What follows belongs to an exercise in optimizing a design on an open flow for small area and a short achievable clock period; a production flow would make more cautious choices.
Where RTL was checked, it was by simulation tests only, not by an equivalence proof against the original.
Not every run is shown, and edits may drop behaviour that the tests do not exercise.
The RTL of runs 2 and 3 was laid out without a check of its function.
Power is estimated from default activity; no workload was simulated.

**design/flow/config.mk**
```make
export PLATFORM = sky130hd
export DESIGN_NAME = adder_1
export DESIGN_NICKNAME = adder_1
export VERILOG_FILES = /design/flow/design.v
export SDC_FILE = /design/flow/constraint.sdc
export NUM_CORES = 4
export LEC_CHECK = 0
export CAP_MARGIN = 20
export CORE_MARGIN = 2
export CORE_UTILIZATION = 40
export SLEW_MARGIN = 20
```
**design/flow/constraint.sdc**
```tcl
create_clock -name core_clock -period 4.0 [get_ports {clk}]
set_input_delay 0.8000 -clock core_clock [delete_from_list [all_inputs] [get_ports {clk}]]
set_output_delay 0.8000 -clock core_clock [all_outputs]
set_load 0.01 [all_outputs]
```
**design/flow/design.v**
```verilog
module adder_1 #(parameter DSIZE = 64)
            (
                in_a,
                in_b,
                in_c,
                in_d,
                sum,
                clk, 
                rst_n
            );
input   [DSIZE-1:0]     in_a;
input   [DSIZE-1:0]     in_b;
input   [DSIZE-1:0]     in_c;
input   [DSIZE-1:0]     in_d;
output  [DSIZE-1:0]     sum ;
input                   clk;
input                   rst_n;
wire   [DSIZE-1:0]      sum_ab;
wire   [DSIZE-1:0]      sum_cd;
wire   [DSIZE-1:0]      sum_abcd;
reg    [DSIZE-1:0]      sum_ab_l;
reg    [DSIZE-1:0]      sum_cd_l;
reg    [DSIZE-1:0]      sum_abcd_l;
assign sum_ab[DSIZE-1:0]    = in_a + in_b;
assign sum_cd[DSIZE-1:0]    = in_c + in_d;
assign sum_abcd[DSIZE-1:0]  = sum_ab_l + sum_cd_l;
always @(posedge clk or negedge rst_n)
begin
    if(~rst_n)
    begin
        sum_ab_l    <= 0;
        sum_cd_l    <= 0;
        sum_abcd_l  <= 0;
    end
    else
    begin
        sum_ab_l    <= sum_ab;
        sum_cd_l    <= sum_cd;
        sum_abcd_l  <= sum_abcd;
    end
end
assign sum = sum_abcd_l;
endmodule
```
**design/flow/run.sh**
```bash
#!/bin/bash
# synth_recipe.tcl (not shown) runs the flow's synth.tcl, then flattens the netlist and writes it again
# the make line also repeats each setting of config.mk as NAME=value (left out here)
make -C /OpenROAD-flow-scripts/flow DESIGN_CONFIG=/design/flow/config.mk WORK_HOME=/design/flow/orfs CLKGATE_MAP_FILE= SYNTH_SCRIPT=/design/flow/synth_recipe.tcl finish
```
==> run_1/io_placement.png <==
(2 px per µm) Pins as bars across the die edge, other pins in grey.
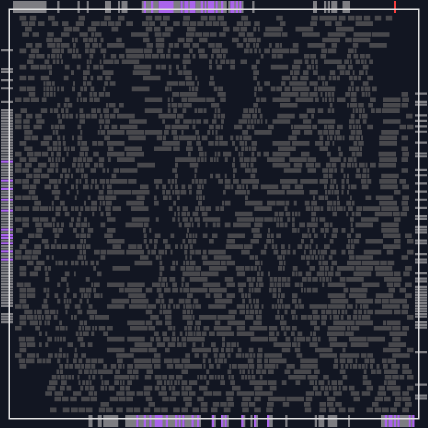
[purple] `in_b` | pins: 64 | direction: input | edge: 27 north, 26 south, 11 west
[red] `clk` | pins: 1 | direction: input | edge: north
all pins by edge: 96 south, 95 north, 83 west, 48 east
die width: 204 µm
port buffer count: 321
die height: 204 µm

==> run_1/layout.png <==
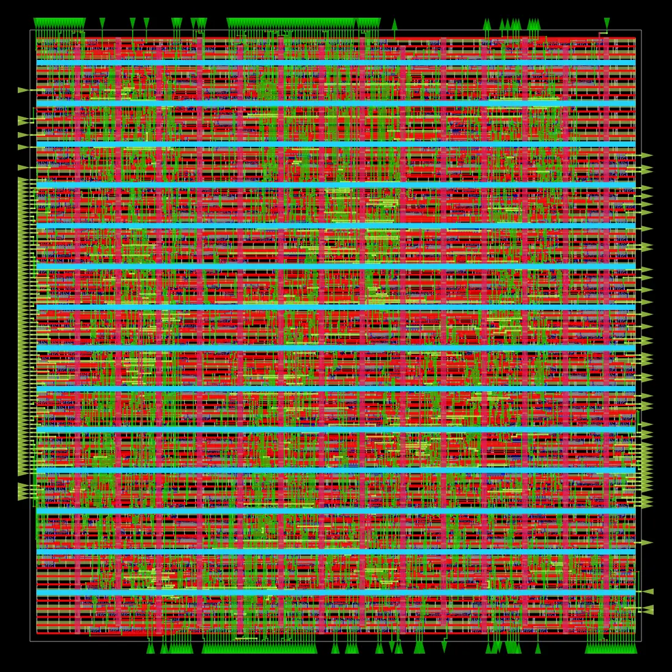
Non-Filler Instances: 2,698
drt total wl: 53.3 mm
die area: 0.0416 mm²

==> results.yml, run 1 <==
synth:
  yosysTopAreaCell: "dfrtp_1"
  ys_seq_elements: 192
  netlist-cell-type-count: 83
  synth_top_area_share_pct: 30.0
  synthArstFlopShare_pct: 100
  syn-instance-count: 1836
  yosysWarnings: 1
  yosysMostFrequentCell: "a21oi_1"
  syn_area_mm2: 0.0160
  post_synth.cell_area_avg_um2: 8.72
  synth-main-ff-cell: "dfrtp_1"
  yosysSeqAreaShare_pct: 30.0
  synth_edf_count: 0
  synth_commonest_cells: "a21oi_1, dfrtp_1, ha_1"
  synthTopCellsByArea: "dfrtp_1, ha_1, a21oi_1"
pwr:
  p_int_mw: 6.09
  peakVddDrop_uv: 340
  clockPowerShare_pct: 17.0
  p_leak_nw: 9.01
  power.switching_mw: 4.11
  p_per_area_mw_per_mm2: 493
  swShare_pct: 40.3
  p_comb_share_pct: 54.4
  pwr-share-seq_pct: 28.6
worst_setup_path:
  cp.arrival_ps: 4120
  startpoint_type: "primary input"
  critPathBufInv: 2
  criticalPathCategory: "primary input to flip-flop"
  max_stage_delay_ps: 400
  critPathMaxFanout: 3
  path_delay_family: "compound AO/OA/AOI/OAI gates"
  critPathCaptureType: "flip-flop"
  crit_top_cell: "a31oi_1"
  cp_cell_sequence: "clkdlybuf4s50_1, ha_1, fa_1, a211oi_1, o21ai_1, a31oi_1, buf_4, a31oi_1, o211ai_1, a31oi_1, o21ai_1, a21oi_1, nor3b_1, xnor2_1"
  critical_path_required_ps: 4350
  cpMaxStageDelayCell: "clkdlybuf4s50_1"
clock_tree:
  tritoncts: "built"
  h-tree-depth: 4
  cts.sink_count: 192
  root_buffer: "clkbuf_16"
  clk_pin_slew_ps: 70
  cts_buffers: 17
  clock_latency_ps: 450
  clockBufferDepth: 2
timing:
  finalCriticalPeriod_ps: 3770
  slew_headroom_pct: 59.4
  rsz0062_at_grt: "false"
  skew_ps: 18.6
  hold_viol: 0
  hold_slack_ps: 277
  period_share_pct: 94.2
  fmax_mhz: 265
  finalMaxSlewViolations: 0
  setup_viol: 0
  worstMarginPinSlew_ps: 601
global_routing:
  grt_pass1_wl_mm: 82.4
  globalRouteOverflowTotal: 0
  antenna_found_initial: 1
  grt_pass1_vias: 14751
  groute.usage.overall_pct: 25.5
  grt_max_degree: 103
placed_design:
  hpwl_mm: 45.2
  gp_congestion: 0.940
  place_area_mm2: 0.0201
floorplanning:
  fp-row-count: 73
  core_area_mm2: 0.0396
  ioPinCount: 322
  start_util_pct: 40.4
final_layout:
  syn2layout_area_growth_pct: 29.2
  fin_area_mm2: 0.0207
  finish.utilization_pct: 52.2
  drive_gt1_share_pct: 6.58
  nNetsFinal: 2609
detailed_routing:
  drc_errors: 0
  vias: 15055
  dr.first_iter.drc_count: 943
  wl_per_cell_um: 19.7
  viasPerCell: 5.58
  final_antenna_net_count: 0
  first_pass_iters: 5
min_path:
  hp-class: "primary input to async pin"
run_status:
  status: "no timing/DRC/antenna violations"
job:
  drv_cap: 0
==> run_1/wires.png <==
(2 px per µm) Only two layers are drawn.
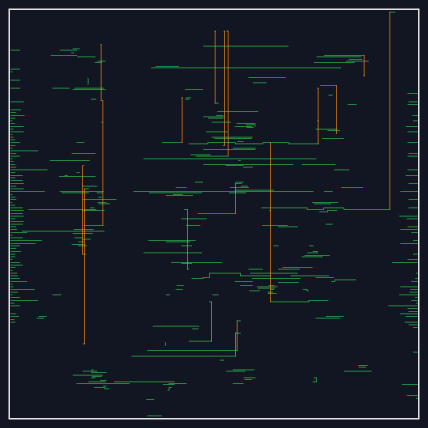
[orange] metal 4 | wire length: 722 µm
[green] metal 3 | wire length: 2,840 µm

## run 1: logic make-up after synthesis
logic type | synth area share [%]
buffers and inverters | 3.33
flip-flops | 30.0
adder cells (fa/ha/maj) | 15.2
AND/OR/NAND/NOR | 14.3
XOR/XNOR | 10.2
AO/OA/AOI/OAI | 27.0
## run 1: cell usage in the layout (no fill, tap or decap), types with 4 or more instances in the layout
cell type        count
nor4_1               7
and3_1              14
a221o_1              4
buf_4               67
o31ai_1             13
xnor2_1            113
and2_1              12
o21bai_1            51
dfrtp_1            192
nand3_1             40
o221ai_1             4
o22ai_1              4
or2_2                6
clkinv_4             5
o21a_1              25
inv_1               56
nand4_1             71
o21ai_1             28
a21oi_1            225
clkbuf_16           17
a31o_2               4
a221oi_1             8
ha_1               189
o211ai_1             7
clkdlybuf4s50_1    320
a31oi_1             21
nand2b_1            16
a21oi_2              4
a211o_1              6
nand2_1            138
a211oi_1            15
xor2_1              73
nor3_1              19
a21boi_1             6
nor2b_1             18
nor2_1             110
a21o_1              94
o21ai_0             81
a41oi_1              5
nor3b_1              4
## run 1: power by group through the flow
stage	Combinational, mW	Sequential (mW)	Clock, mW
final	5.56	2.92	1.73
after global routing	6.10	2.96	1.85
after CTS	5.52	2.91	1.78
after floorplan	3.29	2.95	0
after global placement	5.48	2.94	0
after detailed placement	5.50	2.94	0
## run 1: per-layer routing
layer,GRT usage (%),wire (µm)
met5,0,0
met4,5.23,722
met3,3.28,2840
met2,38.2,22700
met1,39.0,27000
## run 1: final timing paths
kind	startpoint	endpoint	slack (ps)	cells past startpoint
min	rst_n	sum_cd_l[0]$_DFF_PN0_	280	1
max in group asynchronous	rst_n	sum_ab_l[52]$_DFF_PN0_	2860	2
min in group core_clock	sum_cd_l[0]$_DFF_PN0_	sum_abcd_l[0]$_DFF_PN0_	480	1
max reg2reg	sum_ab_l[0]$_DFF_PN0_	sum_abcd_l[62]$_DFF_PN0_	580	12
max	in_a[0]	sum_ab_l[50]$_DFF_PN0_	230	14
min reg2reg	sum_cd_l[0]$_DFF_PN0_	sum_abcd_l[0]$_DFF_PN0_	480	1
## run 1: through the flow
stage | setup slack (ps) | setup TNS, ps | power [mW] | std cells
6_report | 233 | 0 | 10.2 | 2698
5_1_grt | 47.5 | 0 | 10.9 | 2698
4_1_cts | 244 | 0 | 10.2 | 2697
2_1_floorplan | 564 | 0 | 6.25 | 1836
3_5_place_dp | -180 | -1690 | 8.44 | 2665
3_3_place_gp | -152 | -1460 | 8.43 | 2665
## run 1: sequential cells by signal (all words and copies together) (netlist names)
| register | cells |
|---|---|
| sum_abcd_l | 64 |
| sum_cd_l | 64 |
| sum_ab_l | 64 |
## run 1: cell type report
cell class	count	area (µm²)
clock buffer	19	443
tap	525	657
timing repair buffer	389	3740
fill	3788	19000
multi-input combinational	1503	10700
antenna	1	2.50
inverter	56	210
clock inverter	13	158
sequential	192	4800
## run 1: what timing repair did
item / CTS / global route
buffers inserted: 0 / 0
endpoints found under the hold margin: 0 / 0
endpoints found under the setup margin: 0 / 1
hold buffers: 0 / 0
resized for setup: 0 / 1
## run 1: worst reg2reg max path, cell delays in order, from the launching register on
cell and delay [ps]:
dfrtp_1 370, ha_1 220, fa_1 410, a21oi_1 290, o211ai_1 150, a22o_1 240
nand3b_1 140, a2111oi_0 140, nor3b_1 460, o221ai_2 220, a31o_1 290, a31o_1 240
xor2_1 140
==> run_1/clk_routes.png <==
(2 px per µm)
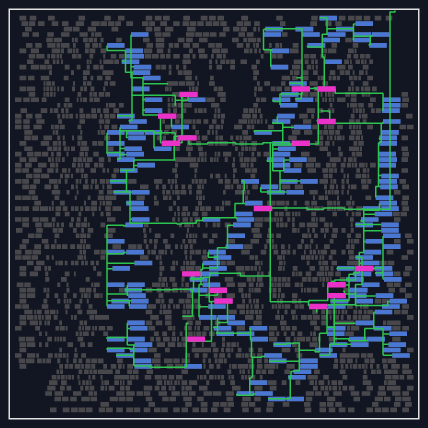

==> run 2, diff against run 1 <==
==> design/flow/design.v (replaced) <==
module adder_1 #(parameter DSIZE = 64)
            (
                in_a,
                in_b,
                in_c,
                in_d,
                sum,
                clk,
                rst_n
            );
input   [DSIZE-1:0]     in_a;
input   [DSIZE-1:0]     in_b;
input   [DSIZE-1:0]     in_c;
input   [DSIZE-1:0]     in_d;
output  [DSIZE-1:0]     sum ;
input                   clk;
input                   rst_n;
wire   [DSIZE-1:0]      s1 = in_a ^ in_b ^ in_c;
wire   [DSIZE-1:0]      c1 = (in_a & in_b) | (in_a & in_c) | (in_b & in_c);
wire   [DSIZE-1:0]      c1s = {c1[DSIZE-2:0], 1'b0};
wire   [DSIZE-1:0]      s2 = s1 ^ c1s ^ in_d;
wire   [DSIZE-1:0]      c2 = (s1 & c1s) | (s1 & in_d) | (c1s & in_d);
reg    [DSIZE-1:0]      sv_l;
reg    [DSIZE-1:1]      cv_l;
reg    [DSIZE-1:0]      sum_l;
always @(posedge clk or negedge rst_n)
begin
    if(~rst_n)
    begin
        sv_l    <= 0;
        cv_l    <= 0;
        sum_l   <= 0;
    end
    else
    begin
        sv_l    <= s2;
        cv_l    <= c2[DSIZE-2:0];
        sum_l   <= sv_l + {cv_l, 1'b0};
    end
end
assign sum = sum_l;
endmodule
==> run_2/clk_routes.png <==
(3 px per µm)
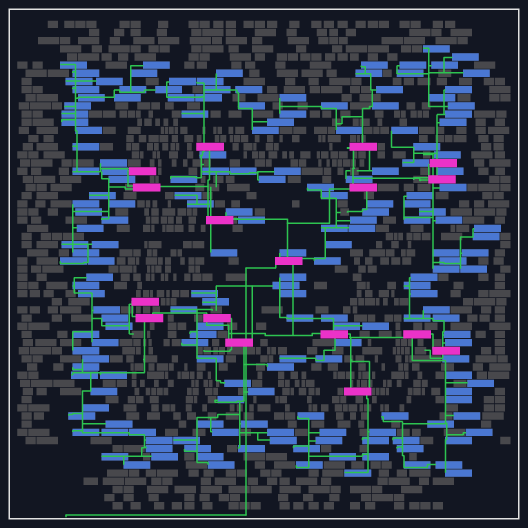
[magenta] clock drivers | count: 17
[blue] flip-flops | count: 191
[green] clock wires | length: 2,250 µm
routed clock nets: 18
Clk power: 1.70 mW
clock power share: 19.5%
Clk Latency, worst-skew pair: 430 ps
Layout Skew: 11.4 ps

==> results.yml, run 2 <==
placed_design:
  port_buffers: 321
  hpwl_mm: 21.4
  place_area_mm2: 0.0145
  gp_congestion: 0.845
  pre_cts_ws_ps: 838
worst_setup_path:
  critical_path_required_ps: 4300
  cp_cell_sequence: "ha_1, fa_1, a21o_1, a221oi_2, nor3_2, o21ba_2, o21bai_4, nand3_1, nor3_1, o21a_1, o22ai_1, xor2_1"
  critPathCaptureType: "flip-flop"
  critPathMaxFanout: 3
  endpoint: "sum_l[41]$_DFF_PN0_"
  startpoint_type: "flip-flop"
  cp.depth: 12
  criticalPathCategory: "flip-flop to flip-flop"
  rr_startpoint: "sv_l[1]$_DFF_PN0_"
  r2r_end: "sum_l[41]$_DFF_PN0_"
  crit_start: "sv_l[1]$_DFF_PN0_"
  cp.arrival_ps: 3460
  path_delay_family: "compound AO/OA/AOI/OAI gates"
  cpMaxStageDelayCell: "fa_1"
  max_stage_delay_ps: 400
  rrSetupSlack_ps: 840
  worst_r2r_path_depth: 12
  critPathBufInv: 0
floorplanning:
  ioPinCount: 322
  die_w_um: 169
  start_util_pct: 40.7
  dieArea_mm2: 0.0287
  fp.dieH_um: 169
  fp-row-count: 60
  core_area_mm2: 0.0269
timing:
  period_share_pct: 79.0
  rsz0062_at_grt: "false"
  worstMarginPinSlew_ps: 831
  hold_slack_ps: 357
  finalCriticalPeriod_ps: 3160
  tns_ps: 0
  fmax_mhz: 317
  setup_slack_ps: 841
  finalMaxSlewViolations: 0
  hold_viol: 0
  slew_headroom_pct: 44.6
  setup_viol: 0
synth:
  synth_edf_count: 0
  yosysMostFrequentCell: "dfrtp_1"
  syn_area_mm2: 0.0109
  synthArstFlopShare_pct: 100
  synthTopCellsByArea: "dfrtp_1, fa_1, ha_1"
  yosysSeqAreaShare_pct: 43.7
  ys_seq_elements: 191
  yosysWarnings: 1
  synth_commonest_cells: "dfrtp_1, fa_1, a21oi_1, ha_1, a21o_1"
  netlist-cell-type-count: 59
  synth-main-ff-cell: "dfrtp_1"
  syn-instance-count: 828
  post_synth.cell_area_avg_um2: 13.2
  yosysTopAreaCell: "dfrtp_1"
  synth_top_area_share_pct: 43.7
run_status:
  status: "no timing/DRC/antenna violations"
final_layout:
  final_cell_mix: "clkdlybuf4s50_1, dfrtp_1, fa_1"
  reg_top3: "sum_l (64), sv_l (64), cv_l (63)"
  fin_area_mm2: 0.0151
  final_common_cell: "clkdlybuf4s50_1"
  nNetsFinal: 1597
  syn2layout_area_growth_pct: 38.2
  fillers: 2297
  drive_gt1_share_pct: 4.90
clock_tree:
  cts_buffers: 17
  tritoncts: "built"
  clockBufferDepth: 2
  cts.sink_count: 191
  post-cts-setup-buffers: 0
  cts_hold_buf: 0
  ctsResizeCount: 0
  root_buffer: "clkbuf_16"
  h-tree-depth: 4
  clk_pin_slew_ps: 70
min_path:
  hp-class: "flip-flop to flip-flop"
global_routing:
  grt_pass1_vias: 8090
  antenna_found_initial: 2
  grt_pass1_wl_mm: 41.2
  globalRouteOverflowTotal: 0
  grt_max_degree: 101
pwr:
  p_total_mw: 8.69
  p_per_area_mw_per_mm2: 575
  p_leak_nw: 6.43
  peakVddDrop_uv: 326
detailed_routing:
  dr.first_iter.drc_count: 422
  final_antenna_net_count: 0
  drc_errors: 0
  first_pass_iters: 5
  viasPerCell: 5.00
job:
  drv_cap: 0
==> run_2/wires.png <==
(3 px per µm) Only two layers are drawn.
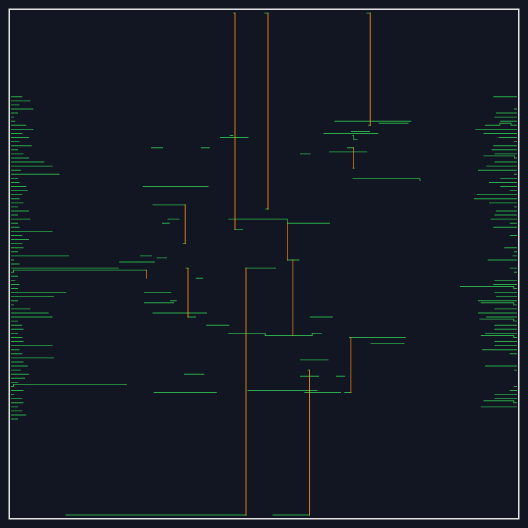
[orange] metal 4 | wire length: 400 µm
[green] metal 3 | wire length: 1,490 µm
global-route usage over all layers: 18.5%
Routed wire per std cell: 17.0 µm
drt total wl: 25.6 mm
DR vias: 7,520

run 2: layer usage:
metal / GRT usage [%] / vias up / part of all wire (%)
met4: 4.83 / 2 / 1.6
met1: 25.4 / 3729 / 44
met5: 0 / - / 0.062
li1: - / 3529 / -
met3: 4.41 / 24 / 5.8
met2: 29.9 / 236 / 49
run 2: kinds of logic after synthesis:
family	count (synthesis)	synth area share, %
flip-flops	191	43.7
AND/OR/NAND/NOR	137	6.27
XOR/XNOR	66	5.29
buffers and inverters	37	1.37
adder cells (fa/ha/maj)	189	30.3
AO/OA/AOI/OAI	208	13.1
run 2: where the power goes:
group	total (mW)	internal, mW	switching [mW]
logic	4.26	2.04	2.21
registers	2.74	2.55	0.190
clock network	1.70	0.919	0.776
run 2: worst min-delay path by stage:
stage / from / end / slack, ps / depth (start not counted)
6_report: sv_l[0]$_DFF_PN0_ / sum_l[0]$_DFF_PN0_ / 360 / 0
5_1_grt: sv_l[0]$_DFF_PN0_ / sum_l[0]$_DFF_PN0_ / 370 / 0
4_1_cts: sv_l[0]$_DFF_PN0_ / sum_l[0]$_DFF_PN0_ / 360 / 0
3_5_place_dp: sv_l[0]$_DFF_PN0_ / sum_l[0]$_DFF_PN0_ / 340 / 0
3_3_place_gp: sv_l[0]$_DFF_PN0_ / sum_l[0]$_DFF_PN0_ / 340 / 0
2_1_floorplan: sv_l[0]$_DFF_PN0_ / sum_l[0]$_DFF_PN0_ / 330 / 0
run 2: final cells by class:
| type | instances | area, µm² | share of cell area, % |
|---|---|---|---|
| tap | 341 | 427 | 2.82 |
| inverter | 15 | 56.3 | 0.373 |
| sequential | 191 | 4780 | 31.6 |
| multi-input combinational | 600 | 6000 | 39.7 |
| timing repair buffer | 325 | 3250 | 21.5 |
| antenna | 1 | 2.50 | 0.0166 |
| clock buffer | 19 | 453 | 3.00 |
| clock inverter | 13 | 143 | 0.944 |
run 2: through the flow:
stage,utilization (%),instances
2_1_floorplan,-,828
3_3_place_gp,54.0,1472
3_5_place_dp,54.0,1472
4_1_cts,56.2,1504
5_1_grt,56.2,1505
6_report,56.2,1505
==> run_2/cell_density.png <==
(2 px per µm) The die is cut into 17 by 17 equal tiles; black is low, pale yellow is high, 0 to 100% covered.
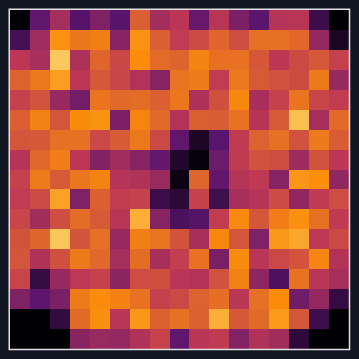

==> run 3: a larger rewrite; changed files in full <==
removed: design/flow/run.sh
==> design/flow/design.v <==
module pfx_nnp (input gi, input pi, input gj, input pj, output go, output po);
assign go = ((~gi) | ((~pi) & (~gj)));
assign po = ((~pi) & (~pj));
endmodule
module pfx_nnp_g (input gi, input pi, input gj, output go);
assign go = ((~gi) | ((~pi) & (~gj)));
endmodule
module pfx_npp_g (input gi, input pi, input gj, output go);
assign go = ((~gi) | ((~pi) & (gj)));
endmodule
module pfx_pnn_g (input gi, input pi, input gj, output go);
assign go = ~((gi) | ((pi) & (~gj)));
endmodule
module pfx_ppn (input gi, input pi, input gj, input pj, output go, output po);
assign go = ~((gi) | ((pi) & (gj)));
assign po = ~((pi) & (pj));
endmodule
module pfx_ppn_g (input gi, input pi, input gj, output go);
assign go = ~((gi) | ((pi) & (gj)));
endmodule
module cpa (input [63:0] x, input [63:0] y, output [63:0] s);
wire [63:0] g0 = x & y;
wire [63:0] p0 = x ^ y;
wire g1_1, g1_3, p1_3, g1_5, p1_5, g1_7, p1_7, g1_9, p1_9, g1_11, p1_11, g1_13, p1_13, g1_15, p1_15, g1_17, p1_17, g1_19, p1_19, g1_21, p1_21, g1_23, p1_23, g1_25, p1_25, g1_27, p1_27, g1_29, p1_29, g1_31, p1_31, g1_33, p1_33, g1_35, p1_35, g1_37, p1_37, g1_39, p1_39, g1_41, p1_41, g1_43, p1_43, g1_45, p1_45, g1_47, p1_47, g1_49, p1_49, g1_51, p1_51, g1_53, p1_53, g1_55, p1_55, g1_57, p1_57, g1_59, p1_59, g1_61, p1_61, g2_3, g2_5, p2_5, g2_7, p2_7, g2_9, p2_9, g2_11, p2_11, g2_13, p2_13, g2_15, p2_15, g2_17, p2_17, g2_19, p2_19, g2_21, p2_21, g2_23, p2_23, g2_25, p2_25, g2_27, p2_27, g2_29, p2_29, g2_31, p2_31, g2_33, p2_33, g2_35, p2_35, g2_37, p2_37, g2_39, p2_39, g2_41, p2_41, g2_43, p2_43, g2_45, p2_45, g2_47, p2_47, g2_49, p2_49, g2_51, p2_51, g2_53, p2_53, g2_55, p2_55, g2_57, p2_57, g2_59, p2_59, g2_61, p2_61, g3_5, g3_7, g3_9, p3_9, g3_11, p3_11, g3_13, p3_13, g3_15, p3_15, g3_17, p3_17, g3_19, p3_19, g3_21, p3_21, g3_23, p3_23, g3_25, p3_25, g3_27, p3_27, g3_29, p3_29, g3_31, p3_31, g3_33, p3_33, g3_35, p3_35, g3_37, p3_37, g3_39, p3_39, g3_41, p3_41, g3_43, p3_43, g3_45, p3_45, g3_47, p3_47, g3_49, p3_49, g3_51, p3_51, g3_53, p3_53, g3_55, p3_55, g3_57, p3_57, g3_59, p3_59, g3_61, p3_61, g4_9, g4_11, g4_13, g4_15, g4_17, p4_17, g4_19, p4_19, g4_21, p4_21, g4_23, p4_23, g4_25, p4_25, g4_27, p4_27, g4_29, p4_29, g4_31, p4_31, g4_33, p4_33, g4_35, p4_35, g4_37, p4_37, g4_39, p4_39, g4_41, p4_41, g4_43, p4_43, g4_45, p4_45, g4_47, p4_47, g4_49, p4_49, g4_51, p4_51, g4_53, p4_53, g4_55, p4_55, g4_57, p4_57, g4_59, p4_59, g4_61, p4_61, g5_17, g5_19, g5_21, g5_23, g5_25, g5_27, g5_29, g5_31, g5_33, p5_33, g5_35, p5_35, g5_37, p5_37, g5_39, p5_39, g5_41, p5_41, g5_43, p5_43, g5_45, p5_45, g5_47, p5_47, g5_49, p5_49, g5_51, p5_51, g5_53, p5_53, g5_55, p5_55, g5_57, p5_57, g5_59, p5_59, g5_61, p5_61, g6_33, g6_35, g6_37, g6_39, g6_41, g6_43, g6_45, g6_47, g6_49, g6_51, g6_53, g6_55, g6_57, g6_59, g6_61, g7_2, g7_4, g7_6, g7_8, g7_10, g7_12, g7_14, g7_16, g7_18, g7_20, g7_22, g7_24, g7_26, g7_28, g7_30, g7_32, g7_34, g7_36, g7_38, g7_40, g7_42, g7_44, g7_46, g7_48, g7_50, g7_52, g7_54, g7_56, g7_58, g7_60, g7_62;
pfx_ppn_g u_1_1 (.gi(g0[1]), .pi(p0[1]), .gj(g0[0]), .go(g1_1));
pfx_ppn u_1_3 (.gi(g0[3]), .pi(p0[3]), .gj(g0[2]), .pj(p0[2]), .po(p1_3), .go(g1_3));
pfx_ppn u_1_5 (.gi(g0[5]), .pi(p0[5]), .gj(g0[4]), .pj(p0[4]), .po(p1_5), .go(g1_5));
pfx_ppn u_1_7 (.gi(g0[7]), .pi(p0[7]), .gj(g0[6]), .pj(p0[6]), .po(p1_7), .go(g1_7));
pfx_ppn u_1_9 (.gi(g0[9]), .pi(p0[9]), .gj(g0[8]), .pj(p0[8]), .po(p1_9), .go(g1_9));
pfx_ppn u_1_11 (.gi(g0[11]), .pi(p0[11]), .gj(g0[10]), .pj(p0[10]), .po(p1_11), .go(g1_11));
pfx_ppn u_1_13 (.gi(g0[13]), .pi(p0[13]), .gj(g0[12]), .pj(p0[12]), .po(p1_13), .go(g1_13));
pfx_ppn u_1_15 (.gi(g0[15]), .pi(p0[15]), .gj(g0[14]), .pj(p0[14]), .po(p1_15), .go(g1_15));
pfx_ppn u_1_17 (.gi(g0[17]), .pi(p0[17]), .gj(g0[16]), .pj(p0[16]), .po(p1_17), .go(g1_17));
pfx_ppn u_1_19 (.gi(g0[19]), .pi(p0[19]), .gj(g0[18]), .pj(p0[18]), .po(p1_19), .go(g1_19));
pfx_ppn u_1_21 (.gi(g0[21]), .pi(p0[21]), .gj(g0[20]), .pj(p0[20]), .po(p1_21), .go(g1_21));
pfx_ppn u_1_23 (.gi(g0[23]), .pi(p0[23]), .gj(g0[22]), .pj(p0[22]), .po(p1_23), .go(g1_23));
pfx_ppn u_1_25 (.gi(g0[25]), .pi(p0[25]), .gj(g0[24]), .pj(p0[24]), .po(p1_25), .go(g1_25));
pfx_ppn u_1_27 (.gi(g0[27]), .pi(p0[27]), .gj(g0[26]), .pj(p0[26]), .po(p1_27), .go(g1_27));
pfx_ppn u_1_29 (.gi(g0[29]), .pi(p0[29]), .gj(g0[28]), .pj(p0[28]), .po(p1_29), .go(g1_29));
pfx_ppn u_1_31 (.gi(g0[31]), .pi(p0[31]), .gj(g0[30]), .pj(p0[30]), .po(p1_31), .go(g1_31));
pfx_ppn u_1_33 (.gi(g0[33]), .pi(p0[33]), .gj(g0[32]), .pj(p0[32]), .po(p1_33), .go(g1_33));
pfx_ppn u_1_35 (.gi(g0[35]), .pi(p0[35]), .gj(g0[34]), .pj(p0[34]), .po(p1_35), .go(g1_35));
pfx_ppn u_1_37 (.gi(g0[37]), .pi(p0[37]), .gj(g0[36]), .pj(p0[36]), .po(p1_37), .go(g1_37));
pfx_ppn u_1_39 (.gi(g0[39]), .pi(p0[39]), .gj(g0[38]), .pj(p0[38]), .po(p1_39), .go(g1_39));
pfx_ppn u_1_41 (.gi(g0[41]), .pi(p0[41]), .gj(g0[40]), .pj(p0[40]), .po(p1_41), .go(g1_41));
pfx_ppn u_1_43 (.gi(g0[43]), .pi(p0[43]), .gj(g0[42]), .pj(p0[42]), .po(p1_43), .go(g1_43));
pfx_ppn u_1_45 (.gi(g0[45]), .pi(p0[45]), .gj(g0[44]), .pj(p0[44]), .po(p1_45), .go(g1_45));
pfx_ppn u_1_47 (.gi(g0[47]), .pi(p0[47]), .gj(g0[46]), .pj(p0[46]), .po(p1_47), .go(g1_47));
pfx_ppn u_1_49 (.gi(g0[49]), .pi(p0[49]), .gj(g0[48]), .pj(p0[48]), .po(p1_49), .go(g1_49));
pfx_ppn u_1_51 (.gi(g0[51]), .pi(p0[51]), .gj(g0[50]), .pj(p0[50]), .po(p1_51), .go(g1_51));
pfx_ppn u_1_53 (.gi(g0[53]), .pi(p0[53]), .gj(g0[52]), .pj(p0[52]), .po(p1_53), .go(g1_53));
pfx_ppn u_1_55 (.gi(g0[55]), .pi(p0[55]), .gj(g0[54]), .pj(p0[54]), .po(p1_55), .go(g1_55));
pfx_ppn u_1_57 (.gi(g0[57]), .pi(p0[57]), .gj(g0[56]), .pj(p0[56]), .po(p1_57), .go(g1_57));
pfx_ppn u_1_59 (.gi(g0[59]), .pi(p0[59]), .gj(g0[58]), .pj(p0[58]), .po(p1_59), .go(g1_59));
pfx_ppn u_1_61 (.gi(g0[61]), .pi(p0[61]), .gj(g0[60]), .pj(p0[60]), .po(p1_61), .go(g1_61));
pfx_nnp_g u_2_3 (.gi(g1_3), .pi(p1_3), .gj(g1_1), .go(g2_3));
pfx_nnp u_2_5 (.gi(g1_5), .pi(p1_5), .gj(g1_3), .pj(p1_3), .po(p2_5), .go(g2_5));
pfx_nnp u_2_7 (.gi(g1_7), .pi(p1_7), .gj(g1_5), .pj(p1_5), .po(p2_7), .go(g2_7));
pfx_nnp u_2_9 (.gi(g1_9), .pi(p1_9), .gj(g1_7), .pj(p1_7), .po(p2_9), .go(g2_9));
pfx_nnp u_2_11 (.gi(g1_11), .pi(p1_11), .gj(g1_9), .pj(p1_9), .po(p2_11), .go(g2_11));
pfx_nnp u_2_13 (.gi(g1_13), .pi(p1_13), .gj(g1_11), .pj(p1_11), .po(p2_13), .go(g2_13));
pfx_nnp u_2_15 (.gi(g1_15), .pi(p1_15), .gj(g1_13), .pj(p1_13), .po(p2_15), .go(g2_15));
pfx_nnp u_2_17 (.gi(g1_17), .pi(p1_17), .gj(g1_15), .pj(p1_15), .po(p2_17), .go(g2_17));
pfx_nnp u_2_19 (.gi(g1_19), .pi(p1_19), .gj(g1_17), .pj(p1_17), .po(p2_19), .go(g2_19));
pfx_nnp u_2_21 (.gi(g1_21), .pi(p1_21), .gj(g1_19), .pj(p1_19), .po(p2_21), .go(g2_21));
pfx_nnp u_2_23 (.gi(g1_23), .pi(p1_23), .gj(g1_21), .pj(p1_21), .po(p2_23), .go(g2_23));
pfx_nnp u_2_25 (.gi(g1_25), .pi(p1_25), .gj(g1_23), .pj(p1_23), .po(p2_25), .go(g2_25));
pfx_nnp u_2_27 (.gi(g1_27), .pi(p1_27), .gj(g1_25), .pj(p1_25), .po(p2_27), .go(g2_27));
pfx_nnp u_2_29 (.gi(g1_29), .pi(p1_29), .gj(g1_27), .pj(p1_27), .po(p2_29), .go(g2_29));
pfx_nnp u_2_31 (.gi(g1_31), .pi(p1_31), .gj(g1_29), .pj(p1_29), .po(p2_31), .go(g2_31));
pfx_nnp u_2_33 (.gi(g1_33), .pi(p1_33), .gj(g1_31), .pj(p1_31), .po(p2_33), .go(g2_33));
pfx_nnp u_2_35 (.gi(g1_35), .pi(p1_35), .gj(g1_33), .pj(p1_33), .po(p2_35), .go(g2_35));
pfx_nnp u_2_37 (.gi(g1_37), .pi(p1_37), .gj(g1_35), .pj(p1_35), .po(p2_37), .go(g2_37));
pfx_nnp u_2_39 (.gi(g1_39), .pi(p1_39), .gj(g1_37), .pj(p1_37), .po(p2_39), .go(g2_39));
pfx_nnp u_2_41 (.gi(g1_41), .pi(p1_41), .gj(g1_39), .pj(p1_39), .po(p2_41), .go(g2_41));
pfx_nnp u_2_43 (.gi(g1_43), .pi(p1_43), .gj(g1_41), .pj(p1_41), .po(p2_43), .go(g2_43));
pfx_nnp u_2_45 (.gi(g1_45), .pi(p1_45), .gj(g1_43), .pj(p1_43), .po(p2_45), .go(g2_45));
pfx_nnp u_2_47 (.gi(g1_47), .pi(p1_47), .gj(g1_45), .pj(p1_45), .po(p2_47), .go(g2_47));
pfx_nnp u_2_49 (.gi(g1_49), .pi(p1_49), .gj(g1_47), .pj(p1_47), .po(p2_49), .go(g2_49));
pfx_nnp u_2_51 (.gi(g1_51), .pi(p1_51), .gj(g1_49), .pj(p1_49), .po(p2_51), .go(g2_51));
pfx_nnp u_2_53 (.gi(g1_53), .pi(p1_53), .gj(g1_51), .pj(p1_51), .po(p2_53), .go(g2_53));
pfx_nnp u_2_55 (.gi(g1_55), .pi(p1_55), .gj(g1_53), .pj(p1_53), .po(p2_55), .go(g2_55));
pfx_nnp u_2_57 (.gi(g1_57), .pi(p1_57), .gj(g1_55), .pj(p1_55), .po(p2_57), .go(g2_57));
pfx_nnp u_2_59 (.gi(g1_59), .pi(p1_59), .gj(g1_57), .pj(p1_57), .po(p2_59), .go(g2_59));
pfx_nnp u_2_61 (.gi(g1_61), .pi(p1_61), .gj(g1_59), .pj(p1_59), .po(p2_61), .go(g2_61));
pfx_pnn_g u_3_5 (.gi(g2_5), .pi(p2_5), .gj(g1_1), .go(g3_5));
pfx_ppn_g u_3_7 (.gi(g2_7), .pi(p2_7), .gj(g2_3), .go(g3_7));
pfx_ppn u_3_9 (.gi(g2_9), .pi(p2_9), .gj(g2_5), .pj(p2_5), .po(p3_9), .go(g3_9));
pfx_ppn u_3_11 (.gi(g2_11), .pi(p2_11), .gj(g2_7), .pj(p2_7), .po(p3_11), .go(g3_11));
pfx_ppn u_3_13 (.gi(g2_13), .pi(p2_13), .gj(g2_9), .pj(p2_9), .po(p3_13), .go(g3_13));
pfx_ppn u_3_15 (.gi(g2_15), .pi(p2_15), .gj(g2_11), .pj(p2_11), .po(p3_15), .go(g3_15));
pfx_ppn u_3_17 (.gi(g2_17), .pi(p2_17), .gj(g2_13), .pj(p2_13), .po(p3_17), .go(g3_17));
pfx_ppn u_3_19 (.gi(g2_19), .pi(p2_19), .gj(g2_15), .pj(p2_15), .po(p3_19), .go(g3_19));
pfx_ppn u_3_21 (.gi(g2_21), .pi(p2_21), .gj(g2_17), .pj(p2_17), .po(p3_21), .go(g3_21));
pfx_ppn u_3_23 (.gi(g2_23), .pi(p2_23), .gj(g2_19), .pj(p2_19), .po(p3_23), .go(g3_23));
pfx_ppn u_3_25 (.gi(g2_25), .pi(p2_25), .gj(g2_21), .pj(p2_21), .po(p3_25), .go(g3_25));
pfx_ppn u_3_27 (.gi(g2_27), .pi(p2_27), .gj(g2_23), .pj(p2_23), .po(p3_27), .go(g3_27));
pfx_ppn u_3_29 (.gi(g2_29), .pi(p2_29), .gj(g2_25), .pj(p2_25), .po(p3_29), .go(g3_29));
pfx_ppn u_3_31 (.gi(g2_31), .pi(p2_31), .gj(g2_27), .pj(p2_27), .po(p3_31), .go(g3_31));
pfx_ppn u_3_33 (.gi(g2_33), .pi(p2_33), .gj(g2_29), .pj(p2_29), .po(p3_33), .go(g3_33));
pfx_ppn u_3_35 (.gi(g2_35), .pi(p2_35), .gj(g2_31), .pj(p2_31), .po(p3_35), .go(g3_35));
pfx_ppn u_3_37 (.gi(g2_37), .pi(p2_37), .gj(g2_33), .pj(p2_33), .po(p3_37), .go(g3_37));
pfx_ppn u_3_39 (.gi(g2_39), .pi(p2_39), .gj(g2_35), .pj(p2_35), .po(p3_39), .go(g3_39));
pfx_ppn u_3_41 (.gi(g2_41), .pi(p2_41), .gj(g2_37), .pj(p2_37), .po(p3_41), .go(g3_41));
pfx_ppn u_3_43 (.gi(g2_43), .pi(p2_43), .gj(g2_39), .pj(p2_39), .po(p3_43), .go(g3_43));
pfx_ppn u_3_45 (.gi(g2_45), .pi(p2_45), .gj(g2_41), .pj(p2_41), .po(p3_45), .go(g3_45));
pfx_ppn u_3_47 (.gi(g2_47), .pi(p2_47), .gj(g2_43), .pj(p2_43), .po(p3_47), .go(g3_47));
pfx_ppn u_3_49 (.gi(g2_49), .pi(p2_49), .gj(g2_45), .pj(p2_45), .po(p3_49), .go(g3_49));
pfx_ppn u_3_51 (.gi(g2_51), .pi(p2_51), .gj(g2_47), .pj(p2_47), .po(p3_51), .go(g3_51));
pfx_ppn u_3_53 (.gi(g2_53), .pi(p2_53), .gj(g2_49), .pj(p2_49), .po(p3_53), .go(g3_53));
pfx_ppn u_3_55 (.gi(g2_55), .pi(p2_55), .gj(g2_51), .pj(p2_51), .po(p3_55), .go(g3_55));
pfx_ppn u_3_57 (.gi(g2_57), .pi(p2_57), .gj(g2_53), .pj(p2_53), .po(p3_57), .go(g3_57));
pfx_ppn u_3_59 (.gi(g2_59), .pi(p2_59), .gj(g2_55), .pj(p2_55), .po(p3_59), .go(g3_59));
pfx_ppn u_3_61 (.gi(g2_61), .pi(p2_61), .gj(g2_57), .pj(p2_57), .po(p3_61), .go(g3_61));
pfx_nnp_g u_4_9 (.gi(g3_9), .pi(p3_9), .gj(g1_1), .go(g4_9));
pfx_npp_g u_4_11 (.gi(g3_11), .pi(p3_11), .gj(g2_3), .go(g4_11));
pfx_nnp_g u_4_13 (.gi(g3_13), .pi(p3_13), .gj(g3_5), .go(g4_13));
pfx_nnp_g u_4_15 (.gi(g3_15), .pi(p3_15), .gj(g3_7), .go(g4_15));
pfx_nnp u_4_17 (.gi(g3_17), .pi(p3_17), .gj(g3_9), .pj(p3_9), .po(p4_17), .go(g4_17));
pfx_nnp u_4_19 (.gi(g3_19), .pi(p3_19), .gj(g3_11), .pj(p3_11), .po(p4_19), .go(g4_19));
pfx_nnp u_4_21 (.gi(g3_21), .pi(p3_21), .gj(g3_13), .pj(p3_13), .po(p4_21), .go(g4_21));
pfx_nnp u_4_23 (.gi(g3_23), .pi(p3_23), .gj(g3_15), .pj(p3_15), .po(p4_23), .go(g4_23));
pfx_nnp u_4_25 (.gi(g3_25), .pi(p3_25), .gj(g3_17), .pj(p3_17), .po(p4_25), .go(g4_25));
pfx_nnp u_4_27 (.gi(g3_27), .pi(p3_27), .gj(g3_19), .pj(p3_19), .po(p4_27), .go(g4_27));
pfx_nnp u_4_29 (.gi(g3_29), .pi(p3_29), .gj(g3_21), .pj(p3_21), .po(p4_29), .go(g4_29));
pfx_nnp u_4_31 (.gi(g3_31), .pi(p3_31), .gj(g3_23), .pj(p3_23), .po(p4_31), .go(g4_31));
pfx_nnp u_4_33 (.gi(g3_33), .pi(p3_33), .gj(g3_25), .pj(p3_25), .po(p4_33), .go(g4_33));
pfx_nnp u_4_35 (.gi(g3_35), .pi(p3_35), .gj(g3_27), .pj(p3_27), .po(p4_35), .go(g4_35));
pfx_nnp u_4_37 (.gi(g3_37), .pi(p3_37), .gj(g3_29), .pj(p3_29), .po(p4_37), .go(g4_37));
pfx_nnp u_4_39 (.gi(g3_39), .pi(p3_39), .gj(g3_31), .pj(p3_31), .po(p4_39), .go(g4_39));
pfx_nnp u_4_41 (.gi(g3_41), .pi(p3_41), .gj(g3_33), .pj(p3_33), .po(p4_41), .go(g4_41));
pfx_nnp u_4_43 (.gi(g3_43), .pi(p3_43), .gj(g3_35), .pj(p3_35), .po(p4_43), .go(g4_43));
pfx_nnp u_4_45 (.gi(g3_45), .pi(p3_45), .gj(g3_37), .pj(p3_37), .po(p4_45), .go(g4_45));
pfx_nnp u_4_47 (.gi(g3_47), .pi(p3_47), .gj(g3_39), .pj(p3_39), .po(p4_47), .go(g4_47));
pfx_nnp u_4_49 (.gi(g3_49), .pi(p3_49), .gj(g3_41), .pj(p3_41), .po(p4_49), .go(g4_49));
pfx_nnp u_4_51 (.gi(g3_51), .pi(p3_51), .gj(g3_43), .pj(p3_43), .po(p4_51), .go(g4_51));
pfx_nnp u_4_53 (.gi(g3_53), .pi(p3_53), .gj(g3_45), .pj(p3_45), .po(p4_53), .go(g4_53));
pfx_nnp u_4_55 (.gi(g3_55), .pi(p3_55), .gj(g3_47), .pj(p3_47), .po(p4_55), .go(g4_55));
pfx_nnp u_4_57 (.gi(g3_57), .pi(p3_57), .gj(g3_49), .pj(p3_49), .po(p4_57), .go(g4_57));
pfx_nnp u_4_59 (.gi(g3_59), .pi(p3_59), .gj(g3_51), .pj(p3_51), .po(p4_59), .go(g4_59));
pfx_nnp u_4_61 (.gi(g3_61), .pi(p3_61), .gj(g3_53), .pj(p3_53), .po(p4_61), .go(g4_61));
pfx_pnn_g u_5_17 (.gi(g4_17), .pi(p4_17), .gj(g1_1), .go(g5_17));
pfx_ppn_g u_5_19 (.gi(g4_19), .pi(p4_19), .gj(g2_3), .go(g5_19));
pfx_pnn_g u_5_21 (.gi(g4_21), .pi(p4_21), .gj(g3_5), .go(g5_21));
pfx_pnn_g u_5_23 (.gi(g4_23), .pi(p4_23), .gj(g3_7), .go(g5_23));
pfx_ppn_g u_5_25 (.gi(g4_25), .pi(p4_25), .gj(g4_9), .go(g5_25));
pfx_ppn_g u_5_27 (.gi(g4_27), .pi(p4_27), .gj(g4_11), .go(g5_27));
pfx_ppn_g u_5_29 (.gi(g4_29), .pi(p4_29), .gj(g4_13), .go(g5_29));
pfx_ppn_g u_5_31 (.gi(g4_31), .pi(p4_31), .gj(g4_15), .go(g5_31));
pfx_ppn u_5_33 (.gi(g4_33), .pi(p4_33), .gj(g4_17), .pj(p4_17), .po(p5_33), .go(g5_33));
pfx_ppn u_5_35 (.gi(g4_35), .pi(p4_35), .gj(g4_19), .pj(p4_19), .po(p5_35), .go(g5_35));
pfx_ppn u_5_37 (.gi(g4_37), .pi(p4_37), .gj(g4_21), .pj(p4_21), .po(p5_37), .go(g5_37));
pfx_ppn u_5_39 (.gi(g4_39), .pi(p4_39), .gj(g4_23), .pj(p4_23), .po(p5_39), .go(g5_39));
pfx_ppn u_5_41 (.gi(g4_41), .pi(p4_41), .gj(g4_25), .pj(p4_25), .po(p5_41), .go(g5_41));
pfx_ppn u_5_43 (.gi(g4_43), .pi(p4_43), .gj(g4_27), .pj(p4_27), .po(p5_43), .go(g5_43));
pfx_ppn u_5_45 (.gi(g4_45), .pi(p4_45), .gj(g4_29), .pj(p4_29), .po(p5_45), .go(g5_45));
pfx_ppn u_5_47 (.gi(g4_47), .pi(p4_47), .gj(g4_31), .pj(p4_31), .po(p5_47), .go(g5_47));
pfx_ppn u_5_49 (.gi(g4_49), .pi(p4_49), .gj(g4_33), .pj(p4_33), .po(p5_49), .go(g5_49));
pfx_ppn u_5_51 (.gi(g4_51), .pi(p4_51), .gj(g4_35), .pj(p4_35), .po(p5_51), .go(g5_51));
pfx_ppn u_5_53 (.gi(g4_53), .pi(p4_53), .gj(g4_37), .pj(p4_37), .po(p5_53), .go(g5_53));
pfx_ppn u_5_55 (.gi(g4_55), .pi(p4_55), .gj(g4_39), .pj(p4_39), .po(p5_55), .go(g5_55));
pfx_ppn u_5_57 (.gi(g4_57), .pi(p4_57), .gj(g4_41), .pj(p4_41), .po(p5_57), .go(g5_57));
pfx_ppn u_5_59 (.gi(g4_59), .pi(p4_59), .gj(g4_43), .pj(p4_43), .po(p5_59), .go(g5_59));
pfx_ppn u_5_61 (.gi(g4_61), .pi(p4_61), .gj(g4_45), .pj(p4_45), .po(p5_61), .go(g5_61));
pfx_nnp_g u_6_33 (.gi(g5_33), .pi(p5_33), .gj(g1_1), .go(g6_33));
pfx_npp_g u_6_35 (.gi(g5_35), .pi(p5_35), .gj(g2_3), .go(g6_35));
pfx_nnp_g u_6_37 (.gi(g5_37), .pi(p5_37), .gj(g3_5), .go(g6_37));
pfx_nnp_g u_6_39 (.gi(g5_39), .pi(p5_39), .gj(g3_7), .go(g6_39));
pfx_npp_g u_6_41 (.gi(g5_41), .pi(p5_41), .gj(g4_9), .go(g6_41));
pfx_npp_g u_6_43 (.gi(g5_43), .pi(p5_43), .gj(g4_11), .go(g6_43));
pfx_npp_g u_6_45 (.gi(g5_45), .pi(p5_45), .gj(g4_13), .go(g6_45));
pfx_npp_g u_6_47 (.gi(g5_47), .pi(p5_47), .gj(g4_15), .go(g6_47));
pfx_nnp_g u_6_49 (.gi(g5_49), .pi(p5_49), .gj(g5_17), .go(g6_49));
pfx_nnp_g u_6_51 (.gi(g5_51), .pi(p5_51), .gj(g5_19), .go(g6_51));
pfx_nnp_g u_6_53 (.gi(g5_53), .pi(p5_53), .gj(g5_21), .go(g6_53));
pfx_nnp_g u_6_55 (.gi(g5_55), .pi(p5_55), .gj(g5_23), .go(g6_55));
pfx_nnp_g u_6_57 (.gi(g5_57), .pi(p5_57), .gj(g5_25), .go(g6_57));
pfx_nnp_g u_6_59 (.gi(g5_59), .pi(p5_59), .gj(g5_27), .go(g6_59));
pfx_nnp_g u_6_61 (.gi(g5_61), .pi(p5_61), .gj(g5_29), .go(g6_61));
pfx_pnn_g u_7_2 (.gi(g0[2]), .pi(p0[2]), .gj(g1_1), .go(g7_2));
pfx_ppn_g u_7_4 (.gi(g0[4]), .pi(p0[4]), .gj(g2_3), .go(g7_4));
pfx_pnn_g u_7_6 (.gi(g0[6]), .pi(p0[6]), .gj(g3_5), .go(g7_6));
pfx_pnn_g u_7_8 (.gi(g0[8]), .pi(p0[8]), .gj(g3_7), .go(g7_8));
pfx_ppn_g u_7_10 (.gi(g0[10]), .pi(p0[10]), .gj(g4_9), .go(g7_10));
pfx_ppn_g u_7_12 (.gi(g0[12]), .pi(p0[12]), .gj(g4_11), .go(g7_12));
pfx_ppn_g u_7_14 (.gi(g0[14]), .pi(p0[14]), .gj(g4_13), .go(g7_14));
pfx_ppn_g u_7_16 (.gi(g0[16]), .pi(p0[16]), .gj(g4_15), .go(g7_16));
pfx_pnn_g u_7_18 (.gi(g0[18]), .pi(p0[18]), .gj(g5_17), .go(g7_18));
pfx_pnn_g u_7_20 (.gi(g0[20]), .pi(p0[20]), .gj(g5_19), .go(g7_20));
pfx_pnn_g u_7_22 (.gi(g0[22]), .pi(p0[22]), .gj(g5_21), .go(g7_22));
pfx_pnn_g u_7_24 (.gi(g0[24]), .pi(p0[24]), .gj(g5_23), .go(g7_24));
pfx_pnn_g u_7_26 (.gi(g0[26]), .pi(p0[26]), .gj(g5_25), .go(g7_26));
pfx_pnn_g u_7_28 (.gi(g0[28]), .pi(p0[28]), .gj(g5_27), .go(g7_28));
pfx_pnn_g u_7_30 (.gi(g0[30]), .pi(p0[30]), .gj(g5_29), .go(g7_30));
pfx_pnn_g u_7_32 (.gi(g0[32]), .pi(p0[32]), .gj(g5_31), .go(g7_32));
pfx_ppn_g u_7_34 (.gi(g0[34]), .pi(p0[34]), .gj(g6_33), .go(g7_34));
pfx_ppn_g u_7_36 (.gi(g0[36]), .pi(p0[36]), .gj(g6_35), .go(g7_36));
pfx_ppn_g u_7_38 (.gi(g0[38]), .pi(p0[38]), .gj(g6_37), .go(g7_38));
pfx_ppn_g u_7_40 (.gi(g0[40]), .pi(p0[40]), .gj(g6_39), .go(g7_40));
pfx_ppn_g u_7_42 (.gi(g0[42]), .pi(p0[42]), .gj(g6_41), .go(g7_42));
pfx_ppn_g u_7_44 (.gi(g0[44]), .pi(p0[44]), .gj(g6_43), .go(g7_44));
pfx_ppn_g u_7_46 (.gi(g0[46]), .pi(p0[46]), .gj(g6_45), .go(g7_46));
pfx_ppn_g u_7_48 (.gi(g0[48]), .pi(p0[48]), .gj(g6_47), .go(g7_48));
pfx_ppn_g u_7_50 (.gi(g0[50]), .pi(p0[50]), .gj(g6_49), .go(g7_50));
pfx_ppn_g u_7_52 (.gi(g0[52]), .pi(p0[52]), .gj(g6_51), .go(g7_52));
pfx_ppn_g u_7_54 (.gi(g0[54]), .pi(p0[54]), .gj(g6_53), .go(g7_54));
pfx_ppn_g u_7_56 (.gi(g0[56]), .pi(p0[56]), .gj(g6_55), .go(g7_56));
pfx_ppn_g u_7_58 (.gi(g0[58]), .pi(p0[58]), .gj(g6_57), .go(g7_58));
pfx_ppn_g u_7_60 (.gi(g0[60]), .pi(p0[60]), .gj(g6_59), .go(g7_60));
pfx_ppn_g u_7_62 (.gi(g0[62]), .pi(p0[62]), .gj(g6_61), .go(g7_62));
assign s[0] = p0[0];
assign s[1] = p0[1] ^ g0[0];
assign s[2] = ~(p0[2] ^ g1_1);
assign s[3] = ~(p0[3] ^ g7_2);
assign s[4] = p0[4] ^ g2_3;
assign s[5] = ~(p0[5] ^ g7_4);
assign s[6] = ~(p0[6] ^ g3_5);
assign s[7] = ~(p0[7] ^ g7_6);
assign s[8] = ~(p0[8] ^ g3_7);
assign s[9] = ~(p0[9] ^ g7_8);
assign s[10] = p0[10] ^ g4_9;
assign s[11] = ~(p0[11] ^ g7_10);
assign s[12] = p0[12] ^ g4_11;
assign s[13] = ~(p0[13] ^ g7_12);
assign s[14] = p0[14] ^ g4_13;
assign s[15] = ~(p0[15] ^ g7_14);
assign s[16] = p0[16] ^ g4_15;
assign s[17] = ~(p0[17] ^ g7_16);
assign s[18] = ~(p0[18] ^ g5_17);
assign s[19] = ~(p0[19] ^ g7_18);
assign s[20] = ~(p0[20] ^ g5_19);
assign s[21] = ~(p0[21] ^ g7_20);
assign s[22] = ~(p0[22] ^ g5_21);
assign s[23] = ~(p0[23] ^ g7_22);
assign s[24] = ~(p0[24] ^ g5_23);
assign s[25] = ~(p0[25] ^ g7_24);
assign s[26] = ~(p0[26] ^ g5_25);
assign s[27] = ~(p0[27] ^ g7_26);
assign s[28] = ~(p0[28] ^ g5_27);
assign s[29] = ~(p0[29] ^ g7_28);
assign s[30] = ~(p0[30] ^ g5_29);
assign s[31] = ~(p0[31] ^ g7_30);
assign s[32] = ~(p0[32] ^ g5_31);
assign s[33] = ~(p0[33] ^ g7_32);
assign s[34] = p0[34] ^ g6_33;
assign s[35] = ~(p0[35] ^ g7_34);
assign s[36] = p0[36] ^ g6_35;
assign s[37] = ~(p0[37] ^ g7_36);
assign s[38] = p0[38] ^ g6_37;
assign s[39] = ~(p0[39] ^ g7_38);
assign s[40] = p0[40] ^ g6_39;
assign s[41] = ~(p0[41] ^ g7_40);
assign s[42] = p0[42] ^ g6_41;
assign s[43] = ~(p0[43] ^ g7_42);
assign s[44] = p0[44] ^ g6_43;
assign s[45] = ~(p0[45] ^ g7_44);
assign s[46] = p0[46] ^ g6_45;
assign s[47] = ~(p0[47] ^ g7_46);
assign s[48] = p0[48] ^ g6_47;
assign s[49] = ~(p0[49] ^ g7_48);
assign s[50] = p0[50] ^ g6_49;
assign s[51] = ~(p0[51] ^ g7_50);
assign s[52] = p0[52] ^ g6_51;
assign s[53] = ~(p0[53] ^ g7_52);
assign s[54] = p0[54] ^ g6_53;
assign s[55] = ~(p0[55] ^ g7_54);
assign s[56] = p0[56] ^ g6_55;
assign s[57] = ~(p0[57] ^ g7_56);
assign s[58] = p0[58] ^ g6_57;
assign s[59] = ~(p0[59] ^ g7_58);
assign s[60] = p0[60] ^ g6_59;
assign s[61] = ~(p0[61] ^ g7_60);
assign s[62] = p0[62] ^ g6_61;
assign s[63] = ~(p0[63] ^ g7_62);
endmodule
module adder_1 #(parameter DSIZE = 64)
            (
                in_a,
                in_b,
                in_c,
                in_d,
                sum,
                clk,
                rst_n
            );
input   [DSIZE-1:0]     in_a;
input   [DSIZE-1:0]     in_b;
input   [DSIZE-1:0]     in_c;
input   [DSIZE-1:0]     in_d;
output  [DSIZE-1:0]     sum ;
input                   clk;
input                   rst_n;
wire   [DSIZE-1:0]      s1 = in_a ^ in_b ^ in_c;
wire   [DSIZE-1:0]      c1 = (in_a & in_b) | (in_a & in_c) | (in_b & in_c);
wire   [DSIZE-1:0]      c1s = {c1[DSIZE-2:0], 1'b0};
wire   [DSIZE-1:0]      s2 = s1 ^ c1s ^ in_d;
wire   [DSIZE-1:0]      c2 = (s1 & c1s) | (s1 & in_d) | (c1s & in_d);
reg    [DSIZE-1:0]      sv_l;
reg    [DSIZE-1:1]      cv_l;
reg    [DSIZE-1:0]      sum_l;
wire   [DSIZE-1:0]      sum_n;
cpa u_cpa (.x(sv_l), .y({cv_l, 1'b0}), .s(sum_n));
always @(posedge clk or negedge rst_n)
begin
    if(~rst_n)
    begin
        sv_l    <= 0;
        cv_l    <= 0;
        sum_l   <= 0;
    end
    else
    begin
        sv_l    <= s2;
        cv_l    <= c2[DSIZE-2:0];
        sum_l   <= sum_n;
    end
end
assign sum = sum_l;
endmodule
==> design/flow/flow/run.sh <==
#!/bin/bash
export BUFFER_PORTS_ARGS="-buffer_cell sky130_fd_sc_hd__buf_1"
bash standard.sh > standard.log 2>&1
==> design/flow/standard.sh <==
#!/bin/bash
# synth_recipe.tcl (not shown) runs the flow's synth.tcl, then flattens the netlist and writes it again
# the make line also repeats each setting of config.mk as NAME=value (left out here)
make -C /OpenROAD-flow-scripts/flow DESIGN_CONFIG=/design/flow/config.mk WORK_HOME=/design/flow/orfs CLKGATE_MAP_FILE= SYNTH_SCRIPT=/design/flow/synth_recipe.tcl "${@:-finish}"
==> design/flow/config.mk <==
export PLATFORM = sky130hd
export DESIGN_NAME = adder_1
export DESIGN_NICKNAME = adder_1
export VERILOG_FILES = /design/flow/design.v
export SDC_FILE = /design/flow/constraint.sdc
export NUM_CORES = 4
export LEC_CHECK = 0
export CAP_MARGIN = 20
export CORE_MARGIN = 2
export CORE_UTILIZATION = 40
export SETUP_SLACK_MARGIN = 2.1
export SLEW_MARGIN = 20
export SYNTH_HIERARCHICAL = 1
export SYNTH_MINIMUM_KEEP_SIZE = 0
==> run_3/cell_density.png <==
(2 px per µm) The die is cut into 17 by 17 equal tiles; black is low, pale yellow is high, 0 to 100% covered.
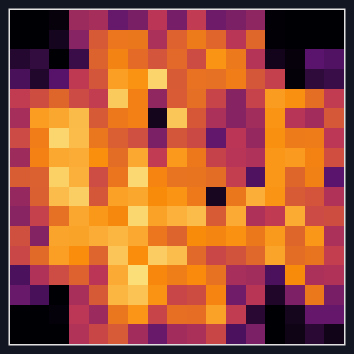
mean over tiles: 53%
emptiest ninth of the die: north-east
nearly empty tiles: 8.7%
tiles over 75% full: 22%
CORE AREA: 0.0261 mm²
Core Util, Final: 58.0%
Initial Utilization: 40.8%

==> run_3/layout.png <==
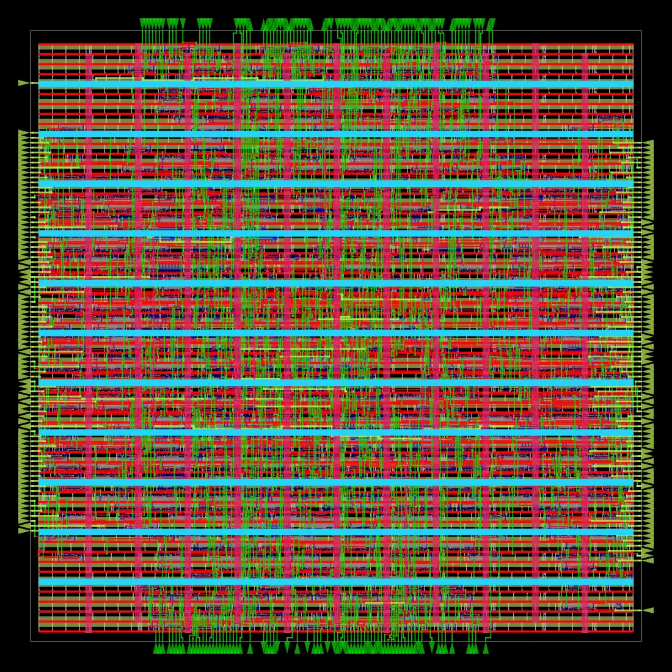
die width: 167 µm
die height: 167 µm
drt total wl: 25.8 mm

==> results.yml, run 3 <==
synth:
  post_synth.cell_area_avg_um2: 13.6
  yosysSeqAreaShare_pct: 45.0
  synth_top_area_share_pct: 45.0
  ys_seq_elements: 191
  synth_edf_count: 0
  syn-instance-count: 779
  synthTopCellsByArea: "dfrtp_1, fa_1, a21oi_2"
  syn_area_mm2: 0.0106
  yosysMostFrequentCell: "dfrtp_1"
  synth_commonest_cells: "dfrtp_1, fa_1, a21oi_2"
  yosysTopAreaCell: "dfrtp_1"
  synth-main-ff-cell: "dfrtp_1"
  synthArstFlopShare_pct: 100
  netlist-cell-type-count: 14
  yosysWarnings: 7
placed_design:
  hpwl_mm: 20.4
  place_area_mm2: 0.0125
  gp_congestion: 0.896
  pre_cts_ws_ps: 1600
  dp_cells: 1438
  port_buffers: 321
timing:
  worstMarginPinSlew_ps: 871
  rsz0062_at_grt: "true"
  period_share_pct: 52.4
  finalMaxSlewViolations: 0
  setup_viol: 0
  setup_slack_ps: 1900
  hold_slack_ps: 477
  finalCriticalPeriod_ps: 2100
  tns_ps: 0
  fmax_mhz: 477
  hold_viol: 0
  slew_headroom_pct: 41.9
  skew_ps: 10.9
detailed_routing:
  vias: 7253
  wl_per_cell_um: 17.0
  wl_met3_mm: 1.42
  drc_errors: 0
  top_layer: "met4"
  viasPerCell: 4.79
  wl_met1_mm: 10.9
  first_pass_iters: 4
  dr.first_iter.drc_count: 249
  final_antenna_net_count: 0
  wl_met2_mm: 13.2
floorplanning:
  dieArea_mm2: 0.0279
  fp-row-count: 59
  ioPinCount: 322
global_routing:
  antenna_found_initial: 0
  grt_pass1_vias: 8236
  grt_pass1_wl_mm: 42.3
  grt_max_degree: 59
  globalRouteOverflowTotal: 0
  groute.usage.overall_pct: 19.5
pwr:
  power.switching_mw: 3.91
  peakVddDrop_uv: 302
  swShare_pct: 40.2
  p_leak_nw: 5.72
  pwr-share-seq_pct: 29.4
  p_total_mw: 9.73
  p_per_area_mw_per_mm2: 644
  p_comb_share_pct: 53.0
  p_int_mw: 5.82
  clockPowerShare_pct: 17.6
final_layout:
  reg_top3: "sum_l (64), sv_l (64), cv_l (63)"
  syn2layout_area_growth_pct: 42.3
  final_cell_mix: "buf_1, dfrtp_1, fa_1"
  drive_gt1_share_pct: 34.8
  layoutNonFillerInstCount: 1515
  fin_area_mm2: 0.0151
  nNetsFinal: 1613
  final_common_cell: "buf_1"
  fillers: 2139
worst_setup_path:
  critPathMaxFanout: 4
  worst_r2r_path_depth: 9
  rrSetupSlack_ps: 1900
  cp.arrival_ps: 2410
  critical_path_required_ps: 4320
  critPathCaptureType: "flip-flop"
  criticalPathCategory: "flip-flop to flip-flop"
  startpoint_type: "flip-flop"
  rr_startpoint: "sv_l[5]$_DFF_PN0_"
  r2r_end: "sum_l[63]$_DFF_PN0_"
clock_tree:
  cts.sink_count: 191
  cts_buffers: 17
  clk_pin_slew_ps: 70
  h-tree-depth: 4
  root_buffer: "clkbuf_16"
  clock_latency_ps: 440
  clockBufferDepth: 2
  tritoncts: "built"
  cts_hold_buf: 0
job:
  drv_cap: 0
min_path:
  hp-class: "primary input to async pin"
run_status:
  status: "no timing/DRC/antenna violations"
run 3: worst max-delay path, cell delays in order, from the launching register on:
cell and delay (ps):
dfrtp_1 400, ha_4 270, a21oi_4 230, o21ai_4 110
a21oi_4 210, o21ai_4 110, a21oi_2 190, o21ai_2 100
a21oi_2 130, xnor3_1 220
run 3: per-layer routing:
| metal | global-route usage (%) | up-vias |
|---|---|---|
| li1 | - | 3376 |
| met2 | 33.4 | 203 |
| met5 | 0 | - |
| met3 | 5.01 | 17 |
| met1 | 25.4 | 3657 |
| met4 | 3.60 | 0 |
run 3: how the worst max path moves through the flow:
stage | cells past startpoint | startpoint | to | slack [ps]
finish | 9 | sv_l[5]$_DFF_PN0_ | sum_l[63]$_DFF_PN0_ | 1900
global route | 9 | cv_l[3]$_DFF_PN0_ | sum_l[59]$_DFF_PN0_ | 1820
CTS | 9 | cv_l[5]$_DFF_PN0_ | sum_l[63]$_DFF_PN0_ | 1910
detailed placement | 9 | cv_l[18]$_DFF_PN0_ | sum_l[55]$_DFF_PN0_ | 1600
global placement | 9 | cv_l[2]$_DFF_PN0_ | sum_l[59]$_DFF_PN0_ | 1650
floorplan | 9 | cv_l[3]$_DFF_PN0_ | sum_l[63]$_DFF_PN0_ | 2090
run 3: what timing repair did:
action | 4_1_cts | 5_1_grt
buffers inserted | 34 | 10
resized for setup | 280 | 41
endpoints found under the setup margin | 48 | 50
pin swaps | 73 | 39
run 3: layout make-up:
cell class | instances | area, µm² | area share (%)
multi-input cells | 566 | 7560 | 50.0
flip-flops and latches | 191 | 4780 | 31.6
clock inverters | 12 | 131 | 0.869
repair buffers | 369 | 1680 | 11.1
well taps | 335 | 419 | 2.77
inverters | 21 | 78.8 | 0.521
clock buffers | 20 | 467 | 3.09
diodes | 1 | 2.50 | 0.0166
run 3: cell families after synthesis:
logic type	count (synthesis)	share of synthesized area, %
compound gates	186	13.0
xor+xnor	66	5.70
fa+ha+maj	189	31.1
buf+inv	22	0.813
flops	191	45.0
other cells	1	0.0353
simple gates	124	4.38
run 3: power by group through the flow:
stage                     Combinational, mW  Sequential (mW)  Clock [mW]
after floorplan                        2.32             2.93           0
after CTS                              4.91             2.86        1.76
after global routing                   5.61             2.91        1.84
final                                  5.16             2.86        1.71
after global placement                 3.61             2.82           0
after detailed placement               3.63             2.82           0
run 3: Yosys stat by module, one instance, submodules excluded:
| module | times used | area [µm²] |
|---|---|---|
| pfx_npp_g | 6 | 12.5 |
| pfx_ppn | 72 | 12.5 |
| pfx_nnp | 52 | 8.76 |
| pfx_ppn_g | 27 | 8.76 |
| cpa | 1 | 1360 |
| pfx_nnp_g | 14 | 5.00 |
| adder_1 | 1 | 7340 |
| pfx_pnn_g | 15 | 12.5 |
==> run_3/flops_by_reg.png <==
(2 px per µm) Other sequential cells in the stronger grey, the rest of the logic in the fainter grey.
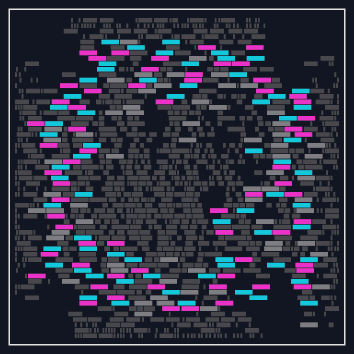

## Run 4: large edit since run 3, in outline
design/flow/design.v: 319 -> 517 lines; modules unchanged: 6
  cpa: edited, 255 -> 253 lines
  fa_m: new, 4 lines
  ha_m: new, 4 lines
  adder_1: edited, 44 -> 236 lines
==> module fa_m as of run 4 <==
module fa_m (input a, input b, input c, output s, output co);
assign s = a ^ b ^ c;
assign co = (a & b) | (a & c) | (b & c);
endmodule
==> module ha_m as of run 4 <==
module ha_m (input a, input b, output s, output co);
assign s = a ^ b;
assign co = a & b;
endmodule
--- a/design/flow/config.mk
+++ b/design/flow/config.mk
@@ -9,5 +9,5 @@
 export CORE_MARGIN = 2
 export CORE_UTILIZATION = 40
-export SETUP_SLACK_MARGIN = 2.1
+export SETUP_SLACK_MARGIN = 2.2
 export SLEW_MARGIN = 20
 export SYNTH_HIERARCHICAL = 1
==> run_4/flops_by_reg.png <==
(2 px per µm) Other sequential cells in the stronger grey, the rest of the logic in the fainter grey.
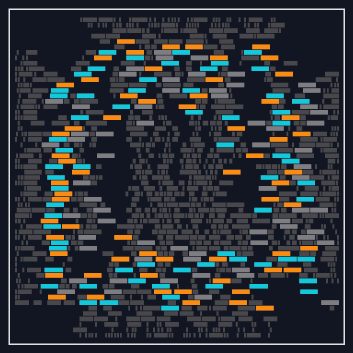
[orange] `gv_l` | sequential cells: 62 | where: all over the die
[cyan] `pv_l` | sequential cells: 64 | where: all over the die
not coloured: 64

==> results.yml, run 4 <==
synth:
  yosysSeqAreaShare_pct: 44.9
  yosysMostFrequentCell: "dfrtp_1"
  netlist-cell-type-count: 15
  synthArstFlopShare_pct: 100
  syn-instance-count: 778
  synthTopCellsByArea: "dfrtp_1, fa_1, a21oi_2"
  post_synth.cell_area_avg_um2: 13.6
  syn_area_mm2: 0.0106
  synth-main-ff-cell: "dfrtp_1"
  synth_edf_count: 0
  yosysTopAreaCell: "dfrtp_1"
  synth_top_area_share_pct: 44.9
  ys_seq_elements: 190
  synth_commonest_cells: "dfrtp_1, fa_1, a21oi_2"
  yosysWarnings: 7
clock_tree:
  cts_buffers: 17
  tritoncts: "built"
  cts_hold_buf: 0
  h-tree-depth: 4
  root_buffer: "clkbuf_16"
  clk_pin_slew_ps: 70
  clockBufferDepth: 2
  clock_latency_ps: 430
  cts.sink_count: 190
timing:
  finalMaxSlewViolations: 0
  hold_slack_ps: 362
  rsz0062_at_grt: "true"
  setup_slack_ps: 2070
  skew_ps: 10.5
  worstMarginPinSlew_ps: 670
  finalCriticalPeriod_ps: 1930
  period_share_pct: 48.3
  slew_headroom_pct: 55.4
  fmax_mhz: 518
  tns_ps: 0
  hold_viol: 0
  setup_viol: 0
detailed_routing:
  wl_per_cell_um: 16.5
  drc_errors: 0
  viasPerCell: 4.72
  final_antenna_net_count: 0
  dr.first_iter.drc_count: 247
  first_pass_iters: 4
  vias: 7111
  totalWireLength_mm: 24.8
job:
  drv_cap: 0
global_routing:
  grt_pass1_wl_mm: 39.7
  groute.usage.overall_pct: 18.5
  antenna_found_initial: 0
  grt_pass1_vias: 7900
  grt_max_degree: 75
  globalRouteOverflowTotal: 0
placed_design:
  hpwl_mm: 19.9
  pre_cts_ws_ps: 1650
  port_buffers: 321
  gp_congestion: 0.824
floorplanning:
  core_area_mm2: 0.0261
  fp-row-count: 59
  start_util_pct: 40.6
  ioPinCount: 322
  dieArea_mm2: 0.0278
  die_w_um: 167
worst_setup_path:
  criticalPathCategory: "primary input to flip-flop"
  cp.arrival_ps: 2250
  critPathMaxFanout: 1
  worst_r2r_path_depth: 8
  critical_path_required_ps: 4320
  crit_start: "in_a[36]"
  cp_cell_sequence: "buf_1, fa_1, fa_1, ha_4"
  startpoint_type: "primary input"
  critPathCaptureType: "flip-flop"
  max_stage_delay_ps: 610
  cpMaxStageDelayCell: "fa_1"
  rr_startpoint: "pv_l[21]$_DFF_PN0_"
  crit_top_cell: "fa_1"
pwr:
  power.switching_mw: 3.59
  clockPowerShare_pct: 19.9
  p_total_mw: 9.07
  p_per_area_mw_per_mm2: 634
  p_leak_nw: 5.49
  pwr-share-seq_pct: 35.7
  p_comb_share_pct: 44.3
  peakVddDrop_uv: 364
  swShare_pct: 39.5
  p_int_mw: 5.49
final_layout:
  final_cell_mix: "buf_1, dfrtp_1, fa_1"
  final_common_cell: "buf_1"
  reg_top3: "pv_l (64), sum_l (64), gv_l (62)"
  diodes: 0
  syn2layout_area_growth_pct: 35.2
  finish.utilization_pct: 54.9
  nNetsFinal: 1604
  drive_gt1_share_pct: 31.2
  fillers: 2221
min_path:
  min-delay-start: "pv_l[0]$_DFF_PN0_"
  hold_path_depth: 0
  hp-class: "flip-flop to flip-flop"
run_status:
  status: "no timing/DRC/antenna violations"
==> run_4/layout.png <==
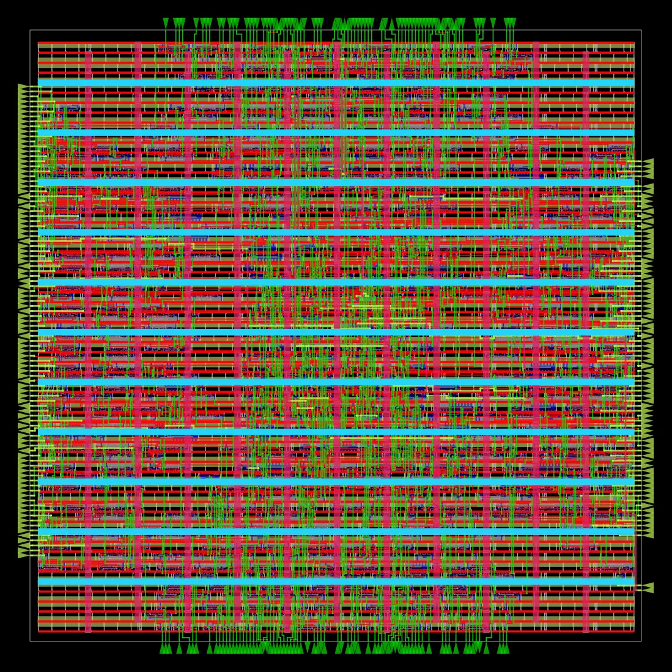
die height: 167 µm
Non-Filler Instances: 1,506

-- run 4: cell types whose count changed after synthesis, sizes merged --
cell,previous run,this run
xnor3,2,1
ha,64,63
xnor2,42,45
xor2,22,21
dfrtp,191,190
-- run 4: cell type report --
| type | instances | area, µm² | area share (%) |
|---|---|---|---|
| sequential | 190 | 4760 | 33.2 |
| tap | 335 | 419 | 2.93 |
| inverter | 21 | 81.3 | 0.568 |
| multi-input combinational | 567 | 6810 | 47.6 |
| clock inverter | 13 | 184 | 1.28 |
| timing repair buffer | 361 | 1620 | 11.3 |
| clock buffer | 19 | 443 | 3.09 |
-- run 4: final timing paths --
check                                           end  slack (ps)
min in group asynchronous        sum_l[0]$_DFF_PN0_         430
worst max-delay path             pv_l[36]$_DFF_PN0_        2070
worst min-delay path             sum_l[0]$_DFF_PN0_         360
max in group asynchronous        pv_l[34]$_DFF_PN0_        2730
worst max register to register  sum_l[59]$_DFF_PN0_        2120
worst min register to register   sum_l[0]$_DFF_PN0_         360
-- run 4: kinds of logic (layout without fill, tap and decap cells) --
logic type	after synthesis	count (layout)	share of synthesized area (%)
flip-flops	190	190	44.9
other	1	2	0.0354
adder cells (fa/ha/maj)	188	188	31.1
AND/OR/NAND/NOR	124	124	4.40
buffers and inverters	22	414	0.815
XOR/XNOR	67	67	5.74
AO/OA/AOI/OAI	186	186	13.0
-- run 4: timing repair --
item | 4_1_cts | 5_1_grt
gates resized for setup | 133 | 87
endpoints found under the setup margin | 103 | 118
hold endpoints to repair | 0 | 0
buffers inserted | 27 | 11
pin swaps | 102 | 58
-- run 4: modules after synthesis, one instance, submodules excluded --
| module | times used | cells inside | cell area, µm² |
|---|---|---|---|
| adder_1 | 1 | 195 | 4810 |
| pfx_nnp | 52 | 2 | 8.76 |
| cpa | 1 | 64 | 559 |
| fa_m | 125 | 1 | 20.0 |
| pfx_pnn_g | 15 | 2 | 12.5 |
| ha_m | 63 | 1 | 12.5 |
| pfx_ppn_g | 27 | 1 | 8.76 |
| pfx_nnp_g | 14 | 1 | 5.00 |
| pfx_npp_g | 6 | 2 | 12.5 |
| pfx_ppn | 72 | 2 | 12.5 |
-- run 4: worst max-delay path, delay by kind of cell --
family,cells,cell delay [ps]
buf+inv,1,90
fa+ha+maj,3,1360
-- run 4: routing by layer --
layer	global-route usage, %	routed length [µm]	vias to the layer above
met5	0	0	-
met2	31.8	12600	219
met4	5.17	408	0
met3	3.94	1340	21
met1	23.7	10400	3514
li1	-	-	3357
-- run 4: power by group through the flow --
stage	sequential (mW)	clock, mW	combinational [mW]
5_1_grt	3.33	1.95	4.45
3_3_place_gp	3.24	0	3.11
4_1_cts	3.23	1.87	3.78
6_report	3.24	1.81	4.02
2_1_floorplan	3.30	0	1.90
3_5_place_dp	3.24	0	3.16
-- run 4: stage by stage --
stage | instances | area, µm²
final | 1506 | 14300
after floorplan | 779 | 10700
after global routing | 1506 | 14300
after CTS | 1495 | 13800
after global placement | 1436 | 12400
after detailed placement | 1436 | 12400
==> run 5, diff against run 4 <==
--- a/design/flow/config.mk
+++ b/design/flow/config.mk
@@ -8,5 +8,6 @@
 export CAP_MARGIN = 20
 export CORE_MARGIN = 2
-export CORE_UTILIZATION = 40
+export CORE_UTILIZATION = 70
+export PLACE_DENSITY = 0.8
 export SETUP_SLACK_MARGIN = 2.2
 export SLEW_MARGIN = 20
==> results.yml, run 5 <==
run_status:
  status: "did not finish"
  haltStage: "global routing"
  error_line: "[ERROR DPL-0038] Utilization greater than 100%, impossible to legalize"
synth:
  post_synth.cell_area_avg_um2: 13.6
  synth_edf_count: 0
  synth_commonest_cells: "dfrtp_1, fa_1, a21oi_2"
  yosysSeqAreaShare_pct: 44.9
  yosysWarnings: 7
  netlist-cell-type-count: 15
  synth-main-ff-cell: "dfrtp_1"
  syn_area_mm2: 0.0106
  synthTopCellsByArea: "dfrtp_1, fa_1, a21oi_2"
  ys_seq_elements: 190
  synth_top_area_share_pct: 44.9
  yosysTopAreaCell: "dfrtp_1"
  yosysMostFrequentCell: "dfrtp_1"
  syn-instance-count: 778
  synthArstFlopShare_pct: 100
floorplanning:
  fp-row-count: 44
  fp.dieH_um: 127
  die_w_um: 127
  ioPinCount: 322
  start_util_pct: 72.3
placed_design:
  pre_cts_ws_ps: 1570
  gp_congestion: 0.859
  hpwl_mm: 21.3
  port_buffers: 321
clock_tree:
  cts.sink_count: 190
  root_buffer: "clkbuf_16"
  h-tree-depth: 4
  cts_buffers: 17
  clockBufferDepth: 2
timing:
  worstEpCategory: "register input"
  postGrtWorstEndpoint: "sum_l[57]$_DFF_PN0_/D"
global_routing:
  grt_max_degree: 72
## run 5: cell counts after synthesis
No cell type changed its count.
## run 5: worst max-delay path by stage
stage	start	to	slack, ps	cells after the start
CTS	in_a[50]	pv_l[50]$_DFF_PN0_	2050	4
detailed placement	in_c[50]	pv_l[50]$_DFF_PN0_	1570	4
global placement	in_c[42]	pv_l[42]$_DFF_PN0_	1670	4
floorplan	in_a[11]	pv_l[11]$_DFF_PN0_	1830	3
## run 5: power groups by stage
stage	Combinational [mW]	Clock (mW)	Sequential, mW
detailed placement	3.16	0	3.26
global placement	2.99	0	3.22
floorplan	1.90	0	3.30
CTS	3.64	1.72	3.26
## run 5: what timing repair did
action | 4_1_cts
pin swaps | 104
buffers inserted | 16
resized for setup | 108
hold buffers | 0
endpoints found under the setup margin | 114
## run 5: cell families after synthesis
family / count (synthesis) / share of synthesized area [%]
XOR/XNOR: 67 / 5.74
buffers and inverters: 22 / 0.815
adder cells (fa/ha/maj): 188 / 31.1
AND/OR/NAND/NOR: 124 / 4.40
AO/OA/AOI/OAI: 186 / 13.0
other: 1 / 0.0354
flip-flops: 190 / 44.9
## run 5: per-stage QoR
stage | total power [mW] | util (%) | cells | area, µm²
after CTS | 8.63 | 92.0 | 1334 | 13500
after detailed placement | 6.42 | 83.2 | 1287 | 12200
after global placement | 6.21 | 83.2 | 1287 | 12200
after floorplan | 5.21 | - | 779 | 10700
## run 5: per-module statistics from Yosys (local to each module, per instance)
module     cells  cell area (µm²)  times used
adder_1      195             4810           1
cpa           64              559           1
fa_m           1             20.0         125
ha_m           1             12.5          63
pfx_nnp        2             8.76          52
pfx_nnp_g      1             5.00          14
pfx_npp_g      2             12.5           6
pfx_pnn_g      2             12.5          15
pfx_ppn        2             12.5          72
pfx_ppn_g      1             8.76          27
==> run 6, diff against run 5 <==
--- a/design/flow/config.mk
+++ b/design/flow/config.mk
@@ -8,7 +8,7 @@
 export CAP_MARGIN = 20
 export CORE_MARGIN = 2
-export CORE_UTILIZATION = 70
-export PLACE_DENSITY = 0.8
-export SETUP_SLACK_MARGIN = 2.2
+export CORE_UTILIZATION = 50
+export PLACE_DENSITY = 0.7
+export SETUP_SLACK_MARGIN = 2.3
 export SLEW_MARGIN = 20
 export SYNTH_HIERARCHICAL = 1
==> run_6/wires.png <==
(3 px per µm) Only two layers are drawn.
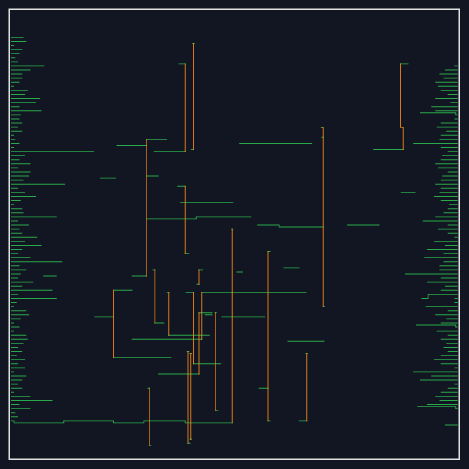
[orange] metal 4 | wire length: 595 µm
[green] metal 3 | wire length: 1,400 µm

==> results.yml, run 6 <==
timing:
  finalCriticalPeriod_ps: 1970
  skew_ps: 11.6
  worstMarginPinSlew_ps: 534
  period_share_pct: 49.2
  hold_viol: 0
  setup_slack_ps: 2030
  finalMaxSlewViolations: 0
  rsz0062_at_grt: "true"
  setup_viol: 0
  tns_ps: 0
  fmax_mhz: 508
  slew_headroom_pct: 64.4
  hold_slack_ps: 357
synth:
  post_synth.cell_area_avg_um2: 13.6
  netlist-cell-type-count: 15
  yosysSeqAreaShare_pct: 44.9
  synth_commonest_cells: "dfrtp_1, fa_1, a21oi_2"
  synth_top_area_share_pct: 44.9
  yosysTopAreaCell: "dfrtp_1"
  syn_area_mm2: 0.0106
  synthTopCellsByArea: "dfrtp_1, fa_1, a21oi_2"
  synth-main-ff-cell: "dfrtp_1"
  yosysMostFrequentCell: "dfrtp_1"
  ys_seq_elements: 190
  synthArstFlopShare_pct: 100
  synth_edf_count: 0
  syn-instance-count: 778
  yosysWarnings: 7
global_routing:
  groute.usage.overall_pct: 23.2
  antenna_found_initial: 0
  globalRouteOverflowTotal: 0
  grt_max_degree: 191
  grt_pass1_vias: 8074
  grt_pass1_wl_mm: 39.0
final_layout:
  fin_area_mm2: 0.0155
  reg_top3: "pv_l (64), sum_l (64), gv_l (62)"
  final_common_cell: "buf_1"
  nNetsFinal: 1630
  diodes: 0
  syn2layout_area_growth_pct: 46.7
  final_cell_mix: "buf_1, dfrtp_1, fa_1"
  drive_gt1_share_pct: 49.2
placed_design:
  hpwl_mm: 19.8
  port_buffers: 321
  dp_cells: 1375
  place_area_mm2: 0.0123
  gp_congestion: 0.819
  pre_cts_ws_ps: 1590
clock_tree:
  root_buffer: "clkbuf_16"
  cts.sink_count: 190
  clk_pin_slew_ps: 70
  cts_hold_buf: 0
  clockBufferDepth: 2
  cts_buffers: 17
  tritoncts: "built"
  clock_latency_ps: 420
  h-tree-depth: 4
detailed_routing:
  viasPerCell: 5.10
  final_antenna_net_count: 0
  first_pass_iters: 4
  dr.first_iter.drc_count: 237
  drc_errors: 0
  wl_per_cell_um: 18.4
  vias: 7503
  totalWireLength_mm: 27.0
worst_setup_path:
  worst_r2r_path_depth: 8
  critPathCaptureType: "flip-flop"
  rr_startpoint: "pv_l[7]$_DFF_PN0_"
  r2r_end: "sum_l[63]$_DFF_PN0_"
  endpoint: "pv_l[36]$_DFF_PN0_"
  crit_start: "in_b[36]"
  rrSetupSlack_ps: 2100
  cp.arrival_ps: 2280
  criticalPathCategory: "primary input to flip-flop"
  critical_path_required_ps: 4310
  startpoint_type: "primary input"
  critPathMaxFanout: 1
min_path:
  min-delay-start: "pv_l[0]$_DFF_PN0_"
  hp-class: "flip-flop to flip-flop"
pwr:
  p_per_area_mw_per_mm2: 626
  peakVddDrop_uv: 307
  p_leak_nw: 6.16
  p_total_mw: 9.73
floorplanning:
  ioPinCount: 322
  core_area_mm2: 0.0209
  start_util_pct: 50.7
job:
  drv_cap: 0
run_status:
  status: "no timing/DRC/antenna violations"
==> run_6/layout.png <==
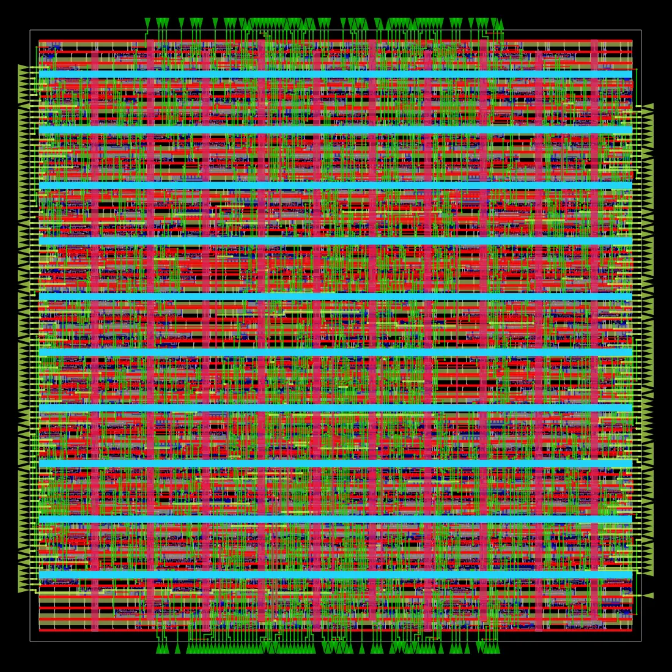
Non-Filler Instances: 1,471
Core Util, Final: 74.4%
die width: 150 µm
die area: 0.0224 mm²
Core Rows: 53

## run 6: cell families after synthesis
kind of cell	after synthesis	share of synthesized area, %
flops	190	44.9
compound gates	186	13.0
simple gates	124	4.40
fa+ha+maj	188	31.1
other cells	1	0.0354
buf+inv	22	0.815
xor+xnor	67	5.74
## run 6: critical path, cell delays in order
cell,delay [ps]
buf_6,100
fa_2,630
fa_2,490
ha_4,260
## run 6: final cells by class
type | instances | area [µm²]
Clock buffer | 20 | 447
Fill cell | 1345 | 5350
Clock inverter | 11 | 105
Timing Repair Buffer | 387 | 2420
Multi-Input combinational cell | 567 | 7360
Sequential cell | 190 | 4770
Tap cell | 275 | 344
Inverter | 21 | 78.8
## run 6: worst min path at each step
stage | to | slack (ps) | cells after the start
after floorplan | sum_l[63]$_DFF_PN0_ | 420 | 1
after global placement | sum_l[0]$_DFF_PN0_ | 330 | 0
after detailed placement | sum_l[0]$_DFF_PN0_ | 350 | 0
after CTS | sum_l[0]$_DFF_PN0_ | 360 | 0
after global routing | sum_l[0]$_DFF_PN0_ | 370 | 0
final | sum_l[0]$_DFF_PN0_ | 360 | 0
## run 6: repair_timing
action,CTS,global route
pin swaps,117,125
gates resized for setup,264,289
endpoints found under the hold margin,0,0
setup buffers,32,32
setup endpoints to repair,230,239
## run 6: routing by layer
| metal | vias up | global-route usage, % | share of wire, % |
|---|---|---|---|
| met5 | - | 0 | 0 |
| met4 | 0 | 6.14 | 2.2 |
| met3 | 47 | 4.09 | 5.2 |
| met2 | 250 | 42.0 | 54 |
| met1 | 3790 | 28.7 | 38 |
| li1 | 3416 | - | - |
## run 6: power by group
part           internal (mW)  total [mW]  switching (mW)
sequential              2.69        3.33           0.637
clock                  0.877        1.59           0.717
combinational           2.24        4.80            2.57
total                   5.81        9.73            3.92
## run 6: per-module statistics from Yosys, one instance, submodules excluded
module / area [µm²] / copies in the design / cells / flops+latches
pfx_pnn_g: 12.5 / 15 / 2 / 0
pfx_nnp_g: 5.00 / 14 / 1 / 0
pfx_nnp: 8.76 / 52 / 2 / 0
fa_m: 20.0 / 125 / 1 / 0
ha_m: 12.5 / 63 / 1 / 0
adder_1: 4810 / 1 / 195 / 190
cpa: 559 / 1 / 64 / 0
pfx_ppn_g: 8.76 / 27 / 1 / 0
pfx_npp_g: 12.5 / 6 / 2 / 0
pfx_ppn: 12.5 / 72 / 2 / 0
==> run_6/cell_density.png <==
(2 px per µm) The die is cut into 15 by 15 equal tiles; black is low, pale yellow is high, 0 to 100% covered.
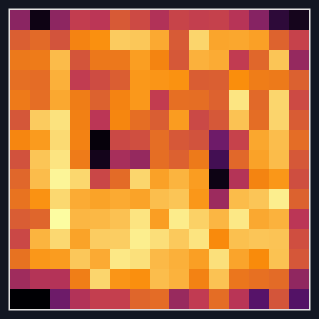

==> run 7, diff against run 6 <==
==> design/flow/flow/run.sh (replaced) <==
#!/bin/bash
export BUFFER_PORTS_ARGS="-buffer_cell sky130_fd_sc_hd__buf_1"
bash standard.sh ABC_LOAD_IN_FF=3 finish > standard.log 2>&1
--- a/design/flow/config.mk
+++ b/design/flow/config.mk
@@ -8,7 +8,6 @@
 export CAP_MARGIN = 20
 export CORE_MARGIN = 2
-export CORE_UTILIZATION = 50
-export PLACE_DENSITY = 0.7
-export SETUP_SLACK_MARGIN = 2.3
+export CORE_UTILIZATION = 40
+export SETUP_SLACK_MARGIN = 2.2
 export SLEW_MARGIN = 20
 export SYNTH_HIERARCHICAL = 1
==> run_7/cell_density.png <==
(2 px per µm) The die is cut into 16 by 16 equal tiles; black is low, pale yellow is high, 0 to 100% covered.
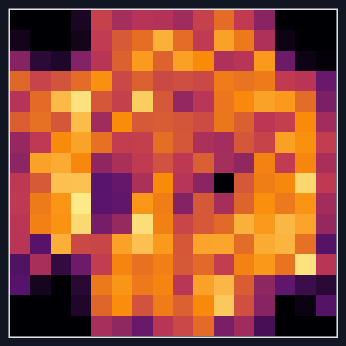
emptiest ninth of the die: south-west
mean over tiles: 51%
tiles over 75% full: 18%
nearly empty tiles: 9.4%
fullest tile: 95%

==> results.yml, run 7 <==
final_layout:
  final_cell_mix: "buf_1, dfrtp_1, fa_1"
  final_common_cell: "buf_1"
  reg_top3: "pv_l (64), sum_l (64), gv_l (62)"
  nNetsFinal: 1599
  multi_input_area_mm2: 0.00665
  syn2layout_area_growth_pct: 38.6
  fillers: 2092
  drive_gt1_share_pct: 28.7
  diodes: 0
synth:
  yosysSeqAreaShare_pct: 46.9
  synth-main-ff-cell: "dfrtp_1"
  post_synth.cell_area_avg_um2: 13.0
  ys_seq_elements: 190
  yosysWarnings: 7
  syn-instance-count: 778
  netlist-cell-type-count: 14
  yosysMostFrequentCell: "dfrtp_1"
  syn_area_mm2: 0.0101
  synth_commonest_cells: "dfrtp_1, fa_1, a21oi_1"
  synthTopCellsByArea: "dfrtp_1, fa_1, ha_1"
  synthArstFlopShare_pct: 100
  synth_edf_count: 0
  synth_top_area_share_pct: 46.9
  yosysTopAreaCell: "dfrtp_1"
timing:
  slew_headroom_pct: 25.4
  worstMarginPinSlew_ps: 1120
  skew_ps: 12.7
  hold_viol: 0
  setup_viol: 0
  rsz0062_at_grt: "true"
  fmax_mhz: 520
  finalMaxSlewViolations: 0
  hold_slack_ps: 351
  period_share_pct: 48.0
  finalCriticalPeriod_ps: 1920
  tns_ps: 0
clock_tree:
  tritoncts: "built"
  cts.sink_count: 190
  cts_hold_buf: 0
  clk_pin_slew_ps: 70
  h-tree-depth: 4
  clock_latency_ps: 430
  clockBufferDepth: 2
  cts_buffers: 17
  root_buffer: "clkbuf_16"
floorplanning:
  fp.dieH_um: 163
  fp-row-count: 58
  die_w_um: 163
  start_util_pct: 40.5
  ioPinCount: 322
  core_area_mm2: 0.0250
  dieArea_mm2: 0.0266
min_path:
  hp-class: "flip-flop to flip-flop"
  min-delay-start: "pv_l[0]$_DFF_PN0_"
pwr:
  peakVddDrop_uv: 279
  p_total_mw: 8.74
  p_per_area_mw_per_mm2: 622
  clockPowerShare_pct: 19.1
  p_leak_nw: 5.43
  p_comb_share_pct: 44.6
  swShare_pct: 39.2
  p_int_mw: 5.31
  power.switching_mw: 3.43
  pwr-share-seq_pct: 36.3
worst_setup_path:
  critical_path_required_ps: 4310
  max_stage_delay_ps: 530
  cpMaxStageDelayCell: "fa_1"
  rr_startpoint: "pv_l[3]$_DFF_PN0_"
  critPathMaxFanout: 1
  criticalPathCategory: "primary input to flip-flop"
  startpoint_type: "primary input"
  crit_start: "in_a[33]"
  cp.arrival_ps: 2230
  critPathCaptureType: "flip-flop"
  cp_cell_sequence: "clkbuf_2, fa_2, fa_1, ha_1"
run_status:
  status: "no timing/DRC/antenna violations"
detailed_routing:
  first_pass_iters: 4
  final_antenna_net_count: 0
  drc_errors: 0
  vias: 7215
  viasPerCell: 4.83
  wl_per_cell_um: 16.7
  dr.first_iter.drc_count: 275
  totalWireLength_mm: 24.9
placed_design:
  port_buffers: 321
  gp_congestion: 0.876
  hpwl_mm: 20.1
global_routing:
  groute.usage.overall_pct: 19.4
  grt_pass1_wl_mm: 38.9
  antenna_found_initial: 0
  globalRouteOverflowTotal: 0
  grt_max_degree: 191
  grt_pass1_vias: 7740
job:
  drv_cap: 0
==> run_7/flops_by_reg.png <==
(2 px per µm) Other sequential cells in the stronger grey, the rest of the logic in the fainter grey.
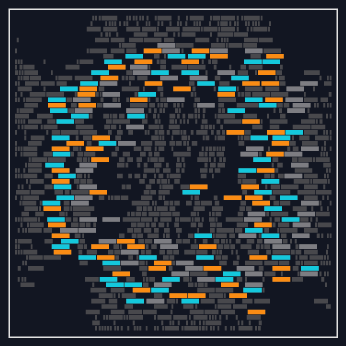
[orange] `gv_l` | sequential cells: 62 | where: all over the die
[cyan] `pv_l` | sequential cells: 64 | where: all over the die
sequential cell power: 3.18 mW
register area: 0.00476 mm²
sequential share of cell area: 33.8%
Core Util, Final: 56.1%

-- run 7: changes by cell type in the layout (fill, tap and decap cells not counted), sizes merged --
cell,before,now
buf,332,336
bufinv,1,2
clkbuf,75,42
clkinv,2,3
clkinvlp,4,3
inv,25,22
-- run 7: cells by family after synthesis --
family	count (synthesis)	synth area share, %
flops	190	46.9
other cells	1	0.0370
buf+inv	22	0.852
fa+ha+maj	188	32.5
xor+xnor	67	6.00
compound gates	186	9.18
simple gates	124	4.59
-- run 7: repair_timing --
item	in CTS	in global routing
pin swaps	102	87
endpoints found under the setup margin	116	123
gates resized for setup	166	151
setup buffers	26	8
cloned	0	0
-- run 7: worst paths after layout --
path                       depth (start not counted)                  end  slack [ps]
min in group asynchronous                          2   sum_l[3]$_DFF_PN0_         490
max in group asynchronous                          2   sum_l[6]$_DFF_PN0_        2600
max reg2reg                                        9  sum_l[55]$_DFF_PN0_        2140
max                                                4   pv_l[33]$_DFF_PN0_        2080
min reg2reg                                        0   sum_l[0]$_DFF_PN0_         350
min                                                0   sum_l[0]$_DFF_PN0_         350
-- run 7: critical path: cells and delay by family --
kind | cells | cell delay, ps
adders and majority gates | 3 | 1320
buffers and inverters | 1 | 110
-- run 7: area by class of cell --
class | instances | share of cell area (%)
clock buffers | 22 | 3.37
clock inverters | 9 | 0.783
flip-flops and latches | 190 | 33.8
well taps | 330 | 2.94
multi-input cells | 567 | 47.3
inverters | 21 | 0.579
repair buffers | 356 | 11.2
-- run 7: power by group through the flow --
stage | Clock (mW) | Sequential (mW) | Combinational, mW
after detailed placement | 0 | 3.13 | 2.90
after CTS | 1.72 | 3.15 | 3.55
after floorplan | 0 | 3.22 | 1.64
after global routing | 1.81 | 3.27 | 4.33
final | 1.67 | 3.18 | 3.90
after global placement | 0 | 3.13 | 2.86
-- run 7: per-module statistics from Yosys, one instance, submodules excluded, excerpt --
module	flip-flops and latches	times used	cells inside
pfx_pnn_g	0	15	2
adder_1	190	1	195
pfx_nnp_g	0	14	1
fa_m	0	125	1
pfx_nnp	0	52	2
pfx_npp_g	0	6	2
cpa	0	1	64
-- run 7: per-stage QoR --
step / std cells / setup slack, ps / area, µm² / utilization [%]
after floorplan: 779 / 1830 / 10200 / -
after global placement: 1430 / 1580 / 11900 / 47.5
after detailed placement: 1430 / 1580 / 11900 / 47.5
after CTS: 1487 / 2080 / 13400 / 53.6
after global routing: 1495 / 2040 / 14100 / 56.1
final: 1495 / 2080 / 14100 / 56.1
-- run 7: layer usage --
layer / share of wire, % / global-route usage [%] / wire (µm)
met1: 41 / 25.1 / 10300
met2: 51 / 32.9 / 12700
met3: 6.3 / 4.90 / 1580
met4: 1.2 / 4.59 / 303
met5: 0 / 0 / 0
==> run_7/layout.png <==
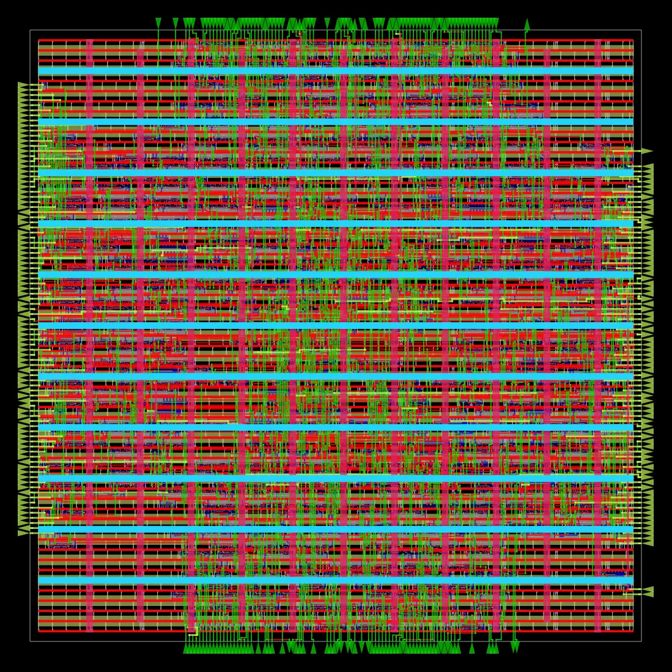

==> run 8, diff against run 7 <==
--- a/design/flow/config.mk
+++ b/design/flow/config.mk
@@ -9,5 +9,5 @@
 export CORE_MARGIN = 2
 export CORE_UTILIZATION = 40
-export SETUP_SLACK_MARGIN = 2.2
+export SETUP_SLACK_MARGIN = 2.1
 export SLEW_MARGIN = 20
 export SYNTH_HIERARCHICAL = 1
==> run_8/layout.png <==
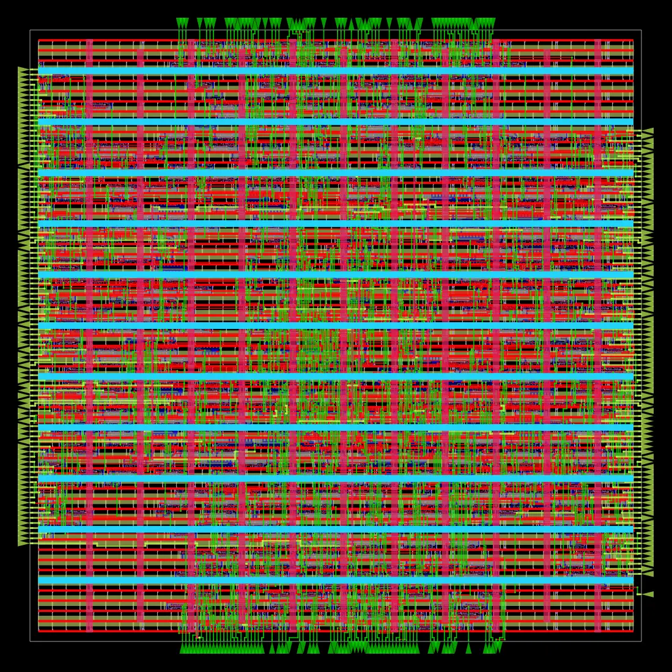
Non-Filler Instances: 1,486
Core Util, Final: 54.5%

==> run_8/clk_routes.png <==
(3 px per µm)
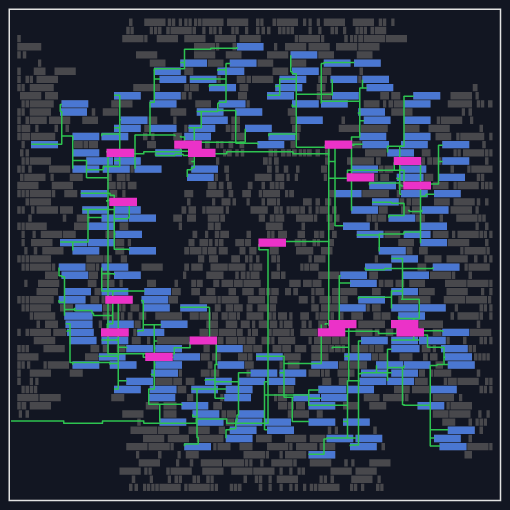
[green] clock wires | length: 2,160 µm
[magenta] clock drivers | count: 17
[blue] flip-flops | count: 190
routed clock nets: 18
flops lie: all over the die

==> results.yml, run 8 <==
detailed_routing:
  totalWireLength_mm: 24.7
  drc_errors: 0
  dr.first_iter.drc_count: 213
  wl_per_cell_um: 16.7
  vias: 7173
  final_antenna_net_count: 0
  viasPerCell: 4.83
  first_pass_iters: 4
worst_setup_path:
  crit_start: "pv_l[3]$_DFF_PN0_"
  critical_path_required_ps: 4350
  rr_startpoint: "pv_l[3]$_DFF_PN0_"
  critPathCaptureType: "flip-flop"
  startpoint_type: "flip-flop"
  rrSetupSlack_ps: 2060
  criticalPathCategory: "flip-flop to flip-flop"
  r2r_end: "sum_l[23]$_DFF_PN0_"
  worst_r2r_path_depth: 10
  cp.arrival_ps: 2290
  critPathMaxFanout: 3
global_routing:
  globalRouteOverflowTotal: 0
  antenna_found_initial: 0
  groute.usage.overall_pct: 18.8
  grt_pass1_wl_mm: 37.8
  grt_pass1_vias: 7609
  grt_max_degree: 65
synth:
  syn-instance-count: 778
  syn_area_mm2: 0.0101
  synthTopCellsByArea: "dfrtp_1, fa_1, ha_1"
  ys_seq_elements: 190
  synth-main-ff-cell: "dfrtp_1"
  synthArstFlopShare_pct: 100
  synth_top_area_share_pct: 46.9
  synth_commonest_cells: "dfrtp_1, fa_1, a21oi_1"
  yosysMostFrequentCell: "dfrtp_1"
  netlist-cell-type-count: 14
  yosysTopAreaCell: "dfrtp_1"
  yosysWarnings: 7
  yosysSeqAreaShare_pct: 46.9
  post_synth.cell_area_avg_um2: 13.0
  synth_edf_count: 0
clock_tree:
  clock_latency_ps: 430
  cts.sink_count: 190
  root_buffer: "clkbuf_16"
  tritoncts: "built"
  cts_buffers: 17
  cts_hold_buf: 0
  h-tree-depth: 4
  clk_pin_slew_ps: 70
  clockBufferDepth: 2
timing:
  finalCriticalPeriod_ps: 1940
  worstMarginPinSlew_ps: 911
  finalMaxSlewViolations: 0
  rsz0062_at_grt: "true"
  hold_viol: 0
  slew_headroom_pct: 39.2
  skew_ps: 10.3
  hold_slack_ps: 363
  period_share_pct: 48.6
  fmax_mhz: 515
  setup_viol: 0
  tns_ps: 0
job:
  drv_cap: 0
floorplanning:
  ioPinCount: 322
  start_util_pct: 40.5
  core_area_mm2: 0.0250
  fp.dieH_um: 163
  die_w_um: 163
  fp-row-count: 58
  dieArea_mm2: 0.0266
pwr:
  pwr-share-seq_pct: 37.4
  p_per_area_mw_per_mm2: 626
  swShare_pct: 39.9
  peakVddDrop_uv: 258
  p_int_mw: 5.13
  clockPowerShare_pct: 19.2
  p_leak_nw: 5.29
  p_comb_share_pct: 43.4
  power.switching_mw: 3.41
final_layout:
  diodes: 0
  final_common_cell: "buf_1"
  fillers: 2197
  area.sequential_mm2: 0.00476
  multi_input_area_mm2: 0.00636
  syn2layout_area_growth_pct: 34.6
  nNetsFinal: 1590
  drive_gt1_share_pct: 23.7
  reg_top3: "pv_l (64), sum_l (64), gv_l (62)"
  final_cell_mix: "buf_1, dfrtp_1, fa_1"
placed_design:
  port_buffers: 321
  hpwl_mm: 20.1
  gp_congestion: 0.864
min_path:
  min-delay-start: "pv_l[0]$_DFF_PN0_"
  hold_path_end: "sum_l[0]$_DFF_PN0_"
  hp-class: "flip-flop to flip-flop"
  hold_path_depth: 0
run_status:
  status: "no timing/DRC/antenna violations"
==> run 8: per-stage QoR <==
step	setup slack, ps	util [%]	total power [mW]	cell area, µm²	instances
2_1_floorplan	1830	-	4.85	10200	779
3_3_place_gp	1470	47.5	6.00	11900	1432
3_5_place_dp	1430	47.5	6.04	11900	1432
4_1_cts	2010	51.1	7.98	12800	1475
5_1_grt	2010	54.5	9.16	13600	1486
6_report	2060	54.5	8.54	13600	1486
==> run 8: metal layers <==
metal | vias to the layer above | GRT usage (%) | wire [µm]
met3 | 22 | 4.60 | 1640
met5 | - | 0 | 0
met1 | 3590 | 24.8 | 10400
met2 | 236 | 31.5 | 12400
li1 | 3325 | - | -
met4 | 0 | 4.30 | 335
==> run 8: power by group through the flow <==
| stage | Combinational (mW) | Sequential [mW] | Clock [mW] |
|---|---|---|---|
| after floorplan | 1.63 | 3.22 | 0 |
| after global placement | 2.88 | 3.12 | 0 |
| after detailed placement | 2.91 | 3.13 | 0 |
| after CTS | 3.18 | 3.11 | 1.68 |
| after global routing | 4.11 | 3.28 | 1.77 |
| final | 3.71 | 3.20 | 1.64 |
==> run 8: what timing repair did <==
item | 4_1_cts | 5_1_grt
gates resized for setup | 55 | 185
setup buffers | 12 | 11
pin swaps | 9 | 61
endpoints found under the setup margin | 48 | 58
==> run 8: worst max path at each step <==
stage,end
3_5_place_dp,sum_l[57]$_DFF_PN0_
2_1_floorplan,pv_l[11]$_DFF_PN0_
5_1_grt,sum_l[23]$_DFF_PN0_
4_1_cts,sum_l[55]$_DFF_PN0_
3_3_place_gp,sum_l[57]$_DFF_PN0_
6_report,sum_l[23]$_DFF_PN0_
==> run 8: modules after synthesis, one instance, submodules excluded <==
module	cells	flip-flops and latches
pfx_npp_g	2	0
pfx_ppn	2	0
fa_m	1	0
pfx_nnp_g	1	0
pfx_ppn_g	1	0
ha_m	1	0
adder_1	195	190
pfx_nnp	2	0
cpa	64	0
pfx_pnn_g	2	0
==> run 8: final cells by class <==
class / count / area share [%]
multi-input combinational: 567 / 46.6
clock buffer: 17 / 3.12
clock inverter: 14 / 1.05
timing repair buffer: 347 / 10.7
sequential: 190 / 34.9
tap: 330 / 3.03
inverter: 21 / 0.596
==> run 8: cells by family after synthesis <==
group / share of synthesized area [%]
adder cells (fa/ha/maj): 32.5
XOR/XNOR: 6.00
other: 0.0370
flip-flops: 46.9
AO/OA/AOI/OAI: 9.18
buffers and inverters: 0.852
AND/OR/NAND/NOR: 4.59
==> run 8: worst max-delay path: stages, from the launching register on <==
cell and delay (ps):
dfrtp_2 440, a21oi_4 240, o21ai_4 120, a21oi_4 230
buf_6 140, inv_4 30, a21oi_4 180, buf_6 140
inv_2 40, a21oi_2 160, xnor2_1 140
==> run_8/flops_by_reg.png <==
(2 px per µm) Other sequential cells in the stronger grey, the rest of the logic in the fainter grey.
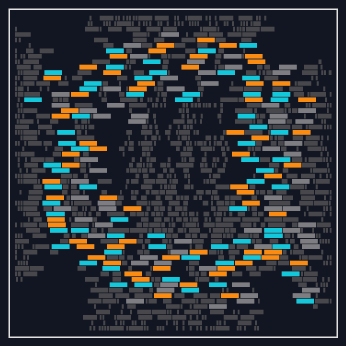

==> run 9, diff against run 8 <==
--- a/design/flow/config.mk
+++ b/design/flow/config.mk
@@ -9,5 +9,5 @@
 export CORE_MARGIN = 2
 export CORE_UTILIZATION = 40
-export SETUP_SLACK_MARGIN = 2.1
+export SETUP_SLACK_MARGIN = 1.8
 export SLEW_MARGIN = 20
 export SYNTH_HIERARCHICAL = 1
==> run_9/flops_by_reg.png <==
(2 px per µm) Other sequential cells in the stronger grey, the rest of the logic in the fainter grey.
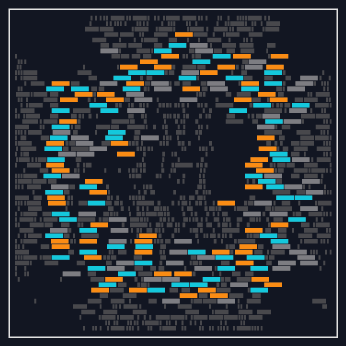
[orange] `gv_l` | sequential cells: 62 | where: all over the die
[cyan] `pv_l` | sequential cells: 64 | where: all over the die
not coloured: 64

==> results.yml, run 9 <==
final_layout:
  final_common_cell: "buf_1"
  drive_gt1_share_pct: 5.10
  layoutNonFillerInstCount: 1467
  fin_area_mm2: 0.0124
  finish.utilization_pct: 49.7
  reg_top3: "pv_l (64), sum_l (64), gv_l (62)"
  syn2layout_area_growth_pct: 22.7
  diodes: 0
  fillers: 2307
  nNetsFinal: 1571
  final_cell_mix: "buf_1, dfrtp_1, fa_1"
  area.sequential_mm2: 0.00475
  multi_input_area_mm2: 0.00540
worst_setup_path:
  startpoint_type: "flip-flop"
  critPathCaptureType: "flip-flop"
  criticalPathCategory: "flip-flop to flip-flop"
  critical_path_required_ps: 4300
  cp.arrival_ps: 2420
  critPathMaxFanout: 3
timing:
  setup_viol: 0
  fmax_mhz: 471
  hold_viol: 0
  finalCriticalPeriod_ps: 2120
  skew_ps: 10.5
  worstMarginPinSlew_ps: 1020
  setup_slack_ps: 1880
  rsz0062_at_grt: "true"
  hold_slack_ps: 351
  finalMaxSlewViolations: 0
  tns_ps: 0
  slew_headroom_pct: 32.1
  period_share_pct: 53.1
floorplanning:
  fp.dieH_um: 163
  die_w_um: 163
  start_util_pct: 40.5
  fp-row-count: 58
  core_area_mm2: 0.0250
  dieArea_mm2: 0.0266
  ioPinCount: 322
detailed_routing:
  drc_errors: 0
  final_antenna_net_count: 0
  dr.first_iter.drc_count: 315
  first_pass_iters: 5
  viasPerCell: 4.72
clock_tree:
  clock_latency_ps: 420
  clk_pin_slew_ps: 70
  h-tree-depth: 4
  root_buffer: "clkbuf_16"
  cts.sink_count: 190
  cts_buffers: 17
  tritoncts: "built"
  clockBufferDepth: 2
synth:
  synthTopCellsByArea: "dfrtp_1, fa_1, ha_1"
  post_synth.cell_area_avg_um2: 13.0
  synthArstFlopShare_pct: 100
  yosysWarnings: 7
  syn_area_mm2: 0.0101
  yosysTopAreaCell: "dfrtp_1"
  synth_top_area_share_pct: 46.9
  synth_edf_count: 0
  netlist-cell-type-count: 14
  syn-instance-count: 778
  synth_commonest_cells: "dfrtp_1, fa_1, a21oi_1"
  ys_seq_elements: 190
  synth-main-ff-cell: "dfrtp_1"
  yosysMostFrequentCell: "dfrtp_1"
  yosysSeqAreaShare_pct: 46.9
global_routing:
  globalRouteOverflowTotal: 0
  grt_pass1_wl_mm: 37.1
  grt_pass1_vias: 7537
  antenna_found_initial: 0
  grt_max_degree: 191
pwr:
  p_total_mw: 7.59
  p_leak_nw: 5.09
  p_per_area_mw_per_mm2: 610
  peakVddDrop_uv: 236
placed_design:
  pre_cts_ws_ps: 1390
  place_area_mm2: 0.0118
  port_buffers: 321
  hpwl_mm: 19.8
  dp_cells: 1430
  gp_congestion: 0.838
run_status:
  status: "no timing/DRC/antenna violations"
job:
  drv_cap: 0
min_path:
  hp-class: "flip-flop to flip-flop"
==> run_9/wires.png <==
(3 px per µm) Only two layers are drawn.
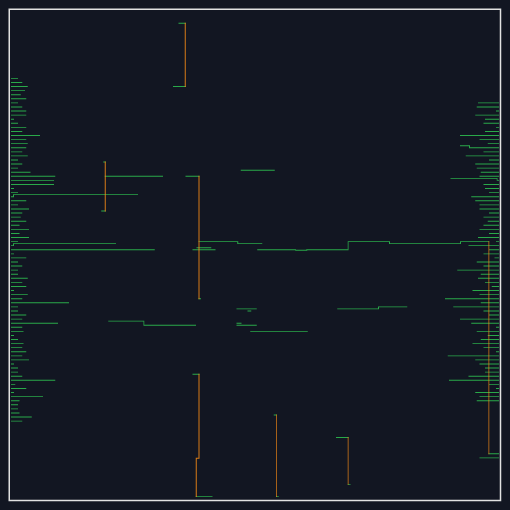
[orange] metal 4 | wire length: 234 µm
[green] metal 3 | wire length: 1,230 µm
DR vias: 6,927
global-route usage over all layers: 18.5%
Routed wire per std cell: 16.0 µm
drt total wl: 23.5 mm

run 9: changes by cell type in the layout (fill, tap and decap cells not counted), moves of 15 or more:
cell	delta
nand2_1	+16
nor2_1	+35
nand2_2	-16
buf_4	-15
a21oi_1	+55
a21oi_2	-38
ha_1	+39
nor2_4	-15
o21ai_4	-16
a21oi_4	-17
ha_2	-31
o21ai_1	+29
nor2_2	-20
run 9: timing repair:
action | CTS | global route
hold buffers | 0 | 0
setup buffers | 2 | 4
endpoints found under the setup margin | 27 | 21
pin swaps | 0 | 2
resized for setup | 8 | 14
run 9: final timing paths:
kind | endpoint | slack, ps | start | cells after the start
min in group asynchronous | sum_l[9]$_DFF_PN0_ | 560 | rst_n | 2
min reg2reg | sum_l[0]$_DFF_PN0_ | 350 | pv_l[0]$_DFF_PN0_ | 0
max | sum_l[41]$_DFF_PN0_ | 1880 | pv_l[26]$_DFF_PN0_ | 8
max reg2reg | sum_l[41]$_DFF_PN0_ | 1880 | pv_l[26]$_DFF_PN0_ | 8
max in group asynchronous | pv_l[46]$_DFF_PN0_ | 2670 | rst_n | 2
min | sum_l[0]$_DFF_PN0_ | 350 | pv_l[0]$_DFF_PN0_ | 0
run 9: area by class of cell:
type,count,area share [%]
multi-input cells,567,43.4
repair buffers,328,10.2
clock buffers,22,3.73
inverters,21,0.634
well taps,330,3.32
flip-flops and latches,190,38.2
clock inverters,9,0.503
run 9: critical path, cell delays in order, from the launching register on:
cell and delay [ps]:
dfrtp_1 380, nand2_1 130, nor2_1 240, nand2_1 130, nor2_1 260, nand2_1 100, o21ai_1 440, a21oi_1 160
xnor2_1 170
run 9: power by group:
part | switching (mW) | internal, mW | total, mW
combinational | 1.80 | 1.17 | 2.97
clock | 0.695 | 0.825 | 1.52
sequential | 0.421 | 2.68 | 3.10
total | 2.92 | 4.67 | 7.59
run 9: Yosys stat by module (local to each module, per instance):
module	cell area (µm²)	flops+latches
pfx_nnp	8.76	0
pfx_ppn_g	5.00	0
pfx_ppn	8.76	0
pfx_nnp_g	5.00	0
ha_m	12.5	0
pfx_pnn_g	8.76	0
fa_m	20.0	0
pfx_npp_g	8.76	0
adder_1	4810	190
cpa	559	0
run 9: logic make-up (layout without fill, tap and decap cells):
group / count (synthesis) / count (layout) / share of synthesized area, %
flops: 190 / 190 / 46.9
fa+ha+maj: 188 / 188 / 32.5
compound gates: 186 / 186 / 9.18
simple gates: 124 / 124 / 4.59
xor+xnor: 67 / 67 / 6.00
buf+inv: 22 / 380 / 0.852
other cells: 1 / 2 / 0.0370
run 9: per-layer routing:
| metal | global-route usage (%) | share of wire (%) | vias up | wire length (µm) |
|---|---|---|---|---|
| li1 | - | - | 3280 | - |
| met2 | 32.1 | 51 | 196 | 11900 |
| met5 | 0 | 0 | - | 0 |
| met1 | 23.6 | 43 | 3435 | 10100 |
| met4 | 4.02 | 0.99 | 0 | 233 |
| met3 | 4.32 | 5.2 | 16 | 1230 |
==> run_9/clk_routes.png <==
(3 px per µm)
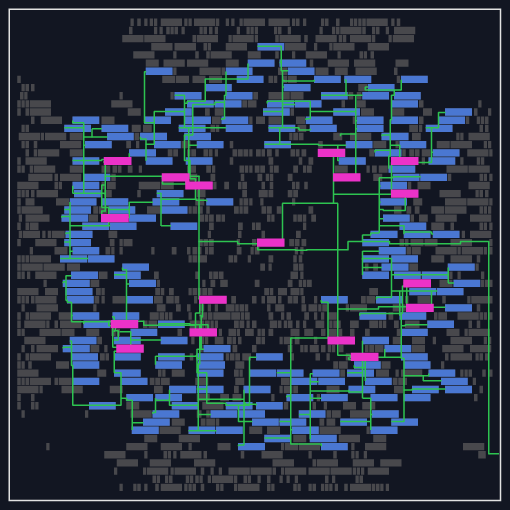

==> run 10, diff against run 9 <==
--- a/design/flow/config.mk
+++ b/design/flow/config.mk
@@ -9,5 +9,5 @@
 export CORE_MARGIN = 2
 export CORE_UTILIZATION = 40
-export SETUP_SLACK_MARGIN = 1.8
+export SETUP_SLACK_MARGIN = 1.9
 export SLEW_MARGIN = 20
 export SYNTH_HIERARCHICAL = 1
==> run_10/clk_routes.png <==
(3 px per µm)
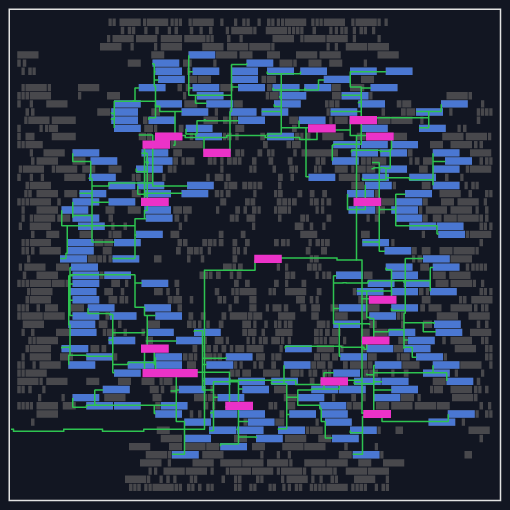
[magenta] clock drivers | count: 17
[blue] flip-flops | count: 190
[green] clock wires | length: 2,160 µm
flops lie: all over the die
Layout Skew: 8.75 ps
clock power share: 21.5%
Clk Latency, worst-skew pair: 420 ps

==> run_10/flops_by_reg.png <==
(2 px per µm) Other sequential cells in the stronger grey, the rest of the logic in the fainter grey.
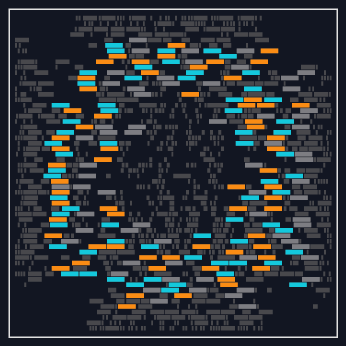
[orange] `gv_l` | sequential cells: 62 | where: all over the die
[cyan] `pv_l` | sequential cells: 64 | where: all over the die
not coloured: 64
sequential cell power: 3.09 mW
sequential share of cell area: 37.6%

==> results.yml, run 10 <==
placed_design:
  hpwl_mm: 20.2
  gp_congestion: 0.868
  pre_cts_ws_ps: 1280
  place_area_mm2: 0.0118
  dp_cells: 1432
  port_buffers: 321
timing:
  fmax_mhz: 485
  hold_viol: 0
  setup_viol: 0
  finalCriticalPeriod_ps: 2060
  rsz0062_at_grt: "true"
  period_share_pct: 51.6
  slew_headroom_pct: 56.7
  tns_ps: 0
  setup_slack_ps: 1940
  worstMarginPinSlew_ps: 650
  finalMaxSlewViolations: 0
worst_setup_path:
  critPathCaptureType: "flip-flop"
  critical_path_required_ps: 4350
  critPathMaxFanout: 3
  startpoint_type: "flip-flop"
  cp_cell_sequence: "a21oi_1, o21ai_1, a21oi_1, o21ai_1, a21oi_2, o21ai_1, a21oi_1, xnor2_1"
  max_stage_delay_ps: 410
  cpMaxStageDelayCell: "dfrtp_1"
  criticalPathCategory: "flip-flop to flip-flop"
  cp.arrival_ps: 2410
synth:
  yosysWarnings: 7
  synth_commonest_cells: "dfrtp_1, fa_1, a21oi_1"
  netlist-cell-type-count: 14
  syn-instance-count: 778
  synthArstFlopShare_pct: 100
  yosysSeqAreaShare_pct: 46.9
  syn_area_mm2: 0.0101
  synth_edf_count: 0
  yosysTopAreaCell: "dfrtp_1"
  yosysMostFrequentCell: "dfrtp_1"
  synth-main-ff-cell: "dfrtp_1"
  synthTopCellsByArea: "dfrtp_1, fa_1, ha_1"
  ys_seq_elements: 190
  synth_simple_gate_area_share_pct: 4.59
  synth_top_area_share_pct: 46.9
  post_synth.cell_area_avg_um2: 13.0
  synthXorXnorAreaFrac_pct: 6.00
  synth-compound-area-share_pct: 9.18
  synthMuxAreaShare_pct: 0
  synth_top_family_by_area: "adder cells"
  yosys.area_share.adder_pct: 32.5
floorplanning:
  core_area_mm2: 0.0250
  fp.dieH_um: 163
  fp-row-count: 58
  die_w_um: 163
  ioPinCount: 322
  dieArea_mm2: 0.0266
  start_util_pct: 40.5
detailed_routing:
  dr.first_iter.drc_count: 245
  wl_per_cell_um: 16.1
  final_antenna_net_count: 0
  top_layer: "met4"
  viasPerCell: 4.73
  wl_met2_mm: 11.7
  first_pass_iters: 4
  totalWireLength_mm: 23.6
  wl_met1_mm: 10.1
  wl_met3_mm: 1.50
  vias: 6948
  drc_errors: 0
clock_tree:
  h-tree-depth: 4
  tritoncts: "built"
  cts.sink_count: 190
  clockBufferDepth: 2
  cts_buffers: 17
  cts_hold_buf: 0
  clk_pin_slew_ps: 60
  root_buffer: "clkbuf_16"
final_layout:
  fin_area_mm2: 0.0126
  drive_gt1_share_pct: 7.21
  diodes: 0
  layoutNonFillerInstCount: 1468
  nNetsFinal: 1571
  syn2layout_area_growth_pct: 24.7
  final_cell_mix: "buf_1, dfrtp_1, fa_1"
  finish.utilization_pct: 50.5
  reg_top3: "pv_l (64), sum_l (64), gv_l (62)"
  final_common_cell: "buf_1"
job:
  drv_cap: 0
global_routing:
  grt_pass1_vias: 7515
  groute.usage.overall_pct: 18.7
  antenna_found_initial: 0
  globalRouteOverflowTotal: 0
  grt_pass1_wl_mm: 37.8
  grt_max_degree: 95
min_path:
  hp-class: "flip-flop to flip-flop"
run_status:
  status: "no timing/DRC/antenna violations"
pwr:
  p_leak_nw: 5.14
  p_per_area_mw_per_mm2: 619
  peakVddDrop_uv: 258
run 10: cell type report:
cell class	count	area [µm²]
inverters	21	78.8
clock inverters	9	109
flip-flops and latches	190	4750
well taps	330	413
clock buffers	23	488
multi-input cells	567	5530
fillers	2330	12400
repair buffers	328	1270
run 10: per-stage QoR:
stage               hold slack, ps  power, mW
finish                         349       7.83
floorplan                      416       4.83
CTS                            353       7.80
global placement               335       5.98
detailed placement             337       6.01
global route                   366       8.47
run 10: critical path: cells and delay by family, from the launching register on:
family | cells | cell delay [ps]
flops | 1 | 410
xor+xnor | 1 | 130
compound gates | 7 | 1450
run 10: path summary, 6_finish.rpt:
check	slack [ps]	end	from	depth (start not counted)
max	1940	sum_l[57]$_DFF_PN0_	pv_l[15]$_DFF_PN0_	8
min	350	sum_l[0]$_DFF_PN0_	pv_l[0]$_DFF_PN0_	0
max reg2reg	1940	sum_l[57]$_DFF_PN0_	pv_l[15]$_DFF_PN0_	8
min reg2reg	350	sum_l[0]$_DFF_PN0_	pv_l[0]$_DFF_PN0_	0
max in group asynchronous	2660	pv_l[58]$_DFF_PN0_	rst_n	2
min in group asynchronous	420	sum_l[0]$_DFF_PN0_	rst_n	1
run 10: modules after synthesis (local to each module, per instance):
module | cell area [µm²] | cells inside
pfx_nnp_g | 5.00 | 1
pfx_ppn_g | 5.00 | 1
pfx_ppn | 8.76 | 2
pfx_pnn_g | 8.76 | 2
ha_m | 12.5 | 1
pfx_nnp | 8.76 | 2
cpa | 559 | 64
adder_1 | 4810 | 195
fa_m | 20.0 | 1
pfx_npp_g | 8.76 | 2
run 10: cells by family (layout without fill, tap and decap cells):
kind of cell / after synthesis / after routing
other cells: 1 / 2
fa+ha+maj: 188 / 188
simple gates: 124 / 124
buf+inv: 22 / 381
flops: 190 / 190
xor+xnor: 67 / 67
compound gates: 186 / 186
run 10: metal layers:
layer / vias up / GRT usage (%)
li1: 3283 / -
met4: 0 / 4.22
met3: 16 / 4.34
met5: - / 0
met1: 3438 / 25.3
met2: 211 / 31.0
run 10: what timing repair did:
action | 4_1_cts | 5_1_grt
setup endpoints to repair | 33 | 26
pin swaps | 0 | 4
setup buffers | 0 | 4
gates resized for setup | 18 | 34
run 10: where the power goes:
part / switching (mW) / internal [mW] / total (mW) / leakage [nW]
clock network: 0.700 / 0.987 / 1.69 / 0.281
registers: 0.416 / 2.68 / 3.09 / 2.29
logic: 1.85 / 1.20 / 3.05 / 2.57

==> screenshots <==
Routed clock nets over the placement.
(3 px per µm)
Plate I
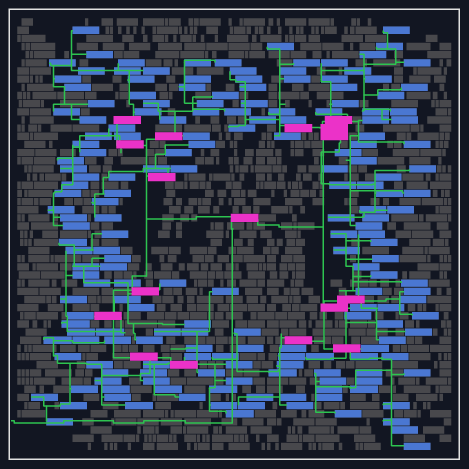
Plate II
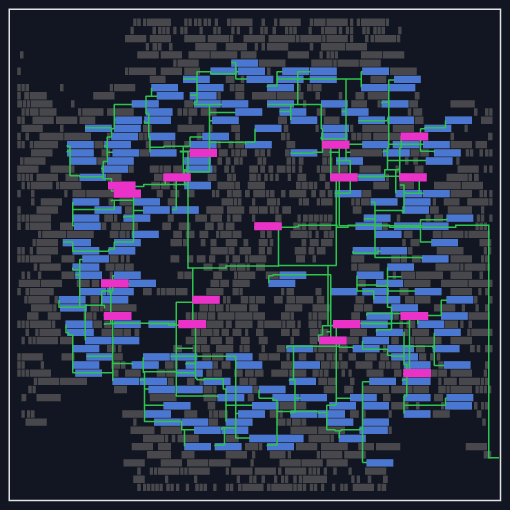
Plate III
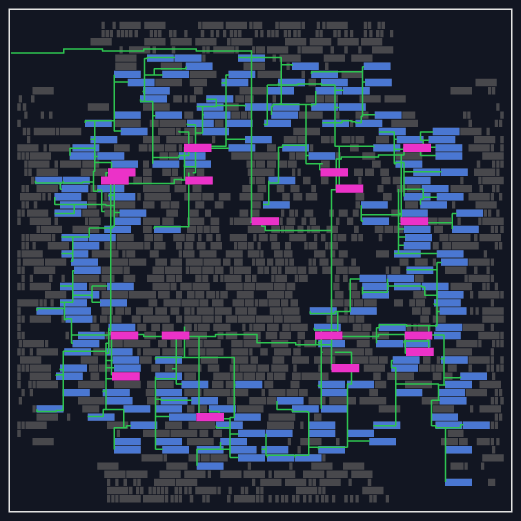
Plate IV
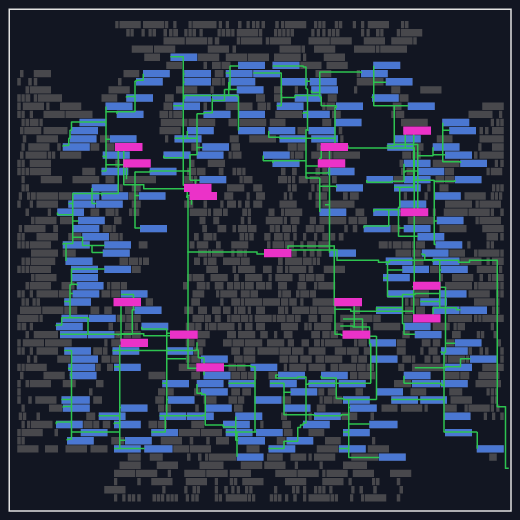
| from | picture |
|---|---|
| run 7 | Plate II |
| run 6 | Plate I |
| run 4 | Plate IV |
| run 3 | Plate III |
The one with the smallest die is Plate I.

re-timing with driven ports:
No port has a modelled driver above. Below, the same layouts with a new extraction and two added sets of constraints.
Step 1: set_driving_cell puts a clkbuf_16 on clk and a buf_2 on each other input, an assumption about the parent block.
Step 2 also shifts input and output timing later by t, the mid clock arrival at the registers, as if the neighbouring blocks saw the same clock.
Three values: ideal ports, drivers, drivers and shift; two values: the first two.
run	t, ns	setup slack, ns	slew at the worst register clock pin (ns)	worst slew at a driven data input, ns
run 1	0.492	0.233 / 0.257 / -0.235	0.08 / 0.08	0.07
run 2	0.472	0.841 / 0.841 / 0.841	0.08 / 0.08	0.08
run 3	0.478	1.904 / 1.904 / 1.904	0.07 / 0.07	0.08
run 4	0.474	2.069 / 2.096 / 1.623	0.07 / 0.07	0.06
run 6	0.466	2.031 / 2.048 / 1.582	0.07 / 0.07	0.06
run 7	0.471	2.078 / 2.102 / 1.632	0.07 / 0.07	0.06
run 8	0.473	2.058 / 2.058 / 1.611	0.07 / 0.07	0.06
run 9	0.470	1.877 / 1.877 / 1.469	0.07 / 0.07	0.06
run 10	0.466	1.937 / 1.937 / 1.511	0.07 / 0.07	0.06
With both steps, setup timing fails in run 1, where it was met with ideal ports. The setup slack of run 1, which loses most, moves by +0.024 ns with the drivers and by -0.468 ns with both steps.
